This is an optimization exercise on Yosys and OpenROAD, whose aim is small area, a short achievable clock period and few clock cycles, not a production implementation.
At most, simulation tests tie the RTL to the original design; equivalence was not proved.
Some runs may be left out. An edit can pass the tests and still lose a function that they never use.
Function not checked in runs 2 to 6: the RTL went through the layout flow alone.
Treat power and IR drop as tool artefacts here; the default activity estimate runs too high for this design.

==> constraint.sdc <==
create_clock -name core_clock -period 10.0 [get_ports {i_clk}]
set_input_delay 2.0000 -clock core_clock [delete_from_list [all_inputs] [get_ports {i_clk}]]
set_output_delay 2.0000 -clock core_clock [all_outputs]
set_load 0.01 [all_outputs]
==> config.mk <==
export PLATFORM = sky130hd
export DESIGN_NAME = cordic
export DESIGN_NICKNAME = cordic
export VERILOG_FILES = /design/flow/design.v
export SDC_FILE = /design/flow/constraint.sdc
export NUM_CORES = 4
export LEC_CHECK = 0
export CAP_MARGIN = 20
export CORE_MARGIN = 2
export CORE_UTILIZATION = 40
export SLEW_MARGIN = 20
==> run.sh <==
#!/bin/bash
# synth_recipe.tcl (not shown) runs the flow's synth.tcl, then flattens the netlist and writes it again
# the make line also repeats each setting of config.mk as NAME=value (left out here)
make -C /OpenROAD-flow-scripts/flow DESIGN_CONFIG=/design/flow/config.mk WORK_HOME=/design/flow/orfs CLKGATE_MAP_FILE= SYNTH_SCRIPT=/design/flow/synth_recipe.tcl finish
==> design.v <==
module fxp_smul
#( parameter QINT=8,
    parameter QFRAC=16)
(out, a, b);
    localparam BIT_WIDTH = QINT + QFRAC; 
    output signed [BIT_WIDTH-1:0] out;
    input signed [BIT_WIDTH-1:0] a;
    input signed [BIT_WIDTH-1:0] b;
    wire [BIT_WIDTH*2-1:0] mul_out;
    assign mul_out = a * b;
    assign out = {mul_out[BIT_WIDTH*2-1],mul_out[BIT_WIDTH*2-QINT-2:QFRAC]};
endmodule
module cordic(i_clk, i_rst, i_en, o_vld, o_cosine, o_sine, i_theta);
    localparam ITER = 16;
    localparam ITER_BITS = $clog2(ITER);
    localparam QFRAC = 16;
    localparam QINT = 8;
    localparam QBITS = QFRAC + QINT;
    localparam width = 16;
    localparam STEPS = 2*(ITER-1);
    input i_clk;
    input i_rst;
    input i_en;
    input signed [QBITS-1:0] i_theta;
    output signed [QBITS-1:0] o_cosine;
    output signed [QBITS-1:0] o_sine;
    output o_vld;
    wire signed [QBITS-1:0] cordic_angles [0:ITER-1];
    assign cordic_angles[00] = 'h00c90f;
    assign cordic_angles[01] = 'h0076b1;
    assign cordic_angles[02] = 'h003eb6;
    assign cordic_angles[03] = 'h001fd5;
    assign cordic_angles[04] = 'h000ffa;
    assign cordic_angles[05] = 'h0007ff;
    assign cordic_angles[06] = 'h0003ff;
    assign cordic_angles[07] = 'h0001ff;
    assign cordic_angles[08] = 'h0000ff;
    assign cordic_angles[09] = 'h00007f;
    assign cordic_angles[10] = 'h00003f;
    assign cordic_angles[11] = 'h00001f;
    assign cordic_angles[12] = 'h000010;
    assign cordic_angles[13] = 'h000008;
    assign cordic_angles[14] = 'h000004;
    assign cordic_angles[15] = 'h000002;
    wire signed [QBITS-1:0] cos_prod2;
    assign cos_prod2 = 'h5E66;
    reg signed [QBITS-1:0] x   [0:STEPS];
    reg signed [QBITS-1:0] y   [0:STEPS];
    reg signed [QBITS-1:0] phi [0:STEPS];
    reg           [STEPS:0] vld;   
    assign o_vld = vld[STEPS];
    always @(posedge i_clk) 
    begin 
        if (i_rst) begin
            vld <= 0;
        end
        else begin
            vld <= {vld[STEPS-1:0], i_en};
        end
        if (i_en == 1) begin
            x[0] <= 'h10000;
            y[0] <= 0;
            phi[0] <= i_theta;
        end
    end
    genvar i,k;
    generate 
    for (i = 0; i < ITER; i=i+1)
    begin: outer
        for(k = 0; k < 2; k=k+1)
        begin: corder_iter
            if (2*i + k + 1 <= STEPS) begin: step
            wire phi_cmp;
            wire signed [QBITS-1:0] x_shr, y_shr;
            assign x_shr = x[2*i + k] >>> i;
            assign y_shr = y[2*i + k] >>> i;
            assign phi_cmp = phi[2*i + k][23];
            always @(posedge i_clk)
            begin 
                  x[2*i + k + 1]  <= phi_cmp ?   x[2*i+k] + y_shr : x[2*i+k] - y_shr;
                  y[2*i + k + 1]  <= phi_cmp ?   y[2*i+k] - x_shr : y[2*i+k] + x_shr;
                phi[2*i + k + 1]  <= phi_cmp ? phi[2*i+k] + cordic_angles[i] : phi[2*i+k] - cordic_angles[i];
            end
            end
        end
    end
    endgenerate
    fxp_smul #(QINT, QFRAC) cosine_mul (.out(o_cosine), .a(x[STEPS]), .b(cos_prod2));
    fxp_smul #(QINT, QFRAC) sine_mul   (.out(o_sine),   .a(y[STEPS]), .b(cos_prod2));
endmodule
**Run 1: power grid**

Pins as bars on the die edge. Tap cells in gray.
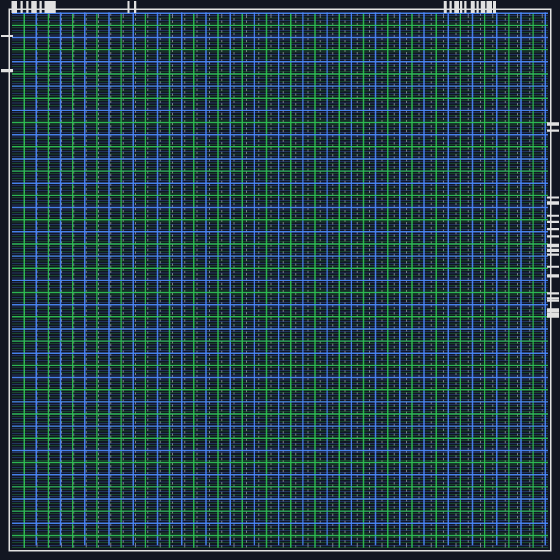
Key: blue = VDD; green = VSS
The core has 220 rows. 44 straps on met5. 44 straps on met4.
chip width: 605 um
Placeable Area: 0.359 mm^2
Die Y: 605 um

**Run 1: routed metal, one color a layer**

Scale: 1 px per um.
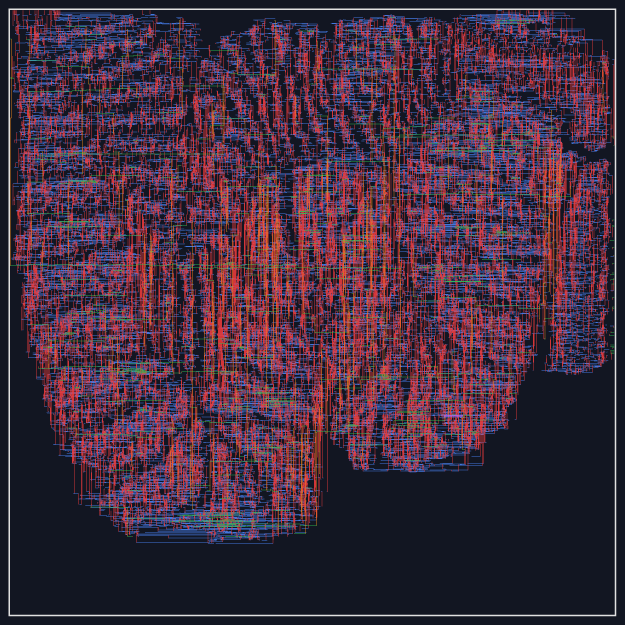
Key: purple = M5 [wire length 17.5 um]; orange = M4 [wire length 10500 um]; green = M3 [wire length 9300 um]; red = M2 [wire length 166 mm]; blue = M1 [wire length 150 mm]

==> results.txt, run 1 <==
status: complete, no violations
largest family of logic cells by synthesized area: adder cells
multiplexer share of the synthesized area: 1.34%
multi-input logic area: 0.100 mm^2
CTS tree: yes
Final Routed Wirelength: 335 mm
Worst-path clk slew: 0.06 ns
io pins: 76
Synth top area share: 26.4%
Yosys top cell by area: dfxtp_1
fin nets: 18858
Cells after Synth: 16214
Leading cell kind: multi-input combinational cells
TAP cells: 4773
GRT Overall Usage: 18.0%
routed len/inst: 15.7 um
Initial Util: 40.2%
Critical Path Source Type: flop
CTS Sinks: 1925
XOR/XNOR Fraction of Synth Area: 13.5%
post-synthesis compound-gate area fraction: 18.6%
synthesized cell area: 0.144 mm^2
final cell count without fillers: 21310
count of warnings emitted by yosys: 7
Max Slew Vio Count: 0
seq_cells: 1925
pre-CTS WS: 0.847 ns
hold_buf cts: 0
antenna violations before repair: 3
post-route minimum period: 9.64 ns
Seq cells post-synth: 1925
Non-clock buffers, area share: 0.703%
GRT busiest layer: met2
setup ws final: 0.359 ns
ratio of cells with drive above 1 in the final layout: 3.94%
register area: 0.0388 mm^2
# diodes: 2
Fmax achieved: 0.104 GHz
Util after Layout: 44.1%
top-count cell post-synth: ha_1
Clock Tree Buf Depth: 4
setup TNS: 0 ns
number of setup violations in the final report: 0
Post-synth EDFFs: 24
clk tree area frac: 4.80%
met2 usage: 33.0%
met1 Use GR: 22.1%
Simple-Gate Fraction of Synth Area: 12.3%
Worst EP required: 8.00 ns
vias in the first global route: 108168
pin count of the biggest net entering global routing: 57
hpwl dp: 273 mm
first-pass GRT wire length: 550 mm
maxcap violations: 0
top post-synthesis cells by count: 2069 x ha_1, 1901 x dfxtp_1, 1616 x a21oi_1
Testbench counts for the RTL of run 1, summed over its fixed seeds: cycles 8,440.
**Run 1: IR drop map**

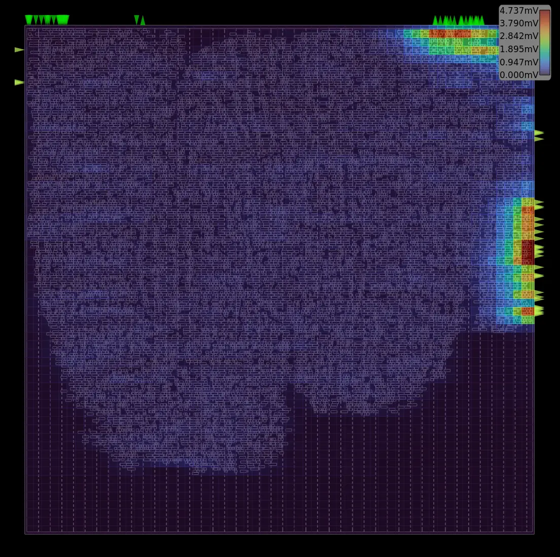

run 1: worst max-delay path, cell delays in order, from the launching register on:
cell and delay [ns]:
dfxtp_2 0.46, ha_1 0.29, inv_1 0.08, fa_1 0.50, inv_1 0.05, fa_1 0.51, fa_1 0.45, fa_1 0.56
inv_1 0.06, fa_1 0.53, inv_1 0.04, ha_1 0.33, a21o_1 0.19, a21oi_1 0.13, nor2b_1 0.09, nor4_4 0.24
nand3_2 0.19, a31o_2 0.31, and3_1 0.19, o21a_1 0.20, o21a_1 0.21, or4b_1 0.46, o2111ai_1 0.12, clkdlybuf4s50_1 0.57
run 1: per-layer routing:
layer / up-vias / part of all wire [%]
li1: 57444 / -
met1: 51543 / 45
met2: 1431 / 49
met3: 491 / 2.8
met4: 2 / 3.1
met5: - / 0.0051
run 1: final timing paths:
path | end | startpoint | depth (start not counted)
worst min register to register | phi[10][0] | phi[9][0] | 0
worst max-delay path | o_sine[22] | y[30][13] | 23
worst max register to register | x[20][18] | y[19][15] | 14
worst min-delay path | phi[10][0] | phi[9][0] | 0
run 1: sequential cells by signal, indices dropped and copies added, names as in the netlist:
register  count
x           602
phi         687
vld          31
y           605
**Run 1: routing congestion map**

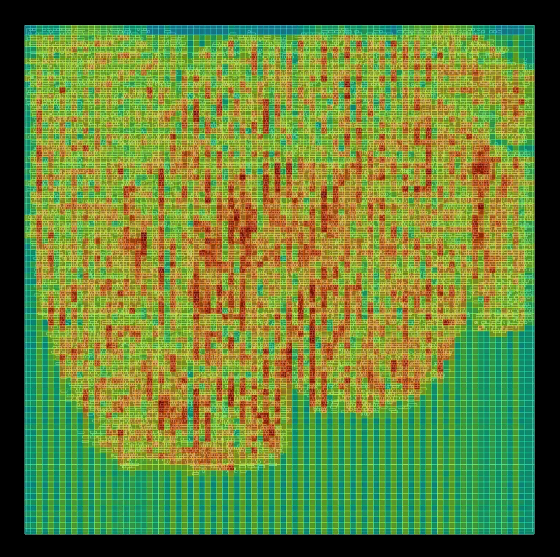

==> run 2: a larger rewrite; changed files in full <==
==> design.v <==
module fxp_smul
#( parameter QINT=8,
    parameter QFRAC=16)
(out, a, b);
    localparam BIT_WIDTH = QINT + QFRAC; 
    output signed [BIT_WIDTH-1:0] out;
    input signed [BIT_WIDTH-1:0] a;
    input signed [BIT_WIDTH-1:0] b;
    wire [BIT_WIDTH*2-1:0] mul_out;
    assign mul_out = a * b;
    assign out = {mul_out[BIT_WIDTH*2-1],mul_out[BIT_WIDTH*2-QINT-2:QFRAC]};
endmodule
module cordic(i_clk, i_rst, i_en, o_vld, o_cosine, o_sine, i_theta);
    input i_clk;
    input i_rst;
    input i_en;
    input signed [23:0] i_theta;
    output signed [23:0] o_cosine;
    output signed [23:0] o_sine;
    output o_vld;
    reg [29:0] vld;    
    assign o_vld = vld[29];
    always @(posedge i_clk)
        if (i_rst) vld <= 0;
        else vld <= {vld[28:0], i_en};
    wire signed [23:0] th;
    wire signed [18:0] phi0;
    wire sat0;
    wire sgn0;
    reg signed [18:0] phi0_q1;
    reg sat0_q1;
    reg sgn0_q1;
    wire n0;
    wire ltp0;
    wire ltn0;
    wire n1;
    wire signed [18:0] pn0;
    wire signed [17:0] phi1;
    wire sat1;
    wire sgn1;
    reg signed [17:0] phi1_q2;
    reg sat1_q2;
    reg sgn1_q2;
    wire n2;
    wire ltp1;
    wire ltn1;
    wire n3;
    wire signed [17:0] pn1;
    wire signed [16:0] phi2;
    wire sat2;
    wire sgn2;
    reg signed [16:0] phi2_q3;
    reg sat2_q3;
    reg sgn2_q3;
    wire n4;
    wire ltp2;
    wire ltn2;
    wire n5;
    wire signed [16:0] pn2;
    wire signed [15:0] phi3;
    wire sat3;
    wire sgn3;
    reg signed [15:0] phi3_q4;
    reg sat3_q4;
    reg sgn3_q4;
    wire n6;
    wire ltp3;
    wire ltn3;
    wire n7;
    wire signed [15:0] pn3;
    wire signed [14:0] phi4;
    wire sat4;
    wire sgn4;
    reg signed [14:0] phi4_q5;
    reg sat4_q5;
    reg sgn4_q5;
    wire n8;
    wire ltp4;
    wire ltn4;
    wire n9;
    wire signed [14:0] pn4;
    wire signed [13:0] phi5;
    wire sat5;
    wire sgn5;
    reg signed [13:0] phi5_q6;
    reg sat5_q6;
    reg sgn5_q6;
    wire n10;
    wire ltp5;
    wire ltn5;
    wire n11;
    wire signed [13:0] pn5;
    wire signed [12:0] phi6;
    wire sat6;
    wire sgn6;
    reg signed [12:0] phi6_q7;
    reg sat6_q7;
    reg sgn6_q7;
    wire n12;
    wire ltp6;
    wire ltn6;
    wire n13;
    wire signed [12:0] pn6;
    wire signed [11:0] phi7;
    wire sat7;
    wire sgn7;
    reg signed [11:0] phi7_q8;
    reg sat7_q8;
    reg sgn7_q8;
    wire n14;
    wire ltp7;
    wire ltn7;
    wire n15;
    wire signed [11:0] pn7;
    wire signed [10:0] phi8;
    wire sat8;
    wire sgn8;
    reg signed [10:0] phi8_q9;
    reg sat8_q9;
    reg sgn8_q9;
    wire n16;
    wire ltp8;
    wire ltn8;
    wire n17;
    wire signed [10:0] pn8;
    wire signed [9:0] phi9;
    wire sat9;
    wire sgn9;
    reg signed [9:0] phi9_q10;
    reg sat9_q10;
    reg sgn9_q10;
    wire n18;
    wire ltp9;
    wire ltn9;
    wire n19;
    wire signed [9:0] pn9;
    wire signed [8:0] phi10;
    wire sat10;
    wire sgn10;
    reg signed [8:0] phi10_q11;
    reg sat10_q11;
    reg sgn10_q11;
    wire n20;
    wire ltp10;
    wire ltn10;
    wire n21;
    wire signed [8:0] pn10;
    wire signed [7:0] phi11;
    wire sat11;
    wire sgn11;
    reg signed [7:0] phi11_q12;
    reg sat11_q12;
    reg sgn11_q12;
    wire n22;
    wire ltp11;
    wire ltn11;
    wire n23;
    wire signed [7:0] pn11;
    wire signed [6:0] phi12;
    wire sat12;
    wire sgn12;
    reg signed [6:0] phi12_q13;
    reg sat12_q13;
    reg sgn12_q13;
    wire n24;
    wire ltp12;
    wire ltn12;
    wire n25;
    wire signed [6:0] pn12;
    wire signed [5:0] phi13;
    wire sat13;
    wire sgn13;
    reg signed [5:0] phi13_q14;
    reg sat13_q14;
    reg sgn13_q14;
    wire n26;
    wire ltp13;
    wire ltn13;
    wire n27;
    wire signed [5:0] pn13;
    wire signed [3:0] phi14;
    wire sat14;
    wire sgn14;
    reg signed [3:0] phi14_q15;
    reg sat14_q15;
    reg sgn14_q15;
    wire n28;
    wire ltp14;
    wire ltn14;
    wire n29;
    reg n0_q2;
    reg n0_q3;
    reg n0_q4;
    reg n0_q5;
    reg n1_q2;
    reg n1_q3;
    reg n1_q4;
    reg n1_q5;
    reg n2_q3;
    reg n2_q4;
    reg n2_q5;
    reg n3_q3;
    reg n3_q4;
    reg n3_q5;
    reg n4_q4;
    reg n4_q5;
    reg n5_q4;
    reg n5_q5;
    reg n6_q5;
    reg n7_q5;
    wire [7:0] lutidx;
    reg signed [18:0] xl, yl;
    wire signed [18:0] x8;
    wire signed [18:0] y8;
    reg signed [18:0] x8_q6;
    reg signed [18:0] y8_q6;
    reg n8_q6;
    wire signed [18:0] xs8;
    wire signed [18:0] ys8;
    wire [19:0] x9_t;
    wire signed [18:0] x9;
    wire [19:0] y9_t;
    wire signed [18:0] y9;
    reg signed [18:0] x9_q7;
    reg signed [18:0] y9_q7;
    reg n9_q6;
    reg n9_q7;
    wire signed [18:0] xs9;
    wire signed [18:0] ys9;
    wire [19:0] x10_t;
    wire signed [18:0] x10;
    wire [19:0] y10_t;
    wire signed [18:0] y10;
    reg signed [18:0] x10_q8;
    reg signed [18:0] y10_q8;
    reg n10_q7;
    reg n10_q8;
    wire signed [18:0] xs10;
    wire signed [18:0] ys10;
    wire [19:0] x11_t;
    wire signed [18:0] x11;
    wire [19:0] y11_t;
    wire signed [18:0] y11;
    reg signed [18:0] x11_q9;
    reg signed [18:0] y11_q9;
    reg n11_q7;
    reg n11_q8;
    reg n11_q9;
    wire signed [18:0] xs11;
    wire signed [18:0] ys11;
    wire [19:0] x12_t;
    wire signed [18:0] x12;
    wire [19:0] y12_t;
    wire signed [18:0] y12;
    reg signed [18:0] x12_q10;
    reg signed [18:0] y12_q10;
    reg n12_q8;
    reg n12_q9;
    reg n12_q10;
    wire signed [18:0] xs12;
    wire signed [18:0] ys12;
    wire [19:0] x13_t;
    wire signed [18:0] x13;
    wire [19:0] y13_t;
    wire signed [18:0] y13;
    reg signed [18:0] x13_q11;
    reg signed [18:0] y13_q11;
    reg n13_q8;
    reg n13_q9;
    reg n13_q10;
    reg n13_q11;
    wire signed [18:0] xs13;
    wire signed [18:0] ys13;
    wire [19:0] x14_t;
    wire signed [18:0] x14;
    wire [19:0] y14_t;
    wire signed [18:0] y14;
    reg signed [18:0] x14_q12;
    reg signed [18:0] y14_q12;
    reg n14_q9;
    reg n14_q10;
    reg n14_q11;
    reg n14_q12;
    wire signed [18:0] xs14;
    wire signed [18:0] ys14;
    wire [19:0] x15_t;
    wire signed [18:0] x15;
    wire [19:0] y15_t;
    wire signed [18:0] y15;
    reg signed [18:0] x15_q13;
    reg signed [18:0] y15_q13;
    reg n15_q9;
    reg n15_q10;
    reg n15_q11;
    reg n15_q12;
    reg n15_q13;
    wire signed [18:0] xs15;
    wire signed [18:0] ys15;
    wire [19:0] x16_t;
    wire signed [18:0] x16;
    wire [19:0] y16_t;
    wire signed [18:0] y16;
    reg signed [18:0] x16_q14;
    reg signed [18:0] y16_q14;
    reg n16_q10;
    reg n16_q11;
    reg n16_q12;
    reg n16_q13;
    reg n16_q14;
    wire signed [18:0] xs16;
    wire signed [18:0] ys16;
    wire [19:0] x17_t;
    wire signed [18:0] x17;
    wire [19:0] y17_t;
    wire signed [18:0] y17;
    reg signed [18:0] x17_q15;
    reg signed [18:0] y17_q15;
    reg n17_q10;
    reg n17_q11;
    reg n17_q12;
    reg n17_q13;
    reg n17_q14;
    reg n17_q15;
    wire signed [18:0] xs17;
    wire signed [18:0] ys17;
    wire [19:0] x18_t;
    wire signed [18:0] x18;
    wire [19:0] y18_t;
    wire signed [18:0] y18;
    reg signed [18:0] x18_q16;
    reg signed [18:0] y18_q16;
    reg n18_q11;
    reg n18_q12;
    reg n18_q13;
    reg n18_q14;
    reg n18_q15;
    reg n18_q16;
    wire signed [18:0] xs18;
    wire signed [18:0] ys18;
    wire [19:0] x19_t;
    wire signed [18:0] x19;
    wire [19:0] y19_t;
    wire signed [18:0] y19;
    reg signed [18:0] x19_q17;
    reg signed [18:0] y19_q17;
    reg n19_q11;
    reg n19_q12;
    reg n19_q13;
    reg n19_q14;
    reg n19_q15;
    reg n19_q16;
    reg n19_q17;
    wire signed [18:0] xs19;
    wire signed [18:0] ys19;
    wire [19:0] x20_t;
    wire signed [18:0] x20;
    wire [19:0] y20_t;
    wire signed [18:0] y20;
    reg signed [18:0] x20_q18;
    reg signed [18:0] y20_q18;
    reg n20_q12;
    reg n20_q13;
    reg n20_q14;
    reg n20_q15;
    reg n20_q16;
    reg n20_q17;
    reg n20_q18;
    wire signed [18:0] xs20;
    wire signed [18:0] ys20;
    wire [19:0] x21_t;
    wire signed [18:0] x21;
    wire [19:0] y21_t;
    wire signed [18:0] y21;
    reg signed [18:0] x21_q19;
    reg signed [18:0] y21_q19;
    reg n21_q12;
    reg n21_q13;
    reg n21_q14;
    reg n21_q15;
    reg n21_q16;
    reg n21_q17;
    reg n21_q18;
    reg n21_q19;
    wire signed [18:0] xs21;
    wire signed [18:0] ys21;
    wire [19:0] x22_t;
    wire signed [18:0] x22;
    wire [19:0] y22_t;
    wire signed [18:0] y22;
    reg signed [18:0] x22_q20;
    reg signed [18:0] y22_q20;
    reg n22_q13;
    reg n22_q14;
    reg n22_q15;
    reg n22_q16;
    reg n22_q17;
    reg n22_q18;
    reg n22_q19;
    reg n22_q20;
    wire signed [18:0] xs22;
    wire signed [18:0] ys22;
    wire [19:0] x23_t;
    wire signed [18:0] x23;
    wire [19:0] y23_t;
    wire signed [18:0] y23;
    reg signed [18:0] x23_q21;
    reg signed [18:0] y23_q21;
    reg n23_q13;
    reg n23_q14;
    reg n23_q15;
    reg n23_q16;
    reg n23_q17;
    reg n23_q18;
    reg n23_q19;
    reg n23_q20;
    reg n23_q21;
    wire signed [18:0] xs23;
    wire signed [18:0] ys23;
    wire [19:0] x24_t;
    wire signed [18:0] x24;
    wire [19:0] y24_t;
    wire signed [18:0] y24;
    reg signed [18:0] x24_q22;
    reg signed [18:0] y24_q22;
    reg n24_q14;
    reg n24_q15;
    reg n24_q16;
    reg n24_q17;
    reg n24_q18;
    reg n24_q19;
    reg n24_q20;
    reg n24_q21;
    reg n24_q22;
    wire signed [18:0] xs24;
    wire signed [18:0] ys24;
    wire [19:0] x25_t;
    wire signed [18:0] x25;
    wire [19:0] y25_t;
    wire signed [18:0] y25;
    reg signed [18:0] x25_q23;
    reg signed [18:0] y25_q23;
    reg n25_q14;
    reg n25_q15;
    reg n25_q16;
    reg n25_q17;
    reg n25_q18;
    reg n25_q19;
    reg n25_q20;
    reg n25_q21;
    reg n25_q22;
    reg n25_q23;
    wire signed [18:0] xs25;
    wire signed [18:0] ys25;
    wire [19:0] x26_t;
    wire signed [18:0] x26;
    wire [19:0] y26_t;
    wire signed [18:0] y26;
    reg signed [18:0] x26_q24;
    reg signed [18:0] y26_q24;
    reg n26_q15;
    reg n26_q16;
    reg n26_q17;
    reg n26_q18;
    reg n26_q19;
    reg n26_q20;
    reg n26_q21;
    reg n26_q22;
    reg n26_q23;
    reg n26_q24;
    wire signed [18:0] xs26;
    wire signed [18:0] ys26;
    wire [19:0] x27_t;
    wire signed [18:0] x27;
    wire [19:0] y27_t;
    wire signed [18:0] y27;
    reg signed [18:0] x27_q25;
    reg signed [18:0] y27_q25;
    reg n27_q15;
    reg n27_q16;
    reg n27_q17;
    reg n27_q18;
    reg n27_q19;
    reg n27_q20;
    reg n27_q21;
    reg n27_q22;
    reg n27_q23;
    reg n27_q24;
    reg n27_q25;
    wire signed [18:0] xs27;
    wire signed [18:0] ys27;
    wire [19:0] x28_t;
    wire signed [18:0] x28;
    wire [19:0] y28_t;
    wire signed [18:0] y28;
    reg signed [18:0] x28_q26;
    reg signed [18:0] y28_q26;
    reg n28_q16;
    reg n28_q17;
    reg n28_q18;
    reg n28_q19;
    reg n28_q20;
    reg n28_q21;
    reg n28_q22;
    reg n28_q23;
    reg n28_q24;
    reg n28_q25;
    reg n28_q26;
    wire signed [18:0] xs28;
    wire signed [18:0] ys28;
    wire [19:0] x29_t;
    wire signed [18:0] x29;
    wire [19:0] y29_t;
    wire signed [18:0] y29;
    reg signed [18:0] x29_q27;
    reg signed [18:0] y29_q27;
    reg n29_q16;
    reg n29_q17;
    reg n29_q18;
    reg n29_q19;
    reg n29_q20;
    reg n29_q21;
    reg n29_q22;
    reg n29_q23;
    reg n29_q24;
    reg n29_q25;
    reg n29_q26;
    reg n29_q27;
    wire signed [18:0] xs29;
    wire signed [18:0] ys29;
    wire [19:0] x30_t;
    wire signed [18:0] x30;
    wire [19:0] y30_t;
    wire signed [18:0] y30;
    reg signed [18:0] x30_q28;
    wire signed [20:0] tx;
    reg signed [20:0] tx_q29;
    reg signed [18:0] x30_q29;
    wire signed [32:0] qx;
    reg signed [18:0] y30_q28;
    wire signed [20:0] ty;
    reg signed [20:0] ty_q29;
    reg signed [18:0] y30_q29;
    wire signed [32:0] qy;
    reg signed [32:0] qx_q30;
    reg signed [32:0] qy_q30;
    assign th = i_theta;
    assign phi0 = th[18:0];
    assign sat0 = ~((&th[23:18]) | ~(|th[23:18]));
    assign sgn0 = th[23];
    assign n0 = sat0_q1 ? sgn0_q1 : phi0_q1[18];
    assign ltp0 = phi0_q1 < 19'sd51471;
    assign ltn0 = phi0_q1 < -19'sd51471;
    assign n1 = sat0_q1 ? sgn0_q1 : (n0 ? ltn0 : ltp0);
    assign pn0 = (n0 == n1) ? (n0 ? phi0_q1 + 19'sd102942 : phi0_q1 - 19'sd102942) : phi0_q1;
    assign phi1 = pn0[17:0];
    assign sat1 = sat0_q1 | ~((&pn0[18:17]) | ~(|pn0[18:17]));
    assign sgn1 = sat0_q1 ? sgn0_q1 : pn0[18];
    assign n2 = sat1_q2 ? sgn1_q2 : phi1_q2[17];
    assign ltp1 = phi1_q2 < 18'sd30385;
    assign ltn1 = phi1_q2 < -18'sd30385;
    assign n3 = sat1_q2 ? sgn1_q2 : (n2 ? ltn1 : ltp1);
    assign pn1 = (n2 == n3) ? (n2 ? phi1_q2 + 18'sd60770 : phi1_q2 - 18'sd60770) : phi1_q2;
    assign phi2 = pn1[16:0];
    assign sat2 = sat1_q2 | ~((&pn1[17:16]) | ~(|pn1[17:16]));
    assign sgn2 = sat1_q2 ? sgn1_q2 : pn1[17];
    assign n4 = sat2_q3 ? sgn2_q3 : phi2_q3[16];
    assign ltp2 = phi2_q3 < 17'sd16054;
    assign ltn2 = phi2_q3 < -17'sd16054;
    assign n5 = sat2_q3 ? sgn2_q3 : (n4 ? ltn2 : ltp2);
    assign pn2 = (n4 == n5) ? (n4 ? phi2_q3 + 17'sd32108 : phi2_q3 - 17'sd32108) : phi2_q3;
    assign phi3 = pn2[15:0];
    assign sat3 = sat2_q3 | ~((&pn2[16:15]) | ~(|pn2[16:15]));
    assign sgn3 = sat2_q3 ? sgn2_q3 : pn2[16];
    assign n6 = sat3_q4 ? sgn3_q4 : phi3_q4[15];
    assign ltp3 = phi3_q4 < 16'sd8149;
    assign ltn3 = phi3_q4 < -16'sd8149;
    assign n7 = sat3_q4 ? sgn3_q4 : (n6 ? ltn3 : ltp3);
    assign pn3 = (n6 == n7) ? (n6 ? phi3_q4 + 16'sd16298 : phi3_q4 - 16'sd16298) : phi3_q4;
    assign phi4 = pn3[14:0];
    assign sat4 = sat3_q4 | ~((&pn3[15:14]) | ~(|pn3[15:14]));
    assign sgn4 = sat3_q4 ? sgn3_q4 : pn3[15];
    assign n8 = sat4_q5 ? sgn4_q5 : phi4_q5[14];
    assign ltp4 = phi4_q5 < 15'sd4090;
    assign ltn4 = phi4_q5 < -15'sd4090;
    assign n9 = sat4_q5 ? sgn4_q5 : (n8 ? ltn4 : ltp4);
    assign pn4 = (n8 == n9) ? (n8 ? phi4_q5 + 15'sd8180 : phi4_q5 - 15'sd8180) : phi4_q5;
    assign phi5 = pn4[13:0];
    assign sat5 = sat4_q5 | ~((&pn4[14:13]) | ~(|pn4[14:13]));
    assign sgn5 = sat4_q5 ? sgn4_q5 : pn4[14];
    assign n10 = sat5_q6 ? sgn5_q6 : phi5_q6[13];
    assign ltp5 = phi5_q6 < 14'sd2047;
    assign ltn5 = phi5_q6 < -14'sd2047;
    assign n11 = sat5_q6 ? sgn5_q6 : (n10 ? ltn5 : ltp5);
    assign pn5 = (n10 == n11) ? (n10 ? phi5_q6 + 14'sd4094 : phi5_q6 - 14'sd4094) : phi5_q6;
    assign phi6 = pn5[12:0];
    assign sat6 = sat5_q6 | ~((&pn5[13:12]) | ~(|pn5[13:12]));
    assign sgn6 = sat5_q6 ? sgn5_q6 : pn5[13];
    assign n12 = sat6_q7 ? sgn6_q7 : phi6_q7[12];
    assign ltp6 = phi6_q7 < 13'sd1023;
    assign ltn6 = phi6_q7 < -13'sd1023;
    assign n13 = sat6_q7 ? sgn6_q7 : (n12 ? ltn6 : ltp6);
    assign pn6 = (n12 == n13) ? (n12 ? phi6_q7 + 13'sd2046 : phi6_q7 - 13'sd2046) : phi6_q7;
    assign phi7 = pn6[11:0];
    assign sat7 = sat6_q7 | ~((&pn6[12:11]) | ~(|pn6[12:11]));
    assign sgn7 = sat6_q7 ? sgn6_q7 : pn6[12];
    assign n14 = sat7_q8 ? sgn7_q8 : phi7_q8[11];
    assign ltp7 = phi7_q8 < 12'sd511;
    assign ltn7 = phi7_q8 < -12'sd511;
    assign n15 = sat7_q8 ? sgn7_q8 : (n14 ? ltn7 : ltp7);
    assign pn7 = (n14 == n15) ? (n14 ? phi7_q8 + 12'sd1022 : phi7_q8 - 12'sd1022) : phi7_q8;
    assign phi8 = pn7[10:0];
    assign sat8 = sat7_q8 | ~((&pn7[11:10]) | ~(|pn7[11:10]));
    assign sgn8 = sat7_q8 ? sgn7_q8 : pn7[11];
    assign n16 = sat8_q9 ? sgn8_q9 : phi8_q9[10];
    assign ltp8 = phi8_q9 < 11'sd255;
    assign ltn8 = phi8_q9 < -11'sd255;
    assign n17 = sat8_q9 ? sgn8_q9 : (n16 ? ltn8 : ltp8);
    assign pn8 = (n16 == n17) ? (n16 ? phi8_q9 + 11'sd510 : phi8_q9 - 11'sd510) : phi8_q9;
    assign phi9 = pn8[9:0];
    assign sat9 = sat8_q9 | ~((&pn8[10:9]) | ~(|pn8[10:9]));
    assign sgn9 = sat8_q9 ? sgn8_q9 : pn8[10];
    assign n18 = sat9_q10 ? sgn9_q10 : phi9_q10[9];
    assign ltp9 = phi9_q10 < 10'sd127;
    assign ltn9 = phi9_q10 < -10'sd127;
    assign n19 = sat9_q10 ? sgn9_q10 : (n18 ? ltn9 : ltp9);
    assign pn9 = (n18 == n19) ? (n18 ? phi9_q10 + 10'sd254 : phi9_q10 - 10'sd254) : phi9_q10;
    assign phi10 = pn9[8:0];
    assign sat10 = sat9_q10 | ~((&pn9[9:8]) | ~(|pn9[9:8]));
    assign sgn10 = sat9_q10 ? sgn9_q10 : pn9[9];
    assign n20 = sat10_q11 ? sgn10_q11 : phi10_q11[8];
    assign ltp10 = phi10_q11 < 9'sd63;
    assign ltn10 = phi10_q11 < -9'sd63;
    assign n21 = sat10_q11 ? sgn10_q11 : (n20 ? ltn10 : ltp10);
    assign pn10 = (n20 == n21) ? (n20 ? phi10_q11 + 9'sd126 : phi10_q11 - 9'sd126) : phi10_q11;
    assign phi11 = pn10[7:0];
    assign sat11 = sat10_q11 | ~((&pn10[8:7]) | ~(|pn10[8:7]));
    assign sgn11 = sat10_q11 ? sgn10_q11 : pn10[8];
    assign n22 = sat11_q12 ? sgn11_q12 : phi11_q12[7];
    assign ltp11 = phi11_q12 < 8'sd31;
    assign ltn11 = phi11_q12 < -8'sd31;
    assign n23 = sat11_q12 ? sgn11_q12 : (n22 ? ltn11 : ltp11);
    assign pn11 = (n22 == n23) ? (n22 ? phi11_q12 + 8'sd62 : phi11_q12 - 8'sd62) : phi11_q12;
    assign phi12 = pn11[6:0];
    assign sat12 = sat11_q12 | ~((&pn11[7:6]) | ~(|pn11[7:6]));
    assign sgn12 = sat11_q12 ? sgn11_q12 : pn11[7];
    assign n24 = sat12_q13 ? sgn12_q13 : phi12_q13[6];
    assign ltp12 = phi12_q13 < 7'sd16;
    assign ltn12 = phi12_q13 < -7'sd16;
    assign n25 = sat12_q13 ? sgn12_q13 : (n24 ? ltn12 : ltp12);
    assign pn12 = (n24 == n25) ? (n24 ? phi12_q13 + 7'sd32 : phi12_q13 - 7'sd32) : phi12_q13;
    assign phi13 = pn12[5:0];
    assign sat13 = sat12_q13 | ~((&pn12[6:5]) | ~(|pn12[6:5]));
    assign sgn13 = sat12_q13 ? sgn12_q13 : pn12[6];
    assign n26 = sat13_q14 ? sgn13_q14 : phi13_q14[5];
    assign ltp13 = phi13_q14 < 6'sd8;
    assign ltn13 = phi13_q14 < -6'sd8;
    assign n27 = sat13_q14 ? sgn13_q14 : (n26 ? ltn13 : ltp13);
    assign pn13 = (n26 == n27) ? (n26 ? phi13_q14 + 6'sd16 : phi13_q14 - 6'sd16) : phi13_q14;
    assign phi14 = pn13[3:0];
    assign sat14 = sat13_q14 | ~((&pn13[5:3]) | ~(|pn13[5:3]));
    assign sgn14 = sat13_q14 ? sgn13_q14 : pn13[5];
    assign n28 = sat14_q15 ? sgn14_q15 : phi14_q15[3];
    assign ltp14 = phi14_q15 < 4'sd4;
    assign ltn14 = phi14_q15 < -4'sd4;
    assign n29 = sat14_q15 ? sgn14_q15 : (n28 ? ltn14 : ltp14);
    assign lutidx = {n7_q5,n6_q5,n5_q5,n4_q5,n3_q5,n2_q5,n1_q5,n0_q5};
    always @* begin
        case (lutidx)
            8'd0: begin xl = -19'sd176000; yl = -19'sd16800; end
            8'd1: begin xl = -19'sd16800; yl = 19'sd176000; end
            8'd2: begin xl = -19'sd16800; yl = 19'sd176000; end
            8'd3: begin xl = 19'sd176000; yl = 19'sd16800; end
            8'd4: begin xl = -19'sd119040; yl = 19'sd130720; end
            8'd5: begin xl = 19'sd130720; yl = 19'sd119040; end
            8'd6: begin xl = 19'sd130720; yl = 19'sd119040; end
            8'd7: begin xl = 19'sd119040; yl = -19'sd130720; end
            8'd8: begin xl = -19'sd119040; yl = 19'sd130720; end
            8'd9: begin xl = 19'sd130720; yl = 19'sd119040; end
            8'd10: begin xl = 19'sd130720; yl = 19'sd119040; end
            8'd11: begin xl = 19'sd119040; yl = -19'sd130720; end
            8'd12: begin xl = 19'sd33152; yl = 19'sd173664; end
            8'd13: begin xl = 19'sd173664; yl = -19'sd33152; end
            8'd14: begin xl = 19'sd173664; yl = -19'sd33152; end
            8'd15: begin xl = -19'sd33152; yl = -19'sd173664; end
            8'd16: begin xl = -19'sd163200; yl = 19'sd68000; end
            8'd17: begin xl = 19'sd68000; yl = 19'sd163200; end
            8'd18: begin xl = 19'sd68000; yl = 19'sd163200; end
            8'd19: begin xl = 19'sd163200; yl = -19'sd68000; end
            8'd20: begin xl = -19'sd43520; yl = 19'sd171360; end
            8'd21: begin xl = 19'sd171360; yl = 19'sd43520; end
            8'd22: begin xl = 19'sd171360; yl = 19'sd43520; end
            8'd23: begin xl = 19'sd43520; yl = -19'sd171360; end
            8'd24: begin xl = -19'sd43520; yl = 19'sd171360; end
            8'd25: begin xl = 19'sd171360; yl = 19'sd43520; end
            8'd26: begin xl = 19'sd171360; yl = 19'sd43520; end
            8'd27: begin xl = 19'sd43520; yl = -19'sd171360; end
            8'd28: begin xl = 19'sd110976; yl = 19'sd137632; end
            8'd29: begin xl = 19'sd137632; yl = -19'sd110976; end
            8'd30: begin xl = 19'sd137632; yl = -19'sd110976; end
            8'd31: begin xl = -19'sd110976; yl = -19'sd137632; end
            8'd32: begin xl = -19'sd163200; yl = 19'sd68000; end
            8'd33: begin xl = 19'sd68000; yl = 19'sd163200; end
            8'd34: begin xl = 19'sd68000; yl = 19'sd163200; end
            8'd35: begin xl = 19'sd163200; yl = -19'sd68000; end
            8'd36: begin xl = -19'sd43520; yl = 19'sd171360; end
            8'd37: begin xl = 19'sd171360; yl = 19'sd43520; end
            8'd38: begin xl = 19'sd171360; yl = 19'sd43520; end
            8'd39: begin xl = 19'sd43520; yl = -19'sd171360; end
            8'd40: begin xl = -19'sd43520; yl = 19'sd171360; end
            8'd41: begin xl = 19'sd171360; yl = 19'sd43520; end
            8'd42: begin xl = 19'sd171360; yl = 19'sd43520; end
            8'd43: begin xl = 19'sd43520; yl = -19'sd171360; end
            8'd44: begin xl = 19'sd110976; yl = 19'sd137632; end
            8'd45: begin xl = 19'sd137632; yl = -19'sd110976; end
            8'd46: begin xl = 19'sd137632; yl = -19'sd110976; end
            8'd47: begin xl = -19'sd110976; yl = -19'sd137632; end
            8'd48: begin xl = -19'sd112000; yl = 19'sd136800; end
            8'd49: begin xl = 19'sd136800; yl = 19'sd112000; end
            8'd50: begin xl = 19'sd136800; yl = 19'sd112000; end
            8'd51: begin xl = 19'sd112000; yl = -19'sd136800; end
            8'd52: begin xl = 19'sd42240; yl = 19'sd171680; end
            8'd53: begin xl = 19'sd171680; yl = -19'sd42240; end
            8'd54: begin xl = 19'sd171680; yl = -19'sd42240; end
            8'd55: begin xl = -19'sd42240; yl = -19'sd171680; end
            8'd56: begin xl = 19'sd42240; yl = 19'sd171680; end
            8'd57: begin xl = 19'sd171680; yl = -19'sd42240; end
            8'd58: begin xl = 19'sd171680; yl = -19'sd42240; end
            8'd59: begin xl = -19'sd42240; yl = -19'sd171680; end
            8'd60: begin xl = 19'sd162688; yl = 19'sd69216; end
            8'd61: begin xl = 19'sd69216; yl = -19'sd162688; end
            8'd62: begin xl = 19'sd69216; yl = -19'sd162688; end
            8'd63: begin xl = -19'sd162688; yl = -19'sd69216; end
            8'd64: begin xl = -19'sd174720; yl = 19'sd27040; end
            8'd65: begin xl = 19'sd27040; yl = 19'sd174720; end
            8'd66: begin xl = 19'sd27040; yl = 19'sd174720; end
            8'd67: begin xl = 19'sd174720; yl = -19'sd27040; end
            8'd68: begin xl = -19'sd83200; yl = 19'sd156000; end
            8'd69: begin xl = 19'sd156000; yl = 19'sd83200; end
            8'd70: begin xl = 19'sd156000; yl = 19'sd83200; end
            8'd71: begin xl = 19'sd83200; yl = -19'sd156000; end
            8'd72: begin xl = -19'sd83200; yl = 19'sd156000; end
            8'd73: begin xl = 19'sd156000; yl = 19'sd83200; end
            8'd74: begin xl = 19'sd156000; yl = 19'sd83200; end
            8'd75: begin xl = 19'sd83200; yl = -19'sd156000; end
            8'd76: begin xl = 19'sd74880; yl = 19'sd160160; end
            8'd77: begin xl = 19'sd160160; yl = -19'sd74880; end
            8'd78: begin xl = 19'sd160160; yl = -19'sd74880; end
            8'd79: begin xl = -19'sd74880; yl = -19'sd160160; end
            8'd80: begin xl = -19'sd141440; yl = 19'sd106080; end
            8'd81: begin xl = 19'sd106080; yl = 19'sd141440; end
            8'd82: begin xl = 19'sd106080; yl = 19'sd141440; end
            8'd83: begin xl = 19'sd141440; yl = -19'sd106080; end
            8'd84: begin xl = 19'sd0; yl = 19'sd176800; end
            8'd85: begin xl = 19'sd176800; yl = 19'sd0; end
            8'd86: begin xl = 19'sd176800; yl = 19'sd0; end
            8'd87: begin xl = 19'sd0; yl = -19'sd176800; end
            8'd88: begin xl = 19'sd0; yl = 19'sd176800; end
            8'd89: begin xl = 19'sd176800; yl = 19'sd0; end
            8'd90: begin xl = 19'sd176800; yl = 19'sd0; end
            8'd91: begin xl = 19'sd0; yl = -19'sd176800; end
            8'd92: begin xl = 19'sd141440; yl = 19'sd106080; end
            8'd93: begin xl = 19'sd106080; yl = -19'sd141440; end
            8'd94: begin xl = 19'sd106080; yl = -19'sd141440; end
            8'd95: begin xl = -19'sd141440; yl = -19'sd106080; end
            8'd96: begin xl = -19'sd141440; yl = 19'sd106080; end
            8'd97: begin xl = 19'sd106080; yl = 19'sd141440; end
            8'd98: begin xl = 19'sd106080; yl = 19'sd141440; end
            8'd99: begin xl = 19'sd141440; yl = -19'sd106080; end
            8'd100: begin xl = 19'sd0; yl = 19'sd176800; end
            8'd101: begin xl = 19'sd176800; yl = 19'sd0; end
            8'd102: begin xl = 19'sd176800; yl = 19'sd0; end
            8'd103: begin xl = 19'sd0; yl = -19'sd176800; end
            8'd104: begin xl = 19'sd0; yl = 19'sd176800; end
            8'd105: begin xl = 19'sd176800; yl = 19'sd0; end
            8'd106: begin xl = 19'sd176800; yl = 19'sd0; end
            8'd107: begin xl = 19'sd0; yl = -19'sd176800; end
            8'd108: begin xl = 19'sd141440; yl = 19'sd106080; end
            8'd109: begin xl = 19'sd106080; yl = -19'sd141440; end
            8'd110: begin xl = 19'sd106080; yl = -19'sd141440; end
            8'd111: begin xl = -19'sd141440; yl = -19'sd106080; end
            8'd112: begin xl = -19'sd74880; yl = 19'sd160160; end
            8'd113: begin xl = 19'sd160160; yl = 19'sd74880; end
            8'd114: begin xl = 19'sd160160; yl = 19'sd74880; end
            8'd115: begin xl = 19'sd74880; yl = -19'sd160160; end
            8'd116: begin xl = 19'sd83200; yl = 19'sd156000; end
            8'd117: begin xl = 19'sd156000; yl = -19'sd83200; end
            8'd118: begin xl = 19'sd156000; yl = -19'sd83200; end
            8'd119: begin xl = -19'sd83200; yl = -19'sd156000; end
            8'd120: begin xl = 19'sd83200; yl = 19'sd156000; end
            8'd121: begin xl = 19'sd156000; yl = -19'sd83200; end
            8'd122: begin xl = 19'sd156000; yl = -19'sd83200; end
            8'd123: begin xl = -19'sd83200; yl = -19'sd156000; end
            8'd124: begin xl = 19'sd174720; yl = 19'sd27040; end
            8'd125: begin xl = 19'sd27040; yl = -19'sd174720; end
            8'd126: begin xl = 19'sd27040; yl = -19'sd174720; end
            8'd127: begin xl = -19'sd174720; yl = -19'sd27040; end
            8'd128: begin xl = -19'sd174720; yl = 19'sd27040; end
            8'd129: begin xl = 19'sd27040; yl = 19'sd174720; end
            8'd130: begin xl = 19'sd27040; yl = 19'sd174720; end
            8'd131: begin xl = 19'sd174720; yl = -19'sd27040; end
            8'd132: begin xl = -19'sd83200; yl = 19'sd156000; end
            8'd133: begin xl = 19'sd156000; yl = 19'sd83200; end
            8'd134: begin xl = 19'sd156000; yl = 19'sd83200; end
            8'd135: begin xl = 19'sd83200; yl = -19'sd156000; end
            8'd136: begin xl = -19'sd83200; yl = 19'sd156000; end
            8'd137: begin xl = 19'sd156000; yl = 19'sd83200; end
            8'd138: begin xl = 19'sd156000; yl = 19'sd83200; end
            8'd139: begin xl = 19'sd83200; yl = -19'sd156000; end
            8'd140: begin xl = 19'sd74880; yl = 19'sd160160; end
            8'd141: begin xl = 19'sd160160; yl = -19'sd74880; end
            8'd142: begin xl = 19'sd160160; yl = -19'sd74880; end
            8'd143: begin xl = -19'sd74880; yl = -19'sd160160; end
            8'd144: begin xl = -19'sd141440; yl = 19'sd106080; end
            8'd145: begin xl = 19'sd106080; yl = 19'sd141440; end
            8'd146: begin xl = 19'sd106080; yl = 19'sd141440; end
            8'd147: begin xl = 19'sd141440; yl = -19'sd106080; end
            8'd148: begin xl = 19'sd0; yl = 19'sd176800; end
            8'd149: begin xl = 19'sd176800; yl = 19'sd0; end
            8'd150: begin xl = 19'sd176800; yl = 19'sd0; end
            8'd151: begin xl = 19'sd0; yl = -19'sd176800; end
            8'd152: begin xl = 19'sd0; yl = 19'sd176800; end
            8'd153: begin xl = 19'sd176800; yl = 19'sd0; end
            8'd154: begin xl = 19'sd176800; yl = 19'sd0; end
            8'd155: begin xl = 19'sd0; yl = -19'sd176800; end
            8'd156: begin xl = 19'sd141440; yl = 19'sd106080; end
            8'd157: begin xl = 19'sd106080; yl = -19'sd141440; end
            8'd158: begin xl = 19'sd106080; yl = -19'sd141440; end
            8'd159: begin xl = -19'sd141440; yl = -19'sd106080; end
            8'd160: begin xl = -19'sd141440; yl = 19'sd106080; end
            8'd161: begin xl = 19'sd106080; yl = 19'sd141440; end
            8'd162: begin xl = 19'sd106080; yl = 19'sd141440; end
            8'd163: begin xl = 19'sd141440; yl = -19'sd106080; end
            8'd164: begin xl = 19'sd0; yl = 19'sd176800; end
            8'd165: begin xl = 19'sd176800; yl = 19'sd0; end
            8'd166: begin xl = 19'sd176800; yl = 19'sd0; end
            8'd167: begin xl = 19'sd0; yl = -19'sd176800; end
            8'd168: begin xl = 19'sd0; yl = 19'sd176800; end
            8'd169: begin xl = 19'sd176800; yl = 19'sd0; end
            8'd170: begin xl = 19'sd176800; yl = 19'sd0; end
            8'd171: begin xl = 19'sd0; yl = -19'sd176800; end
            8'd172: begin xl = 19'sd141440; yl = 19'sd106080; end
            8'd173: begin xl = 19'sd106080; yl = -19'sd141440; end
            8'd174: begin xl = 19'sd106080; yl = -19'sd141440; end
            8'd175: begin xl = -19'sd141440; yl = -19'sd106080; end
            8'd176: begin xl = -19'sd74880; yl = 19'sd160160; end
            8'd177: begin xl = 19'sd160160; yl = 19'sd74880; end
            8'd178: begin xl = 19'sd160160; yl = 19'sd74880; end
            8'd179: begin xl = 19'sd74880; yl = -19'sd160160; end
            8'd180: begin xl = 19'sd83200; yl = 19'sd156000; end
            8'd181: begin xl = 19'sd156000; yl = -19'sd83200; end
            8'd182: begin xl = 19'sd156000; yl = -19'sd83200; end
            8'd183: begin xl = -19'sd83200; yl = -19'sd156000; end
            8'd184: begin xl = 19'sd83200; yl = 19'sd156000; end
            8'd185: begin xl = 19'sd156000; yl = -19'sd83200; end
            8'd186: begin xl = 19'sd156000; yl = -19'sd83200; end
            8'd187: begin xl = -19'sd83200; yl = -19'sd156000; end
            8'd188: begin xl = 19'sd174720; yl = 19'sd27040; end
            8'd189: begin xl = 19'sd27040; yl = -19'sd174720; end
            8'd190: begin xl = 19'sd27040; yl = -19'sd174720; end
            8'd191: begin xl = -19'sd174720; yl = -19'sd27040; end
            8'd192: begin xl = -19'sd162688; yl = 19'sd69216; end
            8'd193: begin xl = 19'sd69216; yl = 19'sd162688; end
            8'd194: begin xl = 19'sd69216; yl = 19'sd162688; end
            8'd195: begin xl = 19'sd162688; yl = -19'sd69216; end
            8'd196: begin xl = -19'sd42240; yl = 19'sd171680; end
            8'd197: begin xl = 19'sd171680; yl = 19'sd42240; end
            8'd198: begin xl = 19'sd171680; yl = 19'sd42240; end
            8'd199: begin xl = 19'sd42240; yl = -19'sd171680; end
            8'd200: begin xl = -19'sd42240; yl = 19'sd171680; end
            8'd201: begin xl = 19'sd171680; yl = 19'sd42240; end
            8'd202: begin xl = 19'sd171680; yl = 19'sd42240; end
            8'd203: begin xl = 19'sd42240; yl = -19'sd171680; end
            8'd204: begin xl = 19'sd112000; yl = 19'sd136800; end
            8'd205: begin xl = 19'sd136800; yl = -19'sd112000; end
            8'd206: begin xl = 19'sd136800; yl = -19'sd112000; end
            8'd207: begin xl = -19'sd112000; yl = -19'sd136800; end
            8'd208: begin xl = -19'sd110976; yl = 19'sd137632; end
            8'd209: begin xl = 19'sd137632; yl = 19'sd110976; end
            8'd210: begin xl = 19'sd137632; yl = 19'sd110976; end
            8'd211: begin xl = 19'sd110976; yl = -19'sd137632; end
            8'd212: begin xl = 19'sd43520; yl = 19'sd171360; end
            8'd213: begin xl = 19'sd171360; yl = -19'sd43520; end
            8'd214: begin xl = 19'sd171360; yl = -19'sd43520; end
            8'd215: begin xl = -19'sd43520; yl = -19'sd171360; end
            8'd216: begin xl = 19'sd43520; yl = 19'sd171360; end
            8'd217: begin xl = 19'sd171360; yl = -19'sd43520; end
            8'd218: begin xl = 19'sd171360; yl = -19'sd43520; end
            8'd219: begin xl = -19'sd43520; yl = -19'sd171360; end
            8'd220: begin xl = 19'sd163200; yl = 19'sd68000; end
            8'd221: begin xl = 19'sd68000; yl = -19'sd163200; end
            8'd222: begin xl = 19'sd68000; yl = -19'sd163200; end
            8'd223: begin xl = -19'sd163200; yl = -19'sd68000; end
            8'd224: begin xl = -19'sd110976; yl = 19'sd137632; end
            8'd225: begin xl = 19'sd137632; yl = 19'sd110976; end
            8'd226: begin xl = 19'sd137632; yl = 19'sd110976; end
            8'd227: begin xl = 19'sd110976; yl = -19'sd137632; end
            8'd228: begin xl = 19'sd43520; yl = 19'sd171360; end
            8'd229: begin xl = 19'sd171360; yl = -19'sd43520; end
            8'd230: begin xl = 19'sd171360; yl = -19'sd43520; end
            8'd231: begin xl = -19'sd43520; yl = -19'sd171360; end
            8'd232: begin xl = 19'sd43520; yl = 19'sd171360; end
            8'd233: begin xl = 19'sd171360; yl = -19'sd43520; end
            8'd234: begin xl = 19'sd171360; yl = -19'sd43520; end
            8'd235: begin xl = -19'sd43520; yl = -19'sd171360; end
            8'd236: begin xl = 19'sd163200; yl = 19'sd68000; end
            8'd237: begin xl = 19'sd68000; yl = -19'sd163200; end
            8'd238: begin xl = 19'sd68000; yl = -19'sd163200; end
            8'd239: begin xl = -19'sd163200; yl = -19'sd68000; end
            8'd240: begin xl = -19'sd33152; yl = 19'sd173664; end
            8'd241: begin xl = 19'sd173664; yl = 19'sd33152; end
            8'd242: begin xl = 19'sd173664; yl = 19'sd33152; end
            8'd243: begin xl = 19'sd33152; yl = -19'sd173664; end
            8'd244: begin xl = 19'sd119040; yl = 19'sd130720; end
            8'd245: begin xl = 19'sd130720; yl = -19'sd119040; end
            8'd246: begin xl = 19'sd130720; yl = -19'sd119040; end
            8'd247: begin xl = -19'sd119040; yl = -19'sd130720; end
            8'd248: begin xl = 19'sd119040; yl = 19'sd130720; end
            8'd249: begin xl = 19'sd130720; yl = -19'sd119040; end
            8'd250: begin xl = 19'sd130720; yl = -19'sd119040; end
            8'd251: begin xl = -19'sd119040; yl = -19'sd130720; end
            8'd252: begin xl = 19'sd176000; yl = -19'sd16800; end
            8'd253: begin xl = -19'sd16800; yl = -19'sd176000; end
            8'd254: begin xl = -19'sd16800; yl = -19'sd176000; end
            8'd255: begin xl = -19'sd176000; yl = 19'sd16800; end
            default: begin xl = 19'sd0; yl = 19'sd0; end
        endcase
    end
    assign x8 = xl;
    assign y8 = yl;
    assign xs8 = x8_q6 >>> 4;
    assign ys8 = y8_q6 >>> 4;
    assign x9_t = {x8_q6, 1'b1} + {ys8 ^ {19{~n8_q6}}, ~n8_q6};
    assign x9 = x9_t[19:1];
    assign y9_t = {y8_q6, 1'b1} + {xs8 ^ {19{n8_q6}}, n8_q6};
    assign y9 = y9_t[19:1];
    assign xs9 = x9_q7 >>> 4;
    assign ys9 = y9_q7 >>> 4;
    assign x10_t = {x9_q7, 1'b1} + {ys9 ^ {19{~n9_q7}}, ~n9_q7};
    assign x10 = x10_t[19:1];
    assign y10_t = {y9_q7, 1'b1} + {xs9 ^ {19{n9_q7}}, n9_q7};
    assign y10 = y10_t[19:1];
    assign xs10 = x10_q8 >>> 5;
    assign ys10 = y10_q8 >>> 5;
    assign x11_t = {x10_q8, 1'b1} + {ys10 ^ {19{~n10_q8}}, ~n10_q8};
    assign x11 = x11_t[19:1];
    assign y11_t = {y10_q8, 1'b1} + {xs10 ^ {19{n10_q8}}, n10_q8};
    assign y11 = y11_t[19:1];
    assign xs11 = x11_q9 >>> 5;
    assign ys11 = y11_q9 >>> 5;
    assign x12_t = {x11_q9, 1'b1} + {ys11 ^ {19{~n11_q9}}, ~n11_q9};
    assign x12 = x12_t[19:1];
    assign y12_t = {y11_q9, 1'b1} + {xs11 ^ {19{n11_q9}}, n11_q9};
    assign y12 = y12_t[19:1];
    assign xs12 = x12_q10 >>> 6;
    assign ys12 = y12_q10 >>> 6;
    assign x13_t = {x12_q10, 1'b1} + {ys12 ^ {19{~n12_q10}}, ~n12_q10};
    assign x13 = x13_t[19:1];
    assign y13_t = {y12_q10, 1'b1} + {xs12 ^ {19{n12_q10}}, n12_q10};
    assign y13 = y13_t[19:1];
    assign xs13 = x13_q11 >>> 6;
    assign ys13 = y13_q11 >>> 6;
    assign x14_t = {x13_q11, 1'b1} + {ys13 ^ {19{~n13_q11}}, ~n13_q11};
    assign x14 = x14_t[19:1];
    assign y14_t = {y13_q11, 1'b1} + {xs13 ^ {19{n13_q11}}, n13_q11};
    assign y14 = y14_t[19:1];
    assign xs14 = x14_q12 >>> 7;
    assign ys14 = y14_q12 >>> 7;
    assign x15_t = {x14_q12, 1'b1} + {ys14 ^ {19{~n14_q12}}, ~n14_q12};
    assign x15 = x15_t[19:1];
    assign y15_t = {y14_q12, 1'b1} + {xs14 ^ {19{n14_q12}}, n14_q12};
    assign y15 = y15_t[19:1];
    assign xs15 = x15_q13 >>> 7;
    assign ys15 = y15_q13 >>> 7;
    assign x16_t = {x15_q13, 1'b1} + {ys15 ^ {19{~n15_q13}}, ~n15_q13};
    assign x16 = x16_t[19:1];
    assign y16_t = {y15_q13, 1'b1} + {xs15 ^ {19{n15_q13}}, n15_q13};
    assign y16 = y16_t[19:1];
    assign xs16 = x16_q14 >>> 8;
    assign ys16 = y16_q14 >>> 8;
    assign x17_t = {x16_q14, 1'b1} + {ys16 ^ {19{~n16_q14}}, ~n16_q14};
    assign x17 = x17_t[19:1];
    assign y17_t = {y16_q14, 1'b1} + {xs16 ^ {19{n16_q14}}, n16_q14};
    assign y17 = y17_t[19:1];
    assign xs17 = x17_q15 >>> 8;
    assign ys17 = y17_q15 >>> 8;
    assign x18_t = {x17_q15, 1'b1} + {ys17 ^ {19{~n17_q15}}, ~n17_q15};
    assign x18 = x18_t[19:1];
    assign y18_t = {y17_q15, 1'b1} + {xs17 ^ {19{n17_q15}}, n17_q15};
    assign y18 = y18_t[19:1];
    assign xs18 = x18_q16 >>> 9;
    assign ys18 = y18_q16 >>> 9;
    assign x19_t = {x18_q16, 1'b1} + {ys18 ^ {19{~n18_q16}}, ~n18_q16};
    assign x19 = x19_t[19:1];
    assign y19_t = {y18_q16, 1'b1} + {xs18 ^ {19{n18_q16}}, n18_q16};
    assign y19 = y19_t[19:1];
    assign xs19 = x19_q17 >>> 9;
    assign ys19 = y19_q17 >>> 9;
    assign x20_t = {x19_q17, 1'b1} + {ys19 ^ {19{~n19_q17}}, ~n19_q17};
    assign x20 = x20_t[19:1];
    assign y20_t = {y19_q17, 1'b1} + {xs19 ^ {19{n19_q17}}, n19_q17};
    assign y20 = y20_t[19:1];
    assign xs20 = x20_q18 >>> 10;
    assign ys20 = y20_q18 >>> 10;
    assign x21_t = {x20_q18, 1'b1} + {ys20 ^ {19{~n20_q18}}, ~n20_q18};
    assign x21 = x21_t[19:1];
    assign y21_t = {y20_q18, 1'b1} + {xs20 ^ {19{n20_q18}}, n20_q18};
    assign y21 = y21_t[19:1];
    assign xs21 = x21_q19 >>> 10;
    assign ys21 = y21_q19 >>> 10;
    assign x22_t = {x21_q19, 1'b1} + {ys21 ^ {19{~n21_q19}}, ~n21_q19};
    assign x22 = x22_t[19:1];
    assign y22_t = {y21_q19, 1'b1} + {xs21 ^ {19{n21_q19}}, n21_q19};
    assign y22 = y22_t[19:1];
    assign xs22 = x22_q20 >>> 11;
    assign ys22 = y22_q20 >>> 11;
    assign x23_t = {x22_q20, 1'b1} + {ys22 ^ {19{~n22_q20}}, ~n22_q20};
    assign x23 = x23_t[19:1];
    assign y23_t = {y22_q20, 1'b1} + {xs22 ^ {19{n22_q20}}, n22_q20};
    assign y23 = y23_t[19:1];
    assign xs23 = x23_q21 >>> 11;
    assign ys23 = y23_q21 >>> 11;
    assign x24_t = {x23_q21, 1'b1} + {ys23 ^ {19{~n23_q21}}, ~n23_q21};
    assign x24 = x24_t[19:1];
    assign y24_t = {y23_q21, 1'b1} + {xs23 ^ {19{n23_q21}}, n23_q21};
    assign y24 = y24_t[19:1];
    assign xs24 = x24_q22 >>> 12;
    assign ys24 = y24_q22 >>> 12;
    assign x25_t = {x24_q22, 1'b1} + {ys24 ^ {19{~n24_q22}}, ~n24_q22};
    assign x25 = x25_t[19:1];
    assign y25_t = {y24_q22, 1'b1} + {xs24 ^ {19{n24_q22}}, n24_q22};
    assign y25 = y25_t[19:1];
    assign xs25 = x25_q23 >>> 12;
    assign ys25 = y25_q23 >>> 12;
    assign x26_t = {x25_q23, 1'b1} + {ys25 ^ {19{~n25_q23}}, ~n25_q23};
    assign x26 = x26_t[19:1];
    assign y26_t = {y25_q23, 1'b1} + {xs25 ^ {19{n25_q23}}, n25_q23};
    assign y26 = y26_t[19:1];
    assign xs26 = x26_q24 >>> 13;
    assign ys26 = y26_q24 >>> 13;
    assign x27_t = {x26_q24, 1'b1} + {ys26 ^ {19{~n26_q24}}, ~n26_q24};
    assign x27 = x27_t[19:1];
    assign y27_t = {y26_q24, 1'b1} + {xs26 ^ {19{n26_q24}}, n26_q24};
    assign y27 = y27_t[19:1];
    assign xs27 = x27_q25 >>> 13;
    assign ys27 = y27_q25 >>> 13;
    assign x28_t = {x27_q25, 1'b1} + {ys27 ^ {19{~n27_q25}}, ~n27_q25};
    assign x28 = x28_t[19:1];
    assign y28_t = {y27_q25, 1'b1} + {xs27 ^ {19{n27_q25}}, n27_q25};
    assign y28 = y28_t[19:1];
    assign xs28 = x28_q26 >>> 14;
    assign ys28 = y28_q26 >>> 14;
    assign x29_t = {x28_q26, 1'b1} + {ys28 ^ {19{~n28_q26}}, ~n28_q26};
    assign x29 = x29_t[19:1];
    assign y29_t = {y28_q26, 1'b1} + {xs28 ^ {19{n28_q26}}, n28_q26};
    assign y29 = y29_t[19:1];
    assign xs29 = x29_q27 >>> 14;
    assign ys29 = y29_q27 >>> 14;
    assign x30_t = {x29_q27, 1'b1} + {ys29 ^ {19{~n29_q27}}, ~n29_q27};
    assign x30 = x30_t[19:1];
    assign y30_t = {y29_q27, 1'b1} + {xs29 ^ {19{n29_q27}}, n29_q27};
    assign y30 = y30_t[19:1];
    assign tx = {{2{x30_q28[18]}}, x30_q28} + {x30_q28[18], x30_q28, 1'b0};
    assign qx = ({{12{tx_q29[20]}}, tx_q29} <<< 12) + ({{12{tx_q29[20]}}, tx_q29} <<< 4) + {{12{tx_q29[20]}}, tx_q29} - ({{14{x30_q29[18]}}, x30_q29} <<< 8);
    assign ty = {{2{y30_q28[18]}}, y30_q28} + {y30_q28[18], y30_q28, 1'b0};
    assign qy = ({{12{ty_q29[20]}}, ty_q29} <<< 12) + ({{12{ty_q29[20]}}, ty_q29} <<< 4) + {{12{ty_q29[20]}}, ty_q29} - ({{14{y30_q29[18]}}, y30_q29} <<< 8);
    always @(posedge i_clk) begin
        phi0_q1 <= phi0;
        sat0_q1 <= sat0;
        sgn0_q1 <= sgn0;
        phi1_q2 <= phi1;
        sat1_q2 <= sat1;
        sgn1_q2 <= sgn1;
        phi2_q3 <= phi2;
        sat2_q3 <= sat2;
        sgn2_q3 <= sgn2;
        phi3_q4 <= phi3;
        sat3_q4 <= sat3;
        sgn3_q4 <= sgn3;
        phi4_q5 <= phi4;
        sat4_q5 <= sat4;
        sgn4_q5 <= sgn4;
        phi5_q6 <= phi5;
        sat5_q6 <= sat5;
        sgn5_q6 <= sgn5;
        phi6_q7 <= phi6;
        sat6_q7 <= sat6;
        sgn6_q7 <= sgn6;
        phi7_q8 <= phi7;
        sat7_q8 <= sat7;
        sgn7_q8 <= sgn7;
        phi8_q9 <= phi8;
        sat8_q9 <= sat8;
        sgn8_q9 <= sgn8;
        phi9_q10 <= phi9;
        sat9_q10 <= sat9;
        sgn9_q10 <= sgn9;
        phi10_q11 <= phi10;
        sat10_q11 <= sat10;
        sgn10_q11 <= sgn10;
        phi11_q12 <= phi11;
        sat11_q12 <= sat11;
        sgn11_q12 <= sgn11;
        phi12_q13 <= phi12;
        sat12_q13 <= sat12;
        sgn12_q13 <= sgn12;
        phi13_q14 <= phi13;
        sat13_q14 <= sat13;
        sgn13_q14 <= sgn13;
        phi14_q15 <= phi14;
        sat14_q15 <= sat14;
        sgn14_q15 <= sgn14;
        n0_q2 <= n0;
        n0_q3 <= n0_q2;
        n0_q4 <= n0_q3;
        n0_q5 <= n0_q4;
        n1_q2 <= n1;
        n1_q3 <= n1_q2;
        n1_q4 <= n1_q3;
        n1_q5 <= n1_q4;
        n2_q3 <= n2;
        n2_q4 <= n2_q3;
        n2_q5 <= n2_q4;
        n3_q3 <= n3;
        n3_q4 <= n3_q3;
        n3_q5 <= n3_q4;
        n4_q4 <= n4;
        n4_q5 <= n4_q4;
        n5_q4 <= n5;
        n5_q5 <= n5_q4;
        n6_q5 <= n6;
        n7_q5 <= n7;
        x8_q6 <= x8;
        y8_q6 <= y8;
        n8_q6 <= n8;
        x9_q7 <= x9;
        y9_q7 <= y9;
        n9_q6 <= n9;
        n9_q7 <= n9_q6;
        x10_q8 <= x10;
        y10_q8 <= y10;
        n10_q7 <= n10;
        n10_q8 <= n10_q7;
        x11_q9 <= x11;
        y11_q9 <= y11;
        n11_q7 <= n11;
        n11_q8 <= n11_q7;
        n11_q9 <= n11_q8;
        x12_q10 <= x12;
        y12_q10 <= y12;
        n12_q8 <= n12;
        n12_q9 <= n12_q8;
        n12_q10 <= n12_q9;
        x13_q11 <= x13;
        y13_q11 <= y13;
        n13_q8 <= n13;
        n13_q9 <= n13_q8;
        n13_q10 <= n13_q9;
        n13_q11 <= n13_q10;
        x14_q12 <= x14;
        y14_q12 <= y14;
        n14_q9 <= n14;
        n14_q10 <= n14_q9;
        n14_q11 <= n14_q10;
        n14_q12 <= n14_q11;
        x15_q13 <= x15;
        y15_q13 <= y15;
        n15_q9 <= n15;
        n15_q10 <= n15_q9;
        n15_q11 <= n15_q10;
        n15_q12 <= n15_q11;
        n15_q13 <= n15_q12;
        x16_q14 <= x16;
        y16_q14 <= y16;
        n16_q10 <= n16;
        n16_q11 <= n16_q10;
        n16_q12 <= n16_q11;
        n16_q13 <= n16_q12;
        n16_q14 <= n16_q13;
        x17_q15 <= x17;
        y17_q15 <= y17;
        n17_q10 <= n17;
        n17_q11 <= n17_q10;
        n17_q12 <= n17_q11;
        n17_q13 <= n17_q12;
        n17_q14 <= n17_q13;
        n17_q15 <= n17_q14;
        x18_q16 <= x18;
        y18_q16 <= y18;
        n18_q11 <= n18;
        n18_q12 <= n18_q11;
        n18_q13 <= n18_q12;
        n18_q14 <= n18_q13;
        n18_q15 <= n18_q14;
        n18_q16 <= n18_q15;
        x19_q17 <= x19;
        y19_q17 <= y19;
        n19_q11 <= n19;
        n19_q12 <= n19_q11;
        n19_q13 <= n19_q12;
        n19_q14 <= n19_q13;
        n19_q15 <= n19_q14;
        n19_q16 <= n19_q15;
        n19_q17 <= n19_q16;
        x20_q18 <= x20;
        y20_q18 <= y20;
        n20_q12 <= n20;
        n20_q13 <= n20_q12;
        n20_q14 <= n20_q13;
        n20_q15 <= n20_q14;
        n20_q16 <= n20_q15;
        n20_q17 <= n20_q16;
        n20_q18 <= n20_q17;
        x21_q19 <= x21;
        y21_q19 <= y21;
        n21_q12 <= n21;
        n21_q13 <= n21_q12;
        n21_q14 <= n21_q13;
        n21_q15 <= n21_q14;
        n21_q16 <= n21_q15;
        n21_q17 <= n21_q16;
        n21_q18 <= n21_q17;
        n21_q19 <= n21_q18;
        x22_q20 <= x22;
        y22_q20 <= y22;
        n22_q13 <= n22;
        n22_q14 <= n22_q13;
        n22_q15 <= n22_q14;
        n22_q16 <= n22_q15;
        n22_q17 <= n22_q16;
        n22_q18 <= n22_q17;
        n22_q19 <= n22_q18;
        n22_q20 <= n22_q19;
        x23_q21 <= x23;
        y23_q21 <= y23;
        n23_q13 <= n23;
        n23_q14 <= n23_q13;
        n23_q15 <= n23_q14;
        n23_q16 <= n23_q15;
        n23_q17 <= n23_q16;
        n23_q18 <= n23_q17;
        n23_q19 <= n23_q18;
        n23_q20 <= n23_q19;
        n23_q21 <= n23_q20;
        x24_q22 <= x24;
        y24_q22 <= y24;
        n24_q14 <= n24;
        n24_q15 <= n24_q14;
        n24_q16 <= n24_q15;
        n24_q17 <= n24_q16;
        n24_q18 <= n24_q17;
        n24_q19 <= n24_q18;
        n24_q20 <= n24_q19;
        n24_q21 <= n24_q20;
        n24_q22 <= n24_q21;
        x25_q23 <= x25;
        y25_q23 <= y25;
        n25_q14 <= n25;
        n25_q15 <= n25_q14;
        n25_q16 <= n25_q15;
        n25_q17 <= n25_q16;
        n25_q18 <= n25_q17;
        n25_q19 <= n25_q18;
        n25_q20 <= n25_q19;
        n25_q21 <= n25_q20;
        n25_q22 <= n25_q21;
        n25_q23 <= n25_q22;
        x26_q24 <= x26;
        y26_q24 <= y26;
        n26_q15 <= n26;
        n26_q16 <= n26_q15;
        n26_q17 <= n26_q16;
        n26_q18 <= n26_q17;
        n26_q19 <= n26_q18;
        n26_q20 <= n26_q19;
        n26_q21 <= n26_q20;
        n26_q22 <= n26_q21;
        n26_q23 <= n26_q22;
        n26_q24 <= n26_q23;
        x27_q25 <= x27;
        y27_q25 <= y27;
        n27_q15 <= n27;
        n27_q16 <= n27_q15;
        n27_q17 <= n27_q16;
        n27_q18 <= n27_q17;
        n27_q19 <= n27_q18;
        n27_q20 <= n27_q19;
        n27_q21 <= n27_q20;
        n27_q22 <= n27_q21;
        n27_q23 <= n27_q22;
        n27_q24 <= n27_q23;
        n27_q25 <= n27_q24;
        x28_q26 <= x28;
        y28_q26 <= y28;
        n28_q16 <= n28;
        n28_q17 <= n28_q16;
        n28_q18 <= n28_q17;
        n28_q19 <= n28_q18;
        n28_q20 <= n28_q19;
        n28_q21 <= n28_q20;
        n28_q22 <= n28_q21;
        n28_q23 <= n28_q22;
        n28_q24 <= n28_q23;
        n28_q25 <= n28_q24;
        n28_q26 <= n28_q25;
        x29_q27 <= x29;
        y29_q27 <= y29;
        n29_q16 <= n29;
        n29_q17 <= n29_q16;
        n29_q18 <= n29_q17;
        n29_q19 <= n29_q18;
        n29_q20 <= n29_q19;
        n29_q21 <= n29_q20;
        n29_q22 <= n29_q21;
        n29_q23 <= n29_q22;
        n29_q24 <= n29_q23;
        n29_q25 <= n29_q24;
        n29_q26 <= n29_q25;
        n29_q27 <= n29_q26;
        x30_q28 <= x30;
        tx_q29 <= tx;
        x30_q29 <= x30_q28;
        y30_q28 <= y30;
        ty_q29 <= ty;
        y30_q29 <= y30_q28;
        qx_q30 <= qx;
        qy_q30 <= qy;
    end
    assign o_cosine = {{7{qx_q30[32]}}, qx_q30[31:15]};
    assign o_sine   = {{7{qy_q30[32]}}, qy_q30[31:15]};
endmodule
==> config.mk <==
export PLATFORM = sky130hd
export DESIGN_NAME = cordic
export DESIGN_NICKNAME = cordic
export VERILOG_FILES = /design/flow/design.v
export SDC_FILE = /design/flow/constraint.sdc
export NUM_CORES = 4
export LEC_CHECK = 0
export CAP_MARGIN = 20
export CORE_MARGIN = 2
export CORE_UTILIZATION = 40
export SLEW_MARGIN = 20
export SYNTH_MEMORY_MAX_BITS = 16384
**Run 2: routing congestion map**

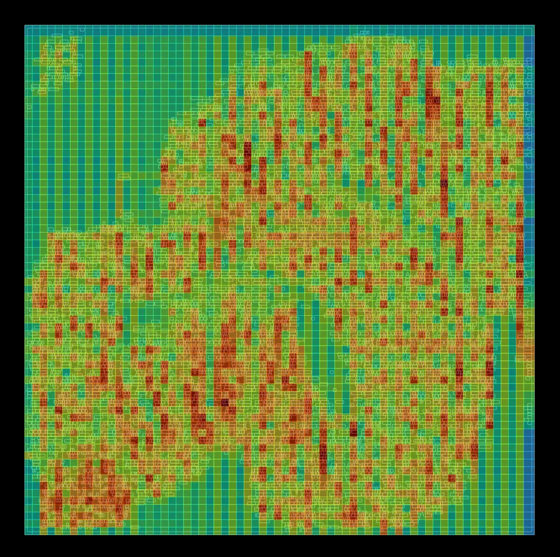
GRT Overall Usage: 17.8%
GRT busiest layer: met2
routed len/inst: 15.8 um
Util after Layout: 44.7%
met3 Use GR: 2.37%

**Run 2: routed metal, one color a layer**

Scale: 1 px per um.
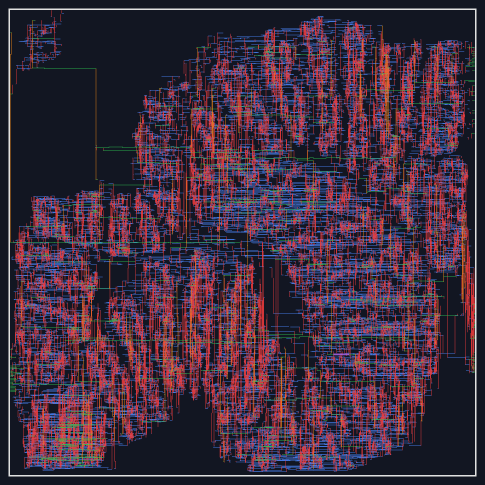
Key: green = M3 [wire length 6890 um]; purple = M5 [wire length 13.8 um]; red = M2 [wire length 94.0 mm]; blue = M1 [wire length 89.9 mm]; orange = M4 [wire length 6030 um]
Final Routed Wirelength: 197 mm
DR vias: 65648

**Run 2: local utilization**

The die is cut into 23 by 23 equal tiles; white is low, dark blue is high, 0 to 100% covered.
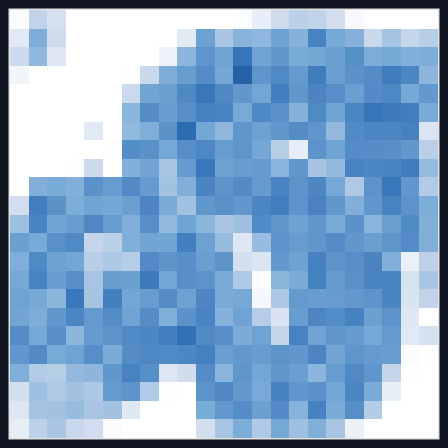
The fullest tile reaches 80%. The emptiest ninth of the die: north-west. 16% of the tiles are nearly empty. The mean over all tiles is 42%. 0.40% of the tiles are over 75% full.
Placeable Area: 0.212 mm^2
Initial Util: 40.2%

==> results.txt, run 2 <==
status: complete, no violations (unchanged)
htree depth: 4 (unchanged)
period utilisation layout: 38.9% (was 96.4%)
seq_cells: 1370 (was 1925)
CP peak stage delay: 0.58 ns (was 0.57 ns)
top-count cell post-synth: dfxtp_1 (was ha_1)
sequential area share after synthesis: 32.3% (was 26.9%)
io pins: 76 (unchanged)
worst path buffer plus inverter count: 2 (was 5)
pin count of the biggest net entering global routing: 72 (was 57)
fin nets: 10701 (was 18858)
clk tree area frac: 5.97% (was 4.80%)
hpwl dp: 154 mm (was 273 mm)
top post-synthesis cells by count: 1370 x dfxtp_1, 1064 x ha_1, 912 x xnor2_1 (was 2069 x ha_1, 1901 x dfxtp_1, 1616 x a21oi_1)
Hold Crit Endpoint: n29_q22 (was phi[10][0])
max reg flops: 30 (was 687)
Regs by FF count: vld: 30 flops, tx_q29: 20 flops, ty_q29: 20 flops (was phi: 687 flops, y: 605 flops, x: 602 flops)
Max Slew Vio Count: 0 (unchanged)
chip width: 465 um (was 605 um)
Biggest register: vld (was phi)
fraction of area in multi-input gates: 58.1% (was 63.2%)
multi-input logic area: 0.0550 mm^2 (was 0.100 mm^2)
RR Endpoint: sat5_q6 (was x[20][18])
Hold Crit Start: n29_q21 (was phi[9][0])
initial drt markers: 3547 (was 5410)
Clk Latency, worst-skew pair: 0.81 ns (was 0.91 ns)
post-route minimum period: 3.89 ns (was 9.64 ns)
final cell count without fillers: 12495 (was 21310)
CP endpoint: sat5_q6 (was o_sine[22])
gpl congestion: 0.871 (was 0.861)
multi-input gates: 7374 (was 12830)
CTS tree: yes (unchanged)
Non-clock buffers, area share: 1.21% (was 0.703%)
worst path cell trace: inv_1 -> a21boi_0 -> inv_1 -> ha_1 -> a211oi_1 -> o21bai_1 -> a31oi_1 -> o21ai_0 -> o41ai_1 -> mux2i_1 -> xnor2_1 -> xor2_1 -> nand2_1 (was ha_1 -> inv_1 -> fa_1 -> inv_1 -> fa_1 -> fa_1 -> fa_1 -> inv_1 -> fa_1 -> inv_1 -> ha_1 -> a21o_1 -> a21oi_1 -> nor2b_1 -> nor4_4 -> nand3_2 -> a31o_2 -> and3_1 -> o21a_1 -> o21a_1 -> or4b_1 -> o2111ai_1 -> clkdlybuf4s50_1)
hold_buf cts: 0 (unchanged)
reg2reg path depth: 13 (was 14)
RSZ-0062 raised after global routing: no
antenna violations before repair: 2 (was 3)
design area: 0.0947 mm^2 (was 0.158 mm^2)
first-pass GRT wire length: 323 mm (was 550 mm)
pre-CTS WS: 6.09 ns (was 0.847 ns)
TAP cells: 2821 (was 4773)
Worst path slowest cell: a21boi_0 (was clkdlybuf4s50_1)
Critical Path Stages: 13 (was 23)
Clock Tree Buf Depth: 3 (was 4)
CP Max Fanout: 11 (was 7)
Remaining Overflow, GRT: 0 (unchanged)
Fmax achieved: 0.257 GHz (was 0.104 GHz)
maxcap violations: 0 (unchanged)
clk root buf: clkbuf_16 (unchanged)
register area: 0.0274 mm^2 (was 0.0388 mm^2)
Worst EP required: 10.69 ns (was 8.00 ns)
setup TNS: 0 ns (unchanged)
WHS Path Cells: 0 (unchanged)
setup ws final: 6.11 ns (was 0.359 ns)
Critical Path Source Type: flop (unchanged)
Async SR Flop Fraction: 0% (unchanged)
Post-synth EDFFs: 0 (was 24)
Leading cell kind: multi-input combinational cells (unchanged)
vias in the first global route: 64789 (was 108168)
CTS Sinks: 1370 (was 1925)
row cnt: 169 (was 220)
synthesized cell area: 0.0850 mm^2 (was 0.144 mm^2)
Most used DFF post-synth: dfxtp_1 (unchanged)
count of warnings emitted by yosys: 1 (was 7)
CP most frequent cell: inv_1 (was fa_1)
Synth top area share: 32.3% (was 26.4%)
placed insts: 12194 (was 20912)
Worst path top cell family by delay: compound AO/OA/AOI/OAI gates (was adder cells)
# diodes: 4 (was 2)
number of setup violations in the final report: 0 (unchanged)
Yosys top cell by area: dfxtp_1 (unchanged)
Worst-path clk slew: 0.06 ns (about the same)
most common cell after layout, fill and taps aside: dfxtp_1 (was ha_1)
r2r startpoint: sat4_q5 (was y[19][15])
Seq cells post-synth: 1370 (was 1925)
CP startpoint: sat4_q5 (was y[30][13])
ratio of cells with drive above 1 in the final layout: 5.45% (was 3.94%)
Die Y: 465 um (was 605 um)
Cells after Synth: 9418 (was 16214)
[run 2: kinds of logic after synthesis]
logic type / count (synthesis) / synth area share (%)
xor+xnor: 1413 / 14.6
flops: 1370 / 32.3
fa+ha+maj: 1142 / 17.4
mux: 71 / 0.918
simple gates: 2158 / 12.2
buf+inv: 674 / 3.07
compound gates: 2590 / 19.6
[run 2: metal layers]
| metal | track usage, % | part of all wire, % | wire length (um) | up-vias |
|---|---|---|---|---|
| met5 | 0 | 0.0066 | 13 | - |
| met4 | 5.85 | 3.1 | 6030 | 2 |
| met3 | 2.37 | 3.5 | 6890 | 328 |
| met2 | 31.5 | 48 | 94000 | 1166 |
| met1 | 22.2 | 46 | 89900 | 30418 |
| li1 | - | - | - | 33734 |
[run 2: worst register-to-register path: stages (launching register included)]
cell and delay, ns:
dfxtp_1 0.36, inv_1 0.11, a21boi_0 0.58, inv_1 0.39, ha_1 0.45, a211oi_1 0.27, o21bai_1 0.13, a31oi_1 0.24
o21ai_0 0.17, o41ai_1 0.40, mux2i_1 0.28, xnor2_1 0.18, xor2_1 0.17, nand2_1 0.06
**Run 2: power grid**

Scale: 1 px per um. Pins as bars on the die edge. Tap cells in gray.
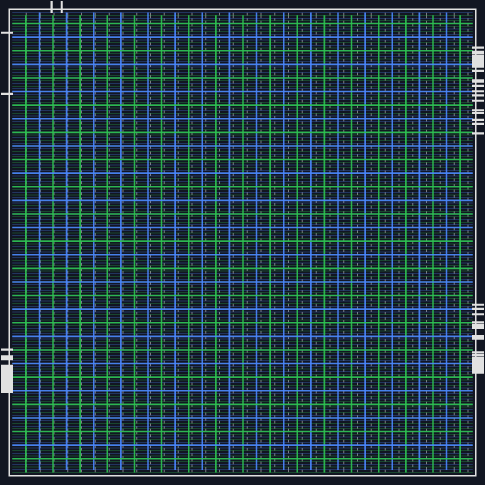

==> inputs of run 3 (changes only) <==
==> flow/run.sh (new file) <==
#!/bin/bash
# Standard layout, with timing repair aiming for extra setup slack.
set -euo pipefail
export SETUP_SLACK_MARGIN=6.5
bash standard.sh > standard.log 2>&1
==> standard.sh (new file) <==
#!/bin/bash
# synth_recipe.tcl (not shown) runs the flow's synth.tcl, then flattens the netlist and writes it again
# the make line also repeats each setting of config.mk as NAME=value (left out here)
make -C /OpenROAD-flow-scripts/flow DESIGN_CONFIG=/design/flow/config.mk WORK_HOME=/design/flow/orfs CLKGATE_MAP_FILE= SYNTH_SCRIPT=/design/flow/synth_recipe.tcl "${@:-finish}"
removed: run.sh
**Run 3: power grid**

Scale: 1 px per um. Pins as bars on the die edge. Tap cells in gray.
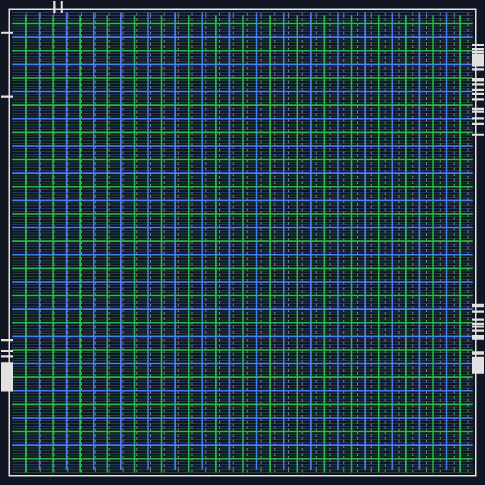
Key: blue = VDD; green = VSS
The core has 169 rows. 76 signal pins sit on the boundary.
chip width: 465 um
Die Y: 465 um

**Run 3: local utilization**

The die is cut into 23 by 23 equal tiles; white is low, dark blue is high, 0 to 100% covered.
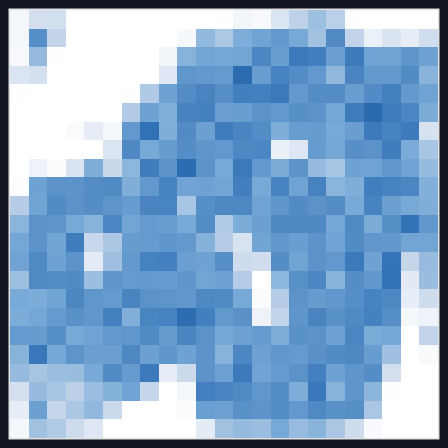
The fullest tile reaches 77%. 15% of the tiles are nearly empty. The mean over all tiles is 43%. 0.80% of the tiles are over 75% full. The emptiest ninth of the die: north-west.
Util after Layout: 45.3%

==> results.txt, run 3 <==
WHS Path Cells: 0 (unchanged)
CTS Sinks: 1370 (unchanged)
Post-Syn Area per Cell: 9.03 um^2 (unchanged)
Regs by FF count: vld: 30 flops, tx_q29: 20 flops, ty_q29: 20 flops (unchanged)
setup TNS: 0 ns (unchanged)
worst path buffer plus inverter count: 3 (was 2)
top post-synthesis cells by count: 1370 x dfxtp_1, 1064 x ha_1, 912 x xnor2_1 (unchanged)
placed insts: 12181 (was 12194)
CP Max Fanout: 6 (was 11)
hold_buf cts: 0 (unchanged)
hpwl dp: 154 mm (about the same)
Worst EP required: 8.00 ns (was 10.69 ns)
Max Slew Vio Count: 0 (unchanged)
Reg2Reg Setup Slack: 6.59 ns (was 6.11 ns)
Cells after Synth: 9418 (unchanged)
gpl congestion: 0.901 (was 0.871)
first-pass GRT wire length: 322 mm (was 323 mm)
vias in the first global route: 64214 (was 64789)
Final Routed Wirelength: 198 mm (was 197 mm)
CP peak stage delay: 0.37 ns (was 0.58 ns)
routed len/inst: 15.8 um (about the same)
fin nets: 10732 (was 10701)
pin count of the biggest net entering global routing: 66 (was 72)
Biggest register: vld (unchanged)
Hold Crit Endpoint: n25_q16 (was n29_q22)
clk root buf: clkbuf_16 (unchanged)
top-count cell post-synth: dfxtp_1 (unchanged)
worst path cell trace: buf_6 -> buf_6 -> buf_6 (was inv_1 -> a21boi_0 -> inv_1 -> ha_1 -> a211oi_1 -> o21bai_1 -> a31oi_1 -> o21ai_0 -> o41ai_1 -> mux2i_1 -> xnor2_1 -> xor2_1 -> nand2_1)
synthesized cell area: 0.0850 mm^2 (unchanged)
design area: 0.0959 mm^2 (was 0.0947 mm^2)
sequential area share after synthesis: 32.3% (unchanged)
RR Endpoint: qy_q30[29] (was sat5_q6)
Worst path top cell family by delay: flip-flops (was compound AO/OA/AOI/OAI gates)
Clock Tree Buf Depth: 3 (unchanged)
htree depth: 4 (unchanged)
Initial Util: 40.2% (unchanged)
largest family of logic cells by synthesized area: compound AO/OA/AOI/OAI gates (unchanged)
Worst-path clk slew: 0.06 ns (about the same)
antenna violations before repair: 1 (was 2)
Hold Crit Start: n25_q15 (was n29_q21)
final cell count without fillers: 12519 (was 12495)
reg2reg path depth: 12 (was 13)
Placeable Area: 0.212 mm^2 (unchanged)
Async SR Flop Fraction: 0% (unchanged)
Synth top area share: 32.3% (unchanged)
CP startpoint: qy_q30[32] (was sat4_q5)
period utilisation layout: 34.9% (was 38.9%)
Post-synth EDFFs: 0 (unchanged)
r2r startpoint: y30_q29[0] (was sat4_q5)
pre-CTS WS: 5.84 ns (was 6.09 ns)
hold_ws: 0.307 ns (was 0.302 ns)
Critical Path Source Type: flop (unchanged)
Worst path slowest cell: dfxtp_4 (was a21boi_0)
max reg flops: 30 (unchanged)
row cnt: 169 (unchanged)
RSZ-0062 raised after global routing: yes (was no)
setup ws final: 6.51 ns (was 6.11 ns)
post-route minimum period: 3.49 ns (was 3.89 ns)
status: complete, no violations (unchanged)
Remaining Overflow, GRT: 0 (unchanged)
count of warnings emitted by yosys: 1 (unchanged)
multiplexer share of the synthesized area: 0.918% (unchanged)
Simple-Gate Fraction of Synth Area: 12.2% (unchanged)
CP most frequent cell: buf_6 (was inv_1)
Most used DFF post-synth: dfxtp_1 (unchanged)
most common cell after layout, fill and taps aside: dfxtp_1 (unchanged)
io pins: 76 (unchanged)
maxcap violations: 0 (unchanged)
DR vias: 65776 (was 65648)
adder-cell share of the synthesized area: 17.4% (unchanged)
Post-CTS Repair Setup Buffers: 2 (was 0)
Yosys top cell by area: dfxtp_1 (unchanged)
number of setup violations in the final report: 0 (unchanged)
XOR/XNOR Fraction of Synth Area: 14.6% (unchanged)
CTS tree: yes (unchanged)
initial drt markers: 3445 (was 3547)
Fmax achieved: 0.287 GHz (was 0.257 GHz)
post-synthesis compound-gate area fraction: 19.6% (unchanged)
ratio of cells with drive above 1 in the final layout: 7.15% (was 5.45%)
Seq cells post-synth: 1370 (unchanged)
Clk Latency, worst-skew pair: 0.81 ns (about the same)
**Run 3: routing congestion map**

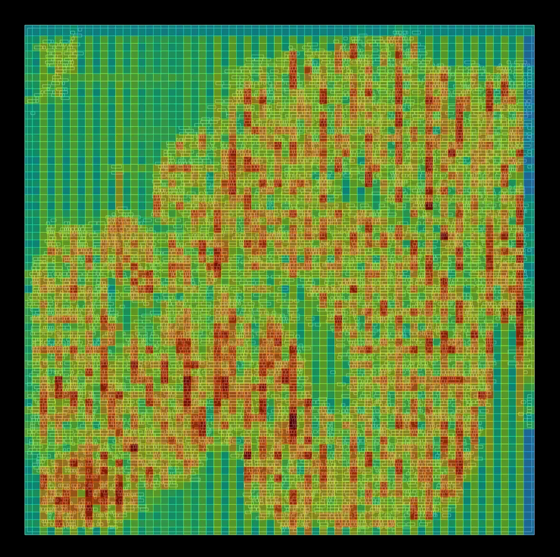
GRT Overall Usage: 17.7%
met2 usage: 31.1%

run 3: cell counts after synthesis:
Identical to the previous run, type by type.
run 3: area by class of cell:
class	count	area [um^2]
fill	20138	116000
multi-input combinational	7374	55700
sequential	1370	27500
clock buffer	204	4470
tap	2821	3530
inverter	502	1900
timing repair buffer	160	1450
clock inverter	86	1340
timing repair inverter	1	5.00
antenna	1	2.50
run 3: worst max path at each step:
stage / endpoint / slack [ns] / cells after the start
floorplan: x29_q27[18] / 6.49 / 13
global placement: sat2_q3 / 5.98 / 13
detailed placement: sat2_q3 / 5.84 / 13
CTS: o_sine[23] / 6.41 / 3
global route: qy_q30[29] / 6.42 / 14
finish: o_sine[23] / 6.51 / 3
run 3: logic make-up (layout without fill, tap and decap cells):
kind of cell,Yosys count,after routing
AOI/OAI and AO/OA,2590,2590
and+or+nand+nor,2158,2158
xor gates and xnor gates,1413,1413
DFF,1370,1370
adders and majority gates,1142,1142
buffers and inverters,674,953
muxes,71,71
other,0,1
run 3: metal layers:
layer / track usage [%] / up-vias / part of all wire [%]
li1: - / 33823 / -
met1: 22.4 / 30516 / 46
met3: 2.32 / 329 / 3.4
met4: 5.49 / 0 / 2.8
met2: 31.1 / 1108 / 48
met5: 0 / - / 0
**Run 3: IR drop map**

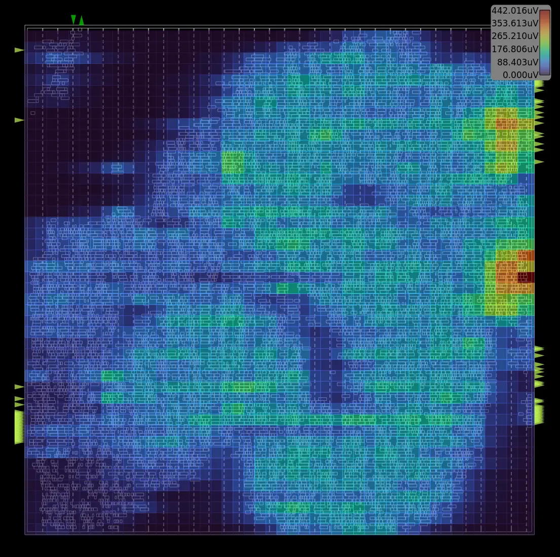

==> inputs of run 4 (changes only) <==
==> flow/run.sh (replaced) <==
#!/bin/bash
# Standard layout, with timing repair aiming for extra setup slack.
set -euo pipefail
export SETUP_SLACK_MARGIN=7.0
bash standard.sh > standard.log 2>&1
**Run 4: IR drop map**

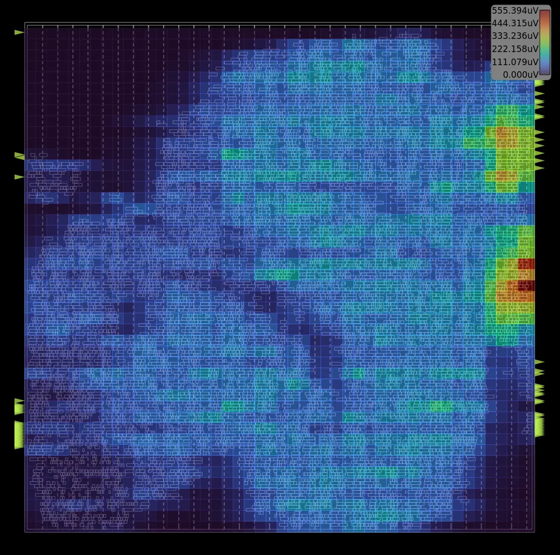

**Run 4: routed metal, one color a layer**

Scale: 1 px per um.
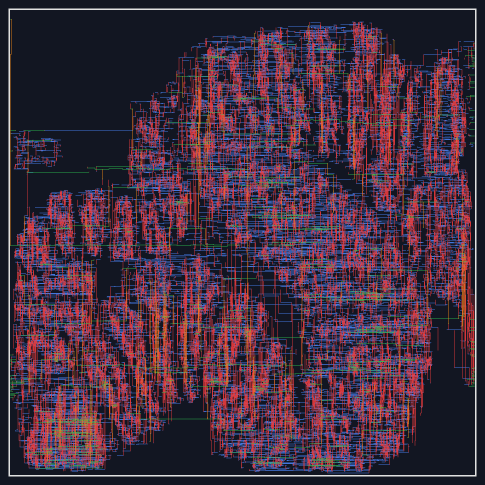
Key: blue = M1 [wire length 94.8 mm]; green = M3 [wire length 7600 um]; red = M2 [wire length 103 mm]; orange = M4 [wire length 6740 um]
routed len/inst: 16.6 um
DR vias: 67897

==> results.txt, run 4 <==
most common cell after layout, fill and taps aside: dfxtp_1 (unchanged)
Most used DFF post-synth: dfxtp_1 (unchanged)
Die Y: 465 um (unchanged)
Max Slew Vio Count: 0 (unchanged)
maxcap violations: 0 (unchanged)
CTS Sinks: 1370 (unchanged)
setup TNS: 0 ns (unchanged)
Synth top area share: 32.3% (unchanged)
htree depth: 4 (unchanged)
Regs by FF count: vld: 30 flops, tx_q29: 20 flops, ty_q29: 20 flops (unchanged)
r2r startpoint: ty_q29[8] (was y30_q29[0])
largest family of logic cells by synthesized area: compound AO/OA/AOI/OAI gates (unchanged)
WHS Path Cells: 0 (unchanged)
Post-CTS Repair Setup Buffers: 114 (was 2)
synthesized cell area: 0.0850 mm^2 (unchanged)
Async SR Flop Fraction: 0% (unchanged)
count of warnings emitted by yosys: 1 (unchanged)
Clock Tree Buf Depth: 3 (unchanged)
Hold Crit Endpoint: n29_q27 (was n25_q16)
fin nets: 11027 (was 10732)
XOR/XNOR Fraction of Synth Area: 14.6% (unchanged)
antenna violations before repair: 2 (was 1)
RR Endpoint: qy_q30[31] (was qy_q30[29])
Clk Latency, worst-skew pair: 0.83 ns (was 0.81 ns)
Worst path slowest cell: fa_1 (was dfxtp_4)
adder-cell share of the synthesized area: 17.4% (unchanged)
worst path cell trace: fa_1 -> fa_1 -> ha_4 -> a21o_1 -> a21o_1 -> a21o_1 -> nor2b_4 -> or3_4 -> a41o_4 -> and2_4 -> o31ai_4 -> xnor2_1 (was buf_6 -> buf_6 -> buf_6)
hold_buf cts: 0 (unchanged)
pre-CTS WS: 6.12 ns (was 5.84 ns)
CP Max Fanout: 4 (was 6)
io pins: 76 (unchanged)
RSZ-0062 raised after global routing: yes (unchanged)
post-route minimum period: 3.37 ns (was 3.49 ns)
Yosys top cell by area: dfxtp_1 (unchanged)
chip width: 465 um (unchanged)
vias in the first global route: 66238 (was 64214)
Post-synth EDFFs: 0 (unchanged)
top-count cell post-synth: dfxtp_1 (unchanged)
hpwl dp: 156 mm (was 154 mm)
placed insts: 12172 (was 12181)
Post-Syn Area per Cell: 9.03 um^2 (unchanged)
Worst EP required: 10.72 ns (was 8.00 ns)
CTS tree: yes (unchanged)
Hold Crit Start: n29_q26 (was n25_q15)
Seq cells post-synth: 1370 (unchanged)
period utilisation layout: 33.7% (was 34.9%)
reg2reg path depth: 12 (unchanged)
Cells after Synth: 9418 (unchanged)
worst path buffer plus inverter count: 0 (was 3)
max reg flops: 30 (unchanged)
first-pass GRT wire length: 335 mm (was 322 mm)
status: complete, no violations (unchanged)
Biggest register: vld (unchanged)
Initial Util: 40.2% (unchanged)
CP most frequent cell: a21o_1 (was buf_6)
sequential area share after synthesis: 32.3% (unchanged)
CP peak stage delay: 0.58 ns (was 0.37 ns)
hold_ws: 0.309 ns (was 0.307 ns)
Remaining Overflow, GRT: 0 (unchanged)
top post-synthesis cells by count: 1370 x dfxtp_1, 1064 x ha_1, 912 x xnor2_1 (unchanged)
final cell count without fillers: 12811 (was 12519)
setup ws final: 6.63 ns (was 6.51 ns)
Worst path top cell family by delay: adder cells (was flip-flops)
ratio of cells with drive above 1 in the final layout: 14.7% (was 7.15%)
Simple-Gate Fraction of Synth Area: 12.2% (unchanged)
initial drt markers: 3345 (was 3445)
Placeable Area: 0.212 mm^2 (unchanged)
gpl congestion: 0.908 (was 0.901)
Reg2Reg Setup Slack: 6.63 ns (was 6.59 ns)
number of setup violations in the final report: 0 (unchanged)
GRT Overall Usage: 18.5% (was 17.7%)
**Run 4: placed cells, one color a class**

Scale: 1.5 px per um.
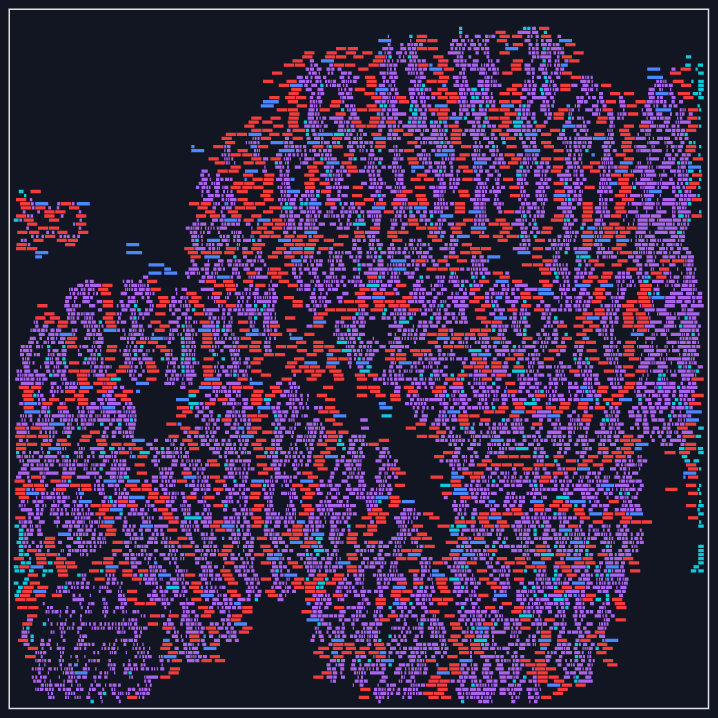
Key: cyan = remaining buffers and delay cells [cells 458]; red = registers [cells 1370]; purple = remaining logic cells [cells 7877]; blue = clock drivers and dummy loads [cells 282]
row cnt: 169
Util after Layout: 47.9%
sequential share of cell area: 27.3%
design area: 0.101 mm^2

==> run 4: changes by cell type in the layout (fill, tap and decap cells not counted), sizes merged <==
cell and change:
buf +334, dlygate4sd2 -27, clkinvlp -4, clkbuf +3
bufbuf +1, bufinv -8, clkinv +6, xor2 +1
clkdlybuf4s15 -18, inv +2, diode +2
==> run 4: how the worst max path moves through the flow <==
stage / endpoint / depth (start not counted) / startpoint / slack [ns]
after floorplan: qy_q30[31] / 13 / y30_q29[4] / 6.73
after global placement: y23_q21[18] / 11 / n22_q20 / 6.22
after detailed placement: y23_q21[18] / 11 / n22_q20 / 6.12
after CTS: o_sine[20] / 1 / qy_q30[32] / 6.59
after global routing: qy_q30[31] / 12 / ty_q29[8] / 6.55
final: qy_q30[31] / 12 / ty_q29[8] / 6.63
==> run 4: layer usage <==
layer	global-route usage [%]	wire [um]
met1	23.0	94800
met2	32.7	103000
met3	2.32	7600
met4	6.24	6740
met5	0	0
==> run 4: area by class of cell <==
class,count,area (um^2)
Antenna cell,3,7.51
Tap cell,2821,3530
Clock inverter,83,1150
Clock buffer,199,4340
Timing Repair Buffer,458,4090
Sequential cell,1370,27700
Multi-Input combinational cell,7375,58600
Fill cell,19577,110000
Inverter,502,1910
**Run 4: routing congestion map**

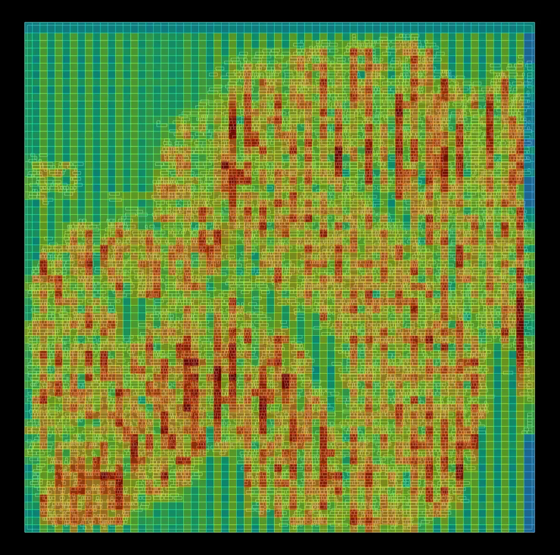

## Run 5: large edit since run 4, in outline
design.v: 1330 -> 1246 lines; modules unchanged: 1
  cordic: edited, 1318 -> 1234 lines
==> flow/run.sh (replaced) <==
#!/bin/bash
# The standard layout (standard.sh), with timing repair aiming for extra setup slack.
set -euo pipefail
export SETUP_SLACK_MARGIN=6.5
bash standard.sh > standard.log 2>&1
**Run 5: routing congestion map**

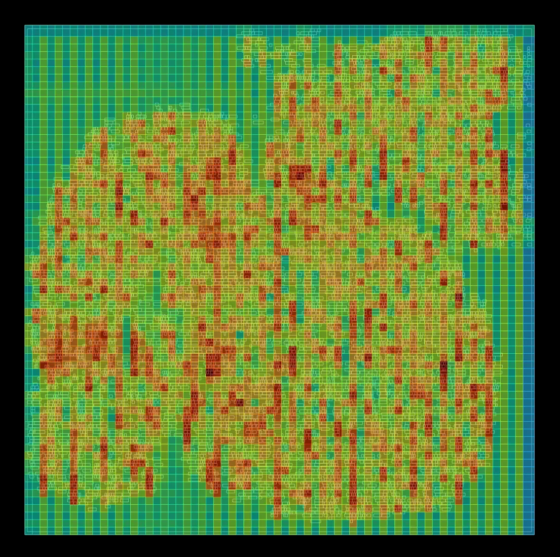
met3 Use GR: 2.25%
Util after Layout: 44.9%

**Run 5: power grid**

Scale: 1 px per um. Pins as bars on the die edge. Tap cells in gray.
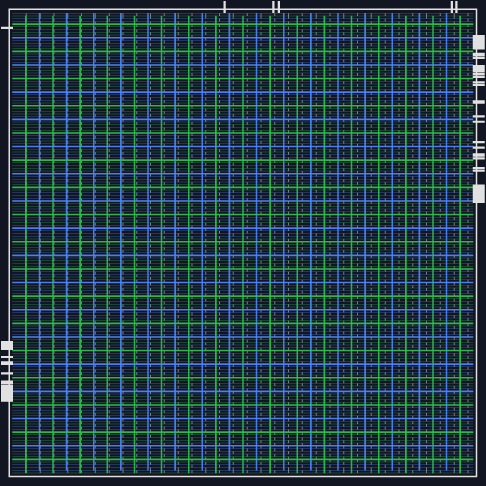
Key: green = VSS; blue = VDD
76 signal pins sit on the boundary. The core has 169 rows. 170 met1 rails follow the rows. 33 straps on met5.
chip width: 466 um
Placeable Area: 0.212 mm^2
Die Y: 466 um

==> results.txt, run 5 <==
status: complete, no violations (unchanged)
Async SR Flop Fraction: 0% (unchanged)
Detailed Routing Iterations Pass 1: 6 (unchanged)
fraction of area in multi-input gates: 58.5% (was 57.9%)
Layout fillers: 20438 (was 19577)
TAP cells: 2821 (unchanged)
htree depth: 4 (unchanged)
top-count cell post-synth: dfxtp_1 (unchanged)
pin count of the biggest net entering global routing: 94 (was 64)
Max Slew Vio Count: 0 (unchanged)
CTS Sinks: 1360 (was 1370)
XOR/XNOR Fraction of Synth Area: 14.3% (was 14.6%)
Regs by FF count: vld: 30 flops, tx_q29: 20 flops, ty_q29: 20 flops (unchanged)
Worst-path clk slew: 0.06 ns (about the same)
GRT busiest layer: met2 (unchanged)
CP Max Fanout: 6 (was 4)
Leading cell kind: multi-input combinational cells (unchanged)
CP most frequent cell: a21oi_2 (was a21o_1)
adder-cell share of the synthesized area: 15.9% (was 17.4%)
# diodes: 0 (was 3)
ratio of cells with drive above 1 in the final layout: 5.81% (was 14.7%)
period utilisation layout: 35.7% (was 33.7%)
register area: 0.0273 mm^2 (was 0.0277 mm^2)
Remaining Overflow, GRT: 0 (unchanged)
pre-CTS WS: 5.88 ns (was 6.12 ns)
GRT Overall Usage: 18.0% (was 18.5%)
setup ws final: 6.43 ns (was 6.63 ns)
Synth top area share: 31.9% (was 32.3%)
clk tree area frac: 5.86% (was 5.42%)
synthesized cell area: 0.0853 mm^2 (was 0.0850 mm^2)
WP data arrival: 4.25 ns (was 4.09 ns)
total length of routed met2 wires: 96.6 mm (was 103 mm)
sequential area share after synthesis: 31.9% (was 32.3%)
first-pass GRT wire length: 328 mm (was 335 mm)
io pins: 76 (unchanged)
multi-input logic area: 0.0557 mm^2 (was 0.0586 mm^2)
hold_ws: 0.308 ns (was 0.309 ns)
WL met3: 6.83 mm (was 7.60 mm)
Clk Latency, worst-skew pair: 0.81 ns (was 0.83 ns)
met1 Use GR: 22.8% (was 23.0%)
number of setup violations in the final report: 0 (unchanged)
Critical Path Source Type: flop (unchanged)
number of non-clock inverters in the layout: 503 (was 502)
largest family of logic cells by synthesized area: compound AO/OA/AOI/OAI gates (unchanged)
wl on met1: 92.1 mm (was 94.8 mm)
Post-Syn Area per Cell: 8.86 um^2 (was 9.03 um^2)
multiplexer share of the synthesized area: 0.696% (was 0.918%)
RSZ-0062 raised after global routing: yes (unchanged)
Clock Tree Buf Depth: 3 (unchanged)
final cell count without fillers: 12625 (was 12811)
initial drt markers: 4029 (was 3345)
top post-synthesis cells by count: 1360 x dfxtp_1, 984 x ha_1, 891 x xnor2_1 (was 1370 x dfxtp_1, 1064 x ha_1, 912 x xnor2_1)
design area: 0.0951 mm^2 (was 0.101 mm^2)
Buffers, non-clock: 131 (was 458)
maxcap violations: 0 (unchanged)
count of warnings emitted by yosys: 1 (unchanged)
worst path cell trace: fa_1 -> inv_1 -> fa_1 -> inv_1 -> ha_2 -> a21oi_2 -> nand2_1 -> nor4b_4 -> a21oi_4 -> a21oi_2 -> a21oi_2 -> or4_1 -> and3_1 (was fa_1 -> fa_1 -> ha_4 -> a21o_1 -> a21o_1 -> a21o_1 -> nor2b_4 -> or3_4 -> a41o_4 -> and2_4 -> o31ai_4 -> xnor2_1)
uppermost routed layer: met4 (unchanged)
post-synthesis compound-gate area fraction: 20.0% (was 19.6%)
top post-synthesis cells by area: dfxtp_1 32%, ha_1 14%, xnor2_1 9.2% (was dfxtp_1 32%, ha_1 16%, xnor2_1 9.4%)
hpwl dp: 157 mm (was 156 mm)
placed insts: 12309 (was 12172)
setup TNS: 0 ns (unchanged)
# clk buffers: 215 (was 199)
CP peak stage delay: 0.53 ns (was 0.58 ns)
Initial Util: 40.2% (about the same)
Final Routed Wirelength: 201 mm (was 212 mm)
Tightest Hold Check Type: reg -> reg (unchanged)
multi-input gates: 7518 (was 7375)
Post-synth EDFFs: 0 (unchanged)
DR vias: 67422 (was 67897)
most common cell after layout, fill and taps aside: dfxtp_1 (unchanged)
Most used DFF post-synth: dfxtp_1 (unchanged)
routed len/inst: 15.9 um (was 16.6 um)
row cnt: 169 (unchanged)
Worst path slowest cell: fa_1 (unchanged)
met2 usage: 31.5% (was 32.7%)
Yosys top cell by area: dfxtp_1 (unchanged)
Biggest register: vld (unchanged)
Cells after Synth: 9620 (was 9418)
Simple-Gate Fraction of Synth Area: 13.8% (was 12.2%)
Max-slew headroom: 25.5% (was 37.1%)
fin nets: 10744 (was 11027)
antenna violations before repair: 0 (was 2)
gpl congestion: 0.888 (was 0.908)
Seq cells post-synth: 1360 (was 1370)
max reg flops: 30 (unchanged)
post-route minimum period: 3.57 ns (was 3.37 ns)
Fmax achieved: 0.280 GHz (was 0.297 GHz)
vias in the first global route: 65309 (was 66238)
sequential share of cell area: 28.7% (was 27.3%)
**Run 5: placed cells, one color a class**

Scale: 1.5 px per um.
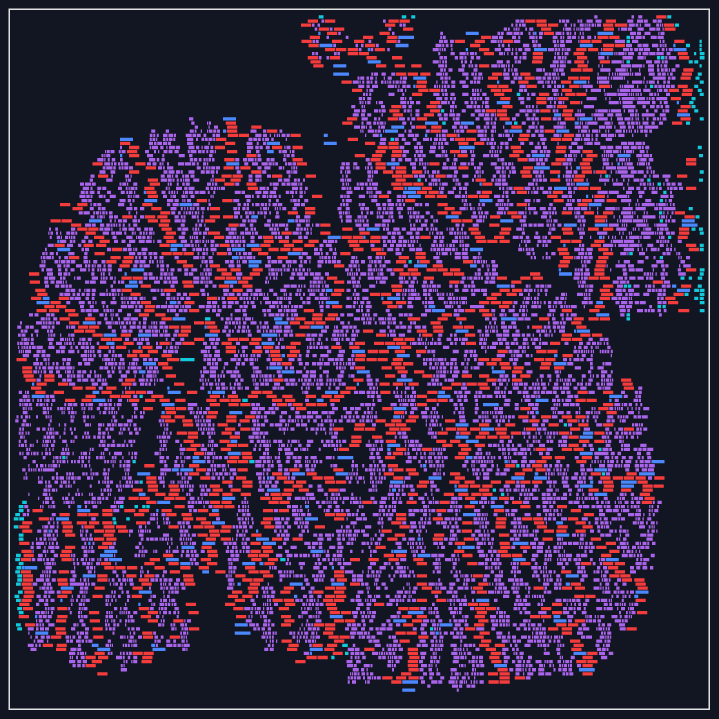
Key: blue = clock drivers and dummy loads [cells 292]; red = registers [cells 1360]; purple = remaining logic cells [cells 8021]; cyan = remaining buffers and delay cells [cells 131]

## run 5: changes by cell type in the layout (fill, tap and decap cells not counted), moves of 40 or more
| cell | delta |
|---|---|
| dfxtp_1 | +55 |
| a21oi_2 | -72 |
| nand2_1 | +56 |
| ha_4 | -40 |
| nand3_1 | +107 |
| o21ai_2 | -46 |
| a211oi_2 | -41 |
| buf_4 | -279 |
| nor2_1 | +57 |
## run 5: worst paths after layout
check,from,end,slack (ns),cells after the start
max,ty_q29[9],qy_q30[32],6.43,13
min,phi6_q8[5],phi6_q9[5],0.31,0
max reg2reg,ty_q29[9],qy_q30[32],6.43,13
min reg2reg,phi6_q8[5],phi6_q9[5],0.31,0
## run 5: worst max-delay path, delay by kind of cell, from the launching register on
kind | cells | cell delay, ns
adder cells (fa/ha/maj) | 3 | 1.36
AND/OR/NAND/NOR | 4 | 1.10
AO/OA/AOI/OAI | 4 | 0.53
flip-flops | 1 | 0.36
buffers and inverters | 2 | 0.10
## run 5: repair_timing
item                                    in CTS  in global routing
hold buffers                                 0                  0
resized for setup                           88                104
pin swaps                                   12                 22
setup buffers                               12                 12
endpoints found under the setup margin      89                125
**Run 5: IR drop map**

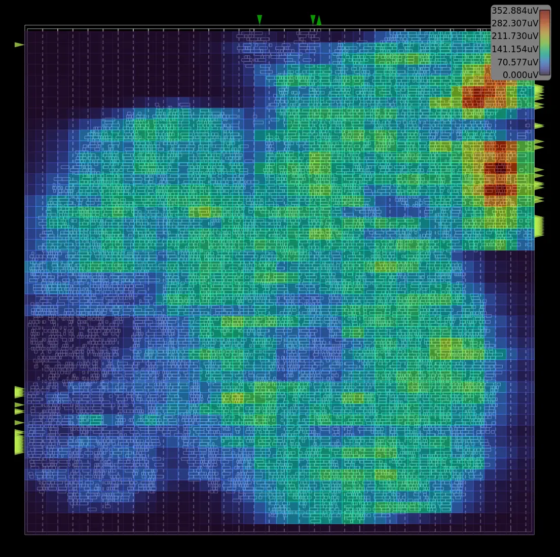

==> run 6: too many edits to list; what changed since run 5 <==
design.v: 1246 -> 1831 lines; modules unchanged: 1
  cordic: edited, 1234 -> 1254 lines
  cordic_add_s10: new, 47 lines
  cordic_add_s11: new, 45 lines
  cordic_add_s12: new, 45 lines
  cordic_add_s13: new, 41 lines
  cordic_add_s14: new, 39 lines
  cordic_add_s4: new, 69 lines
  cordic_add_s5: new, 63 lines
  cordic_add_s6: new, 59 lines
  cordic_add_s7: new, 55 lines
  cordic_add_s8: new, 53 lines
  cordic_add_s9: new, 49 lines
==> module cordic_add_s9 as of run 6 <==
module cordic_add_s9(a, b, sub, s);
    input [18:0] a, b;
    input sub;
    output [18:0] s;
    wire [18:0] bb = b ^ {19{sub}};
wire [10:0] p_lo;
wire [9:0] p_l_p0 = a[9:0] ^ bb[9:0];
wire [9:0] p_l_g0 = a[9:0] & bb[9:0];
wire p_l_G0 = p_l_g0[0] | (p_l_p0[0] & sub);
wire p_l_G1 = p_l_g0[2] | (p_l_p0[2] & p_l_g0[1]);
wire p_l_P1 = p_l_p0[2] & p_l_p0[1];
wire p_l_G2 = p_l_g0[4] | (p_l_p0[4] & p_l_g0[3]);
wire p_l_P2 = p_l_p0[4] & p_l_p0[3];
wire p_l_G3 = p_l_g0[6] | (p_l_p0[6] & p_l_g0[5]);
wire p_l_P3 = p_l_p0[6] & p_l_p0[5];
wire p_l_G4 = p_l_g0[8] | (p_l_p0[8] & p_l_g0[7]);
wire p_l_P4 = p_l_p0[8] & p_l_p0[7];
wire p_l_G5 = p_l_g0[1] | (p_l_p0[1] & p_l_G0);
wire p_l_G6 = p_l_G1 | (p_l_P1 & p_l_G0);
wire p_l_G7 = p_l_g0[5] | (p_l_p0[5] & p_l_G2);
wire p_l_P7 = p_l_p0[5] & p_l_P2;
wire p_l_G8 = p_l_G3 | (p_l_P3 & p_l_G2);
wire p_l_P8 = p_l_P3 & p_l_P2;
wire p_l_G9 = p_l_g0[9] | (p_l_p0[9] & p_l_G4);
wire p_l_P9 = p_l_p0[9] & p_l_P4;
wire p_l_G10 = p_l_g0[3] | (p_l_p0[3] & p_l_G6);
wire p_l_G11 = p_l_G2 | (p_l_P2 & p_l_G6);
wire p_l_G12 = p_l_G7 | (p_l_P7 & p_l_G6);
wire p_l_G13 = p_l_G8 | (p_l_P8 & p_l_G6);
wire p_l_G14 = p_l_g0[7] | (p_l_p0[7] & p_l_G13);
wire p_l_G15 = p_l_G4 | (p_l_P4 & p_l_G13);
wire p_l_G16 = p_l_G9 | (p_l_P9 & p_l_G13);
wire p_co = p_l_G16;
wire [9:0] p_l_c = {p_l_G15,p_l_G14,p_l_G13,p_l_G12,p_l_G11,p_l_G10,p_l_G6,p_l_G5,p_l_G0,sub};
assign p_lo[9:0] = p_l_p0 ^ p_l_c;
wire p_en = p_co ^ bb[9];
wire [8:0] p_y = a[18:10] ^ {9{bb[9]}};
wire [8:0] p_t;
assign p_t[0] = p_en;
assign p_t[1] = p_en & (&p_y[0:0]);
assign p_t[2] = p_en & (&p_y[1:0]);
assign p_t[3] = p_en & (&p_y[2:0]);
assign p_t[4] = p_en & (&p_y[3:0]);
assign p_t[5] = p_en & (&p_y[4:0]);
assign p_t[6] = p_en & (&p_y[5:0]);
assign p_t[7] = p_en & (&p_y[6:0]);
assign p_t[8] = p_en & (&p_y[7:0]);
assign s = {a[18:10] ^ p_t, p_lo[9:0]};
endmodule
==> flow/run.sh (replaced) <==
#!/bin/bash
# The standard layout (standard.sh), with timing repair aiming for extra setup slack.
set -euo pipefail
export SETUP_SLACK_MARGIN=6.6
bash standard.sh > standard.log 2>&1
--- a/config.mk
+++ b/config.mk
@@ -9,4 +9,8 @@
 export CORE_MARGIN = 2
 export CORE_UTILIZATION = 40
+export CTS_BUF_LIST = sky130_fd_sc_hd__clkbuf_16
+export CTS_CLUSTER_DIAMETER = 100
+export CTS_CLUSTER_SIZE = 25
 export SLEW_MARGIN = 20
+export SYNTH_HIERARCHICAL = 1
 export SYNTH_MEMORY_MAX_BITS = 16384
**Run 6: IR drop map**

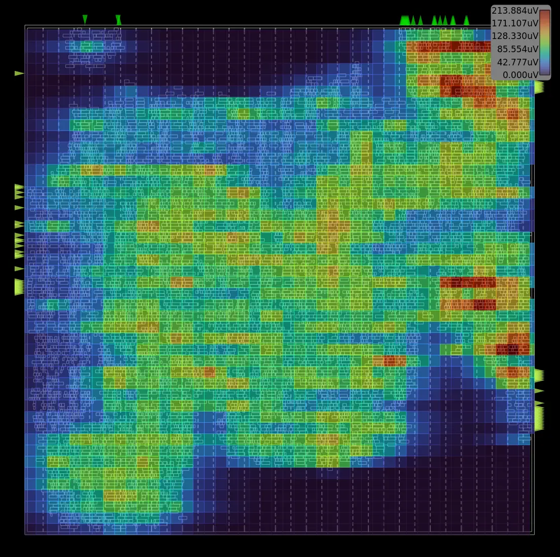

**Run 6: placed cells, one color a class**

Scale: 1.5 px per um.
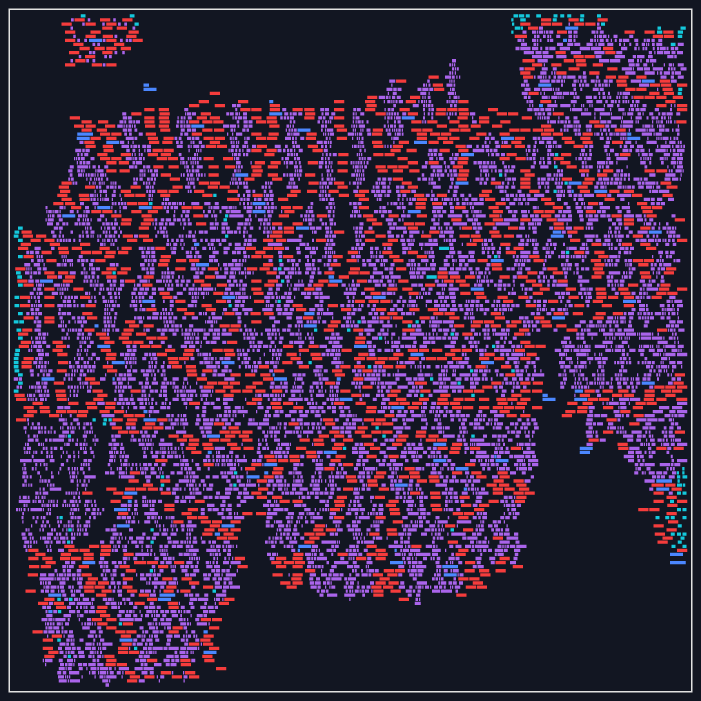
Key: cyan = remaining buffers and delay cells [cells 142]; purple = remaining logic cells [cells 6934]; blue = clock drivers and dummy loads [cells 110]; red = registers [cells 1372]

**Run 6: routed metal, one color a layer**

Scale: 1 px per um.
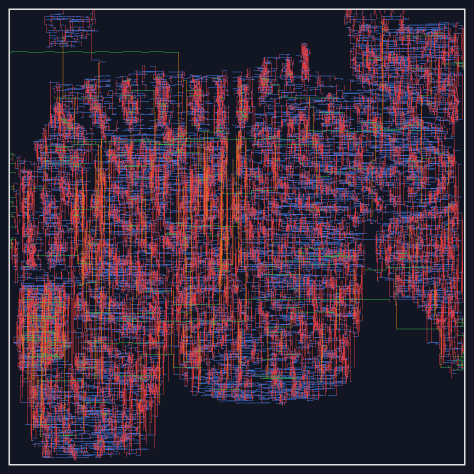
Key: blue = M1 [wire length 80.0 mm]; orange = M4 [wire length 6710 um]; green = M3 [wire length 4900 um]; red = M2 [wire length 91.6 mm]

==> results.txt, run 6 <==
status: complete, no violations (unchanged)
clk tree area frac: 2.69% (was 5.86%)
Initial Util: 40.2% (about the same)
CP endpoint: o_cosine[21] (was qy_q30[32])
multi-input gates: 6410 (was 7518)
routed len/inst: 16.3 um (was 15.9 um)
Leading cell kind: multi-input combinational cells (unchanged)
design area: 0.0871 mm^2 (was 0.0951 mm^2)
register area: 0.0275 mm^2 (was 0.0273 mm^2)
top-count cell post-synth: dfxtp_1 (unchanged)
Max Slew Vio Count: 0 (unchanged)
Layout fillers: 19418 (was 20438)
Worst-path clk slew: 0.09 ns (was 0.06 ns)
pin count of the biggest net entering global routing: 65 (was 94)
Clk Latency, worst-skew pair: 0.73 ns (was 0.81 ns)
DR vias: 59540 (was 67422)
placed insts: 11069 (was 12309)
fraction of area in multi-input gates: 58.2% (was 58.5%)
hpwl dp: 144 mm (was 157 mm)
fin nets: 9334 (was 10744)
Die Y: 454 um (was 466 um)
htree depth: 3 (was 4)
Hold Crit Start: n29_q23 (was phi6_q8[5])
setup TNS: 0 ns (unchanged)
Non-clock buffers, area share: 1.39% (was 1.20%)
Seq cells post-synth: 1372 (was 1360)
max reg flops: 30 (unchanged)
Util after Layout: 43.2% (was 44.9%)
met2 usage: 31.6% (was 31.5%)
most common cell after layout, fill and taps aside: dfxtp_1 (unchanged)
WHS Path Cells: 0 (unchanged)
count of warnings emitted by yosys: 35 (was 1)
Final Routed Wirelength: 183 mm (was 201 mm)
Cells after Synth: 8537 (was 9620)
setup ws final: 6.66 ns (was 6.43 ns)
Clock Tree Buf Depth: 3 (unchanged)
Worst path slowest cell: dfxtp_4 (was fa_1)
clk root buf: clkbuf_16 (unchanged)
Critical Path Source Type: flop (unchanged)
sequential share of cell area: 31.6% (was 28.7%)
Tightest Hold Check Type: reg -> reg (unchanged)
antenna violations before repair: 2 (was 0)
hold_ws: 0.312 ns (was 0.308 ns)
r2r startpoint: n22_q20 (was ty_q29[9])
CTS tree: yes (unchanged)
RSZ-0062 raised after global routing: yes (unchanged)
chip width: 454 um (was 466 um)
top post-synthesis cells by area: dfxtp_1 34%, ha_1 9.1%, xor2_1 7.5% (was dfxtp_1 32%, ha_1 14%, xnor2_1 9.2%)
Post-Syn Area per Cell: 9.49 um^2 (was 8.86 um^2)
final cell count without fillers: 11231 (was 12625)
TAP cells: 2672 (was 2821)
GRT Overall Usage: 17.4% (was 18.0%)
met3 Use GR: 1.84% (was 2.25%)
gpl congestion: 0.908 (was 0.888)
initial drt markers: 3281 (was 4029)
met1 Use GR: 21.1% (was 22.8%)
Hold Crit Endpoint: n29_q24 (was phi6_q9[5])
Async SR Flop Fraction: 0% (unchanged)
post-route minimum period: 3.34 ns (was 3.57 ns)
# diodes: 1 (was 0)
Max-slew headroom: 32.7% (was 25.5%)
worst path buffer plus inverter count: 2 (unchanged)
period utilisation layout: 33.4% (was 35.7%)
sequential area share after synthesis: 33.9% (was 31.9%)
io pins: 76 (unchanged)
Synth top area share: 33.9% (was 31.9%)
maxcap violations: 0 (unchanged)
multi-input logic area: 0.0507 mm^2 (was 0.0557 mm^2)
CP startpoint: qx_q30[32] (was ty_q29[9])
CP peak stage delay: 0.36 ns (was 0.53 ns)
reg2reg path depth: 12 (was 13)
vias in the first global route: 57735 (was 65309)
number of non-clock inverters in the layout: 524 (was 503)
top post-synthesis cells by count: 1372 x dfxtp_1, 694 x xor2_1, 589 x ha_1 (was 1360 x dfxtp_1, 984 x ha_1, 891 x xnor2_1)
RR Endpoint: x23_q21[18] (was qy_q30[32])
CTS Sinks: 1372 (was 1360)
Worst EP required: 8.00 ns (was 10.68 ns)
Critical Path Stages: 2 (was 13)
synthesized cell area: 0.0810 mm^2 (was 0.0853 mm^2)
first-pass GRT wire length: 298 mm (was 328 mm)
Reg2Reg Setup Slack: 6.70 ns (was 6.43 ns)
run 6: changes by cell type after synthesis, sizes merged, moves of 81 or more:
cell    before  now
nand3      256  175
nor2       675  525
mux2i       39  153
a21o       286  136
ha         984  589
xnor2      891  598
xor2       500  694
o21bai     114   23
a21oi      743  454
fa          60  194
run 6: kinds of logic (layout without fill, tap and decap cells):
| kind of cell | count (synthesis) | after routing | synth area share [%] |
|---|---|---|---|
| and+or+nand+nor | 2240 | 2240 | 14.5 |
| AOI/OAI and AO/OA | 1858 | 1858 | 16.0 |
| DFF | 1372 | 1372 | 33.9 |
| xor gates and xnor gates | 1292 | 1292 | 14.4 |
| adders and majority gates | 783 | 783 | 13.9 |
| buffers and inverters | 774 | 776 | 4.17 |
| muxes | 217 | 217 | 3.15 |
| other | 1 | 21 | 0.00463 |
run 6: what timing repair did:
action                                  CTS  global route
endpoints found under the setup margin  193           156
resized for setup                       135            88
hold buffers                              0             0
buffers inserted                         18            33
pin swaps                                 3            18
run 6: per-layer routing:
metal / wire, um / up-vias
met2: 91600 / 975
met1: 80000 / 28346
met3: 4900 / 288
li1: - / 29931
met5: 0 / -
met4: 6710 / 0

==> notes/layouts.md <==
Pictures saved along the way, in no particular order.

Placed cells, one color a class.
image #1
Scale: 1 px per um.
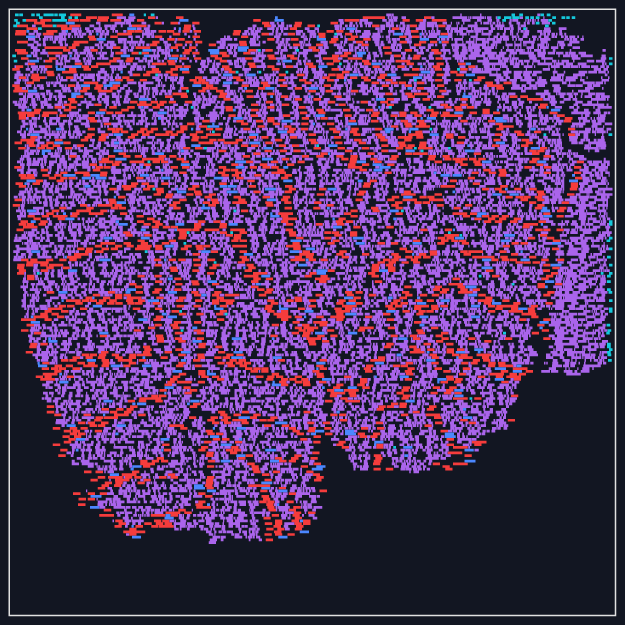
image #2
Scale: 1.5 px per um.
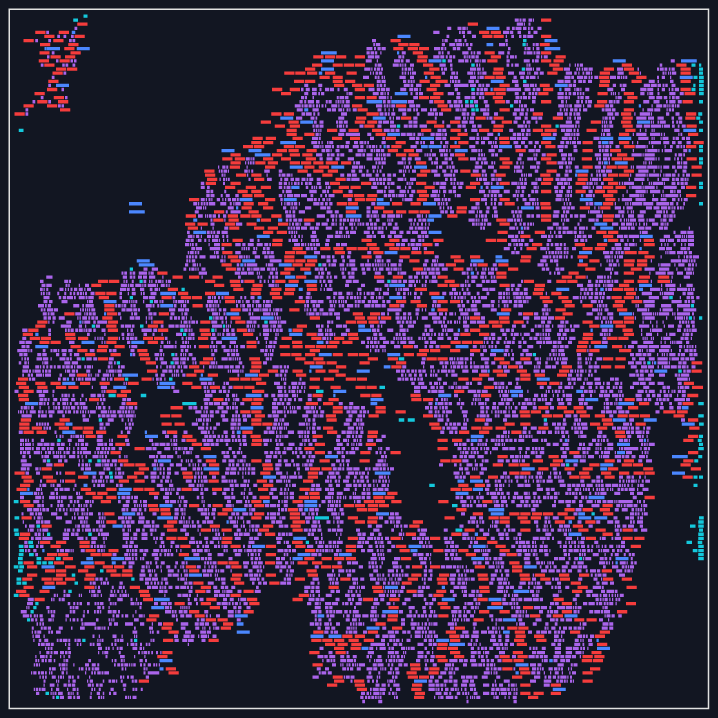
- most cells: image #1
- largest die: image #1
Image #2 is run 3.
Image #1 is run 1.


==> layout pictures side by side <==
Local utilization.
shot_01.png
The die is cut into 23 by 23 equal tiles; white is low, dark blue is high, 0 to 100% covered.
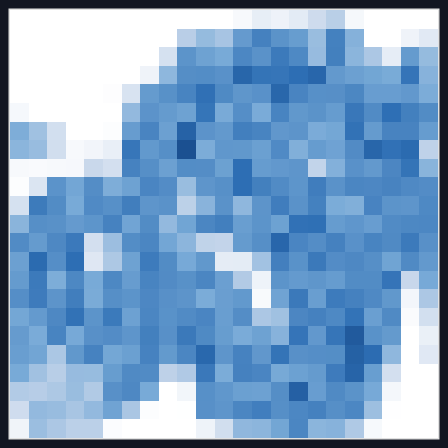
shot_02.png
The die is cut into 23 by 23 equal tiles; white is low, dark blue is high, 0 to 100% covered.
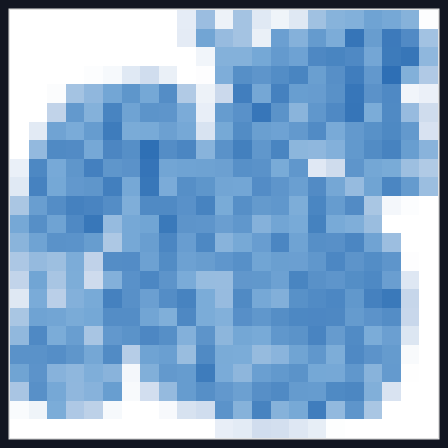
shot_03.png
Scale: 0.5 px per um. The die is cut into 30 by 30 equal tiles; white is low, dark blue is high, 0 to 100% covered.
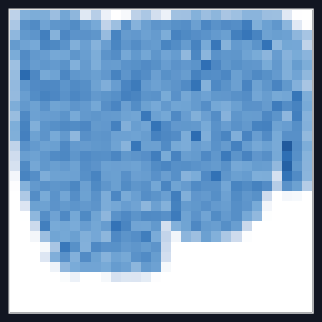
shot_04.png
The die is cut into 23 by 23 equal tiles; white is low, dark blue is high, 0 to 100% covered.
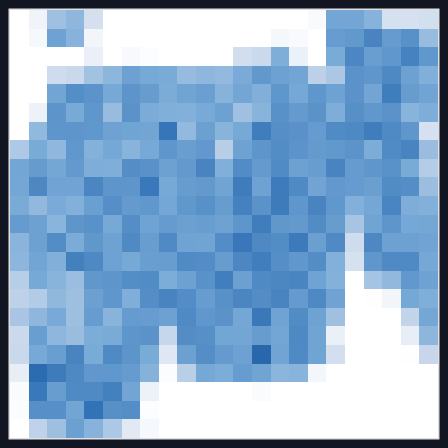
shot_01.png comes from run 4.
shot_04.png comes from run 6.
shot_02.png comes from run 5.
shot_03.png comes from run 1.

Key to shot_03.png:
The mean over all tiles is 42%. 22% of the tiles are nearly empty. 0.40% of the tiles are over 75% full.

what the ideal ports hide:
The results above use ideal ports. As a check the final layouts listed here were re-extracted and re-timed, cells and wires unchanged. Step 1, drivers: a clkbuf_16 drives i_clk and a buf_2 each remaining input, both assumed. Step 2 also shifts input and output timing later by t, the mid clock arrival at the registers, as if the neighbouring blocks saw the same clock. Slacks: ideal ports / drivers / drivers and shift; pairs: ideal ports / drivers.
| run | t, ns | setup slack, ns | worst register clock-pin slew, ns |
|---|---|---|---|
| run 1 | 0.973 | 0.359 / 0.263 / 1.235 | 0.07 / 0.07 |
| run 2 | 0.871 | 6.105 / 6.048 / 6.105 | 0.07 / 0.07 |
| run 3 | 0.874 | 6.510 / 6.427 / 6.563 | 0.06 / 0.06 |
| run 4 | 0.883 | 6.631 / 6.583 / 6.603 | 0.07 / 0.07 |
| run 5 | 0.869 | 6.434 / 6.434 / 6.434 | 0.06 / 0.06 |
| run 6 | 0.786 | 6.661 / 6.576 / 6.617 | 0.10 / 0.10 |
After both steps every run listed still meets setup and hold. For run 6, which loses most, drivers alone change the setup slack by -0.085 ns; drivers and shift together by -0.044 ns.
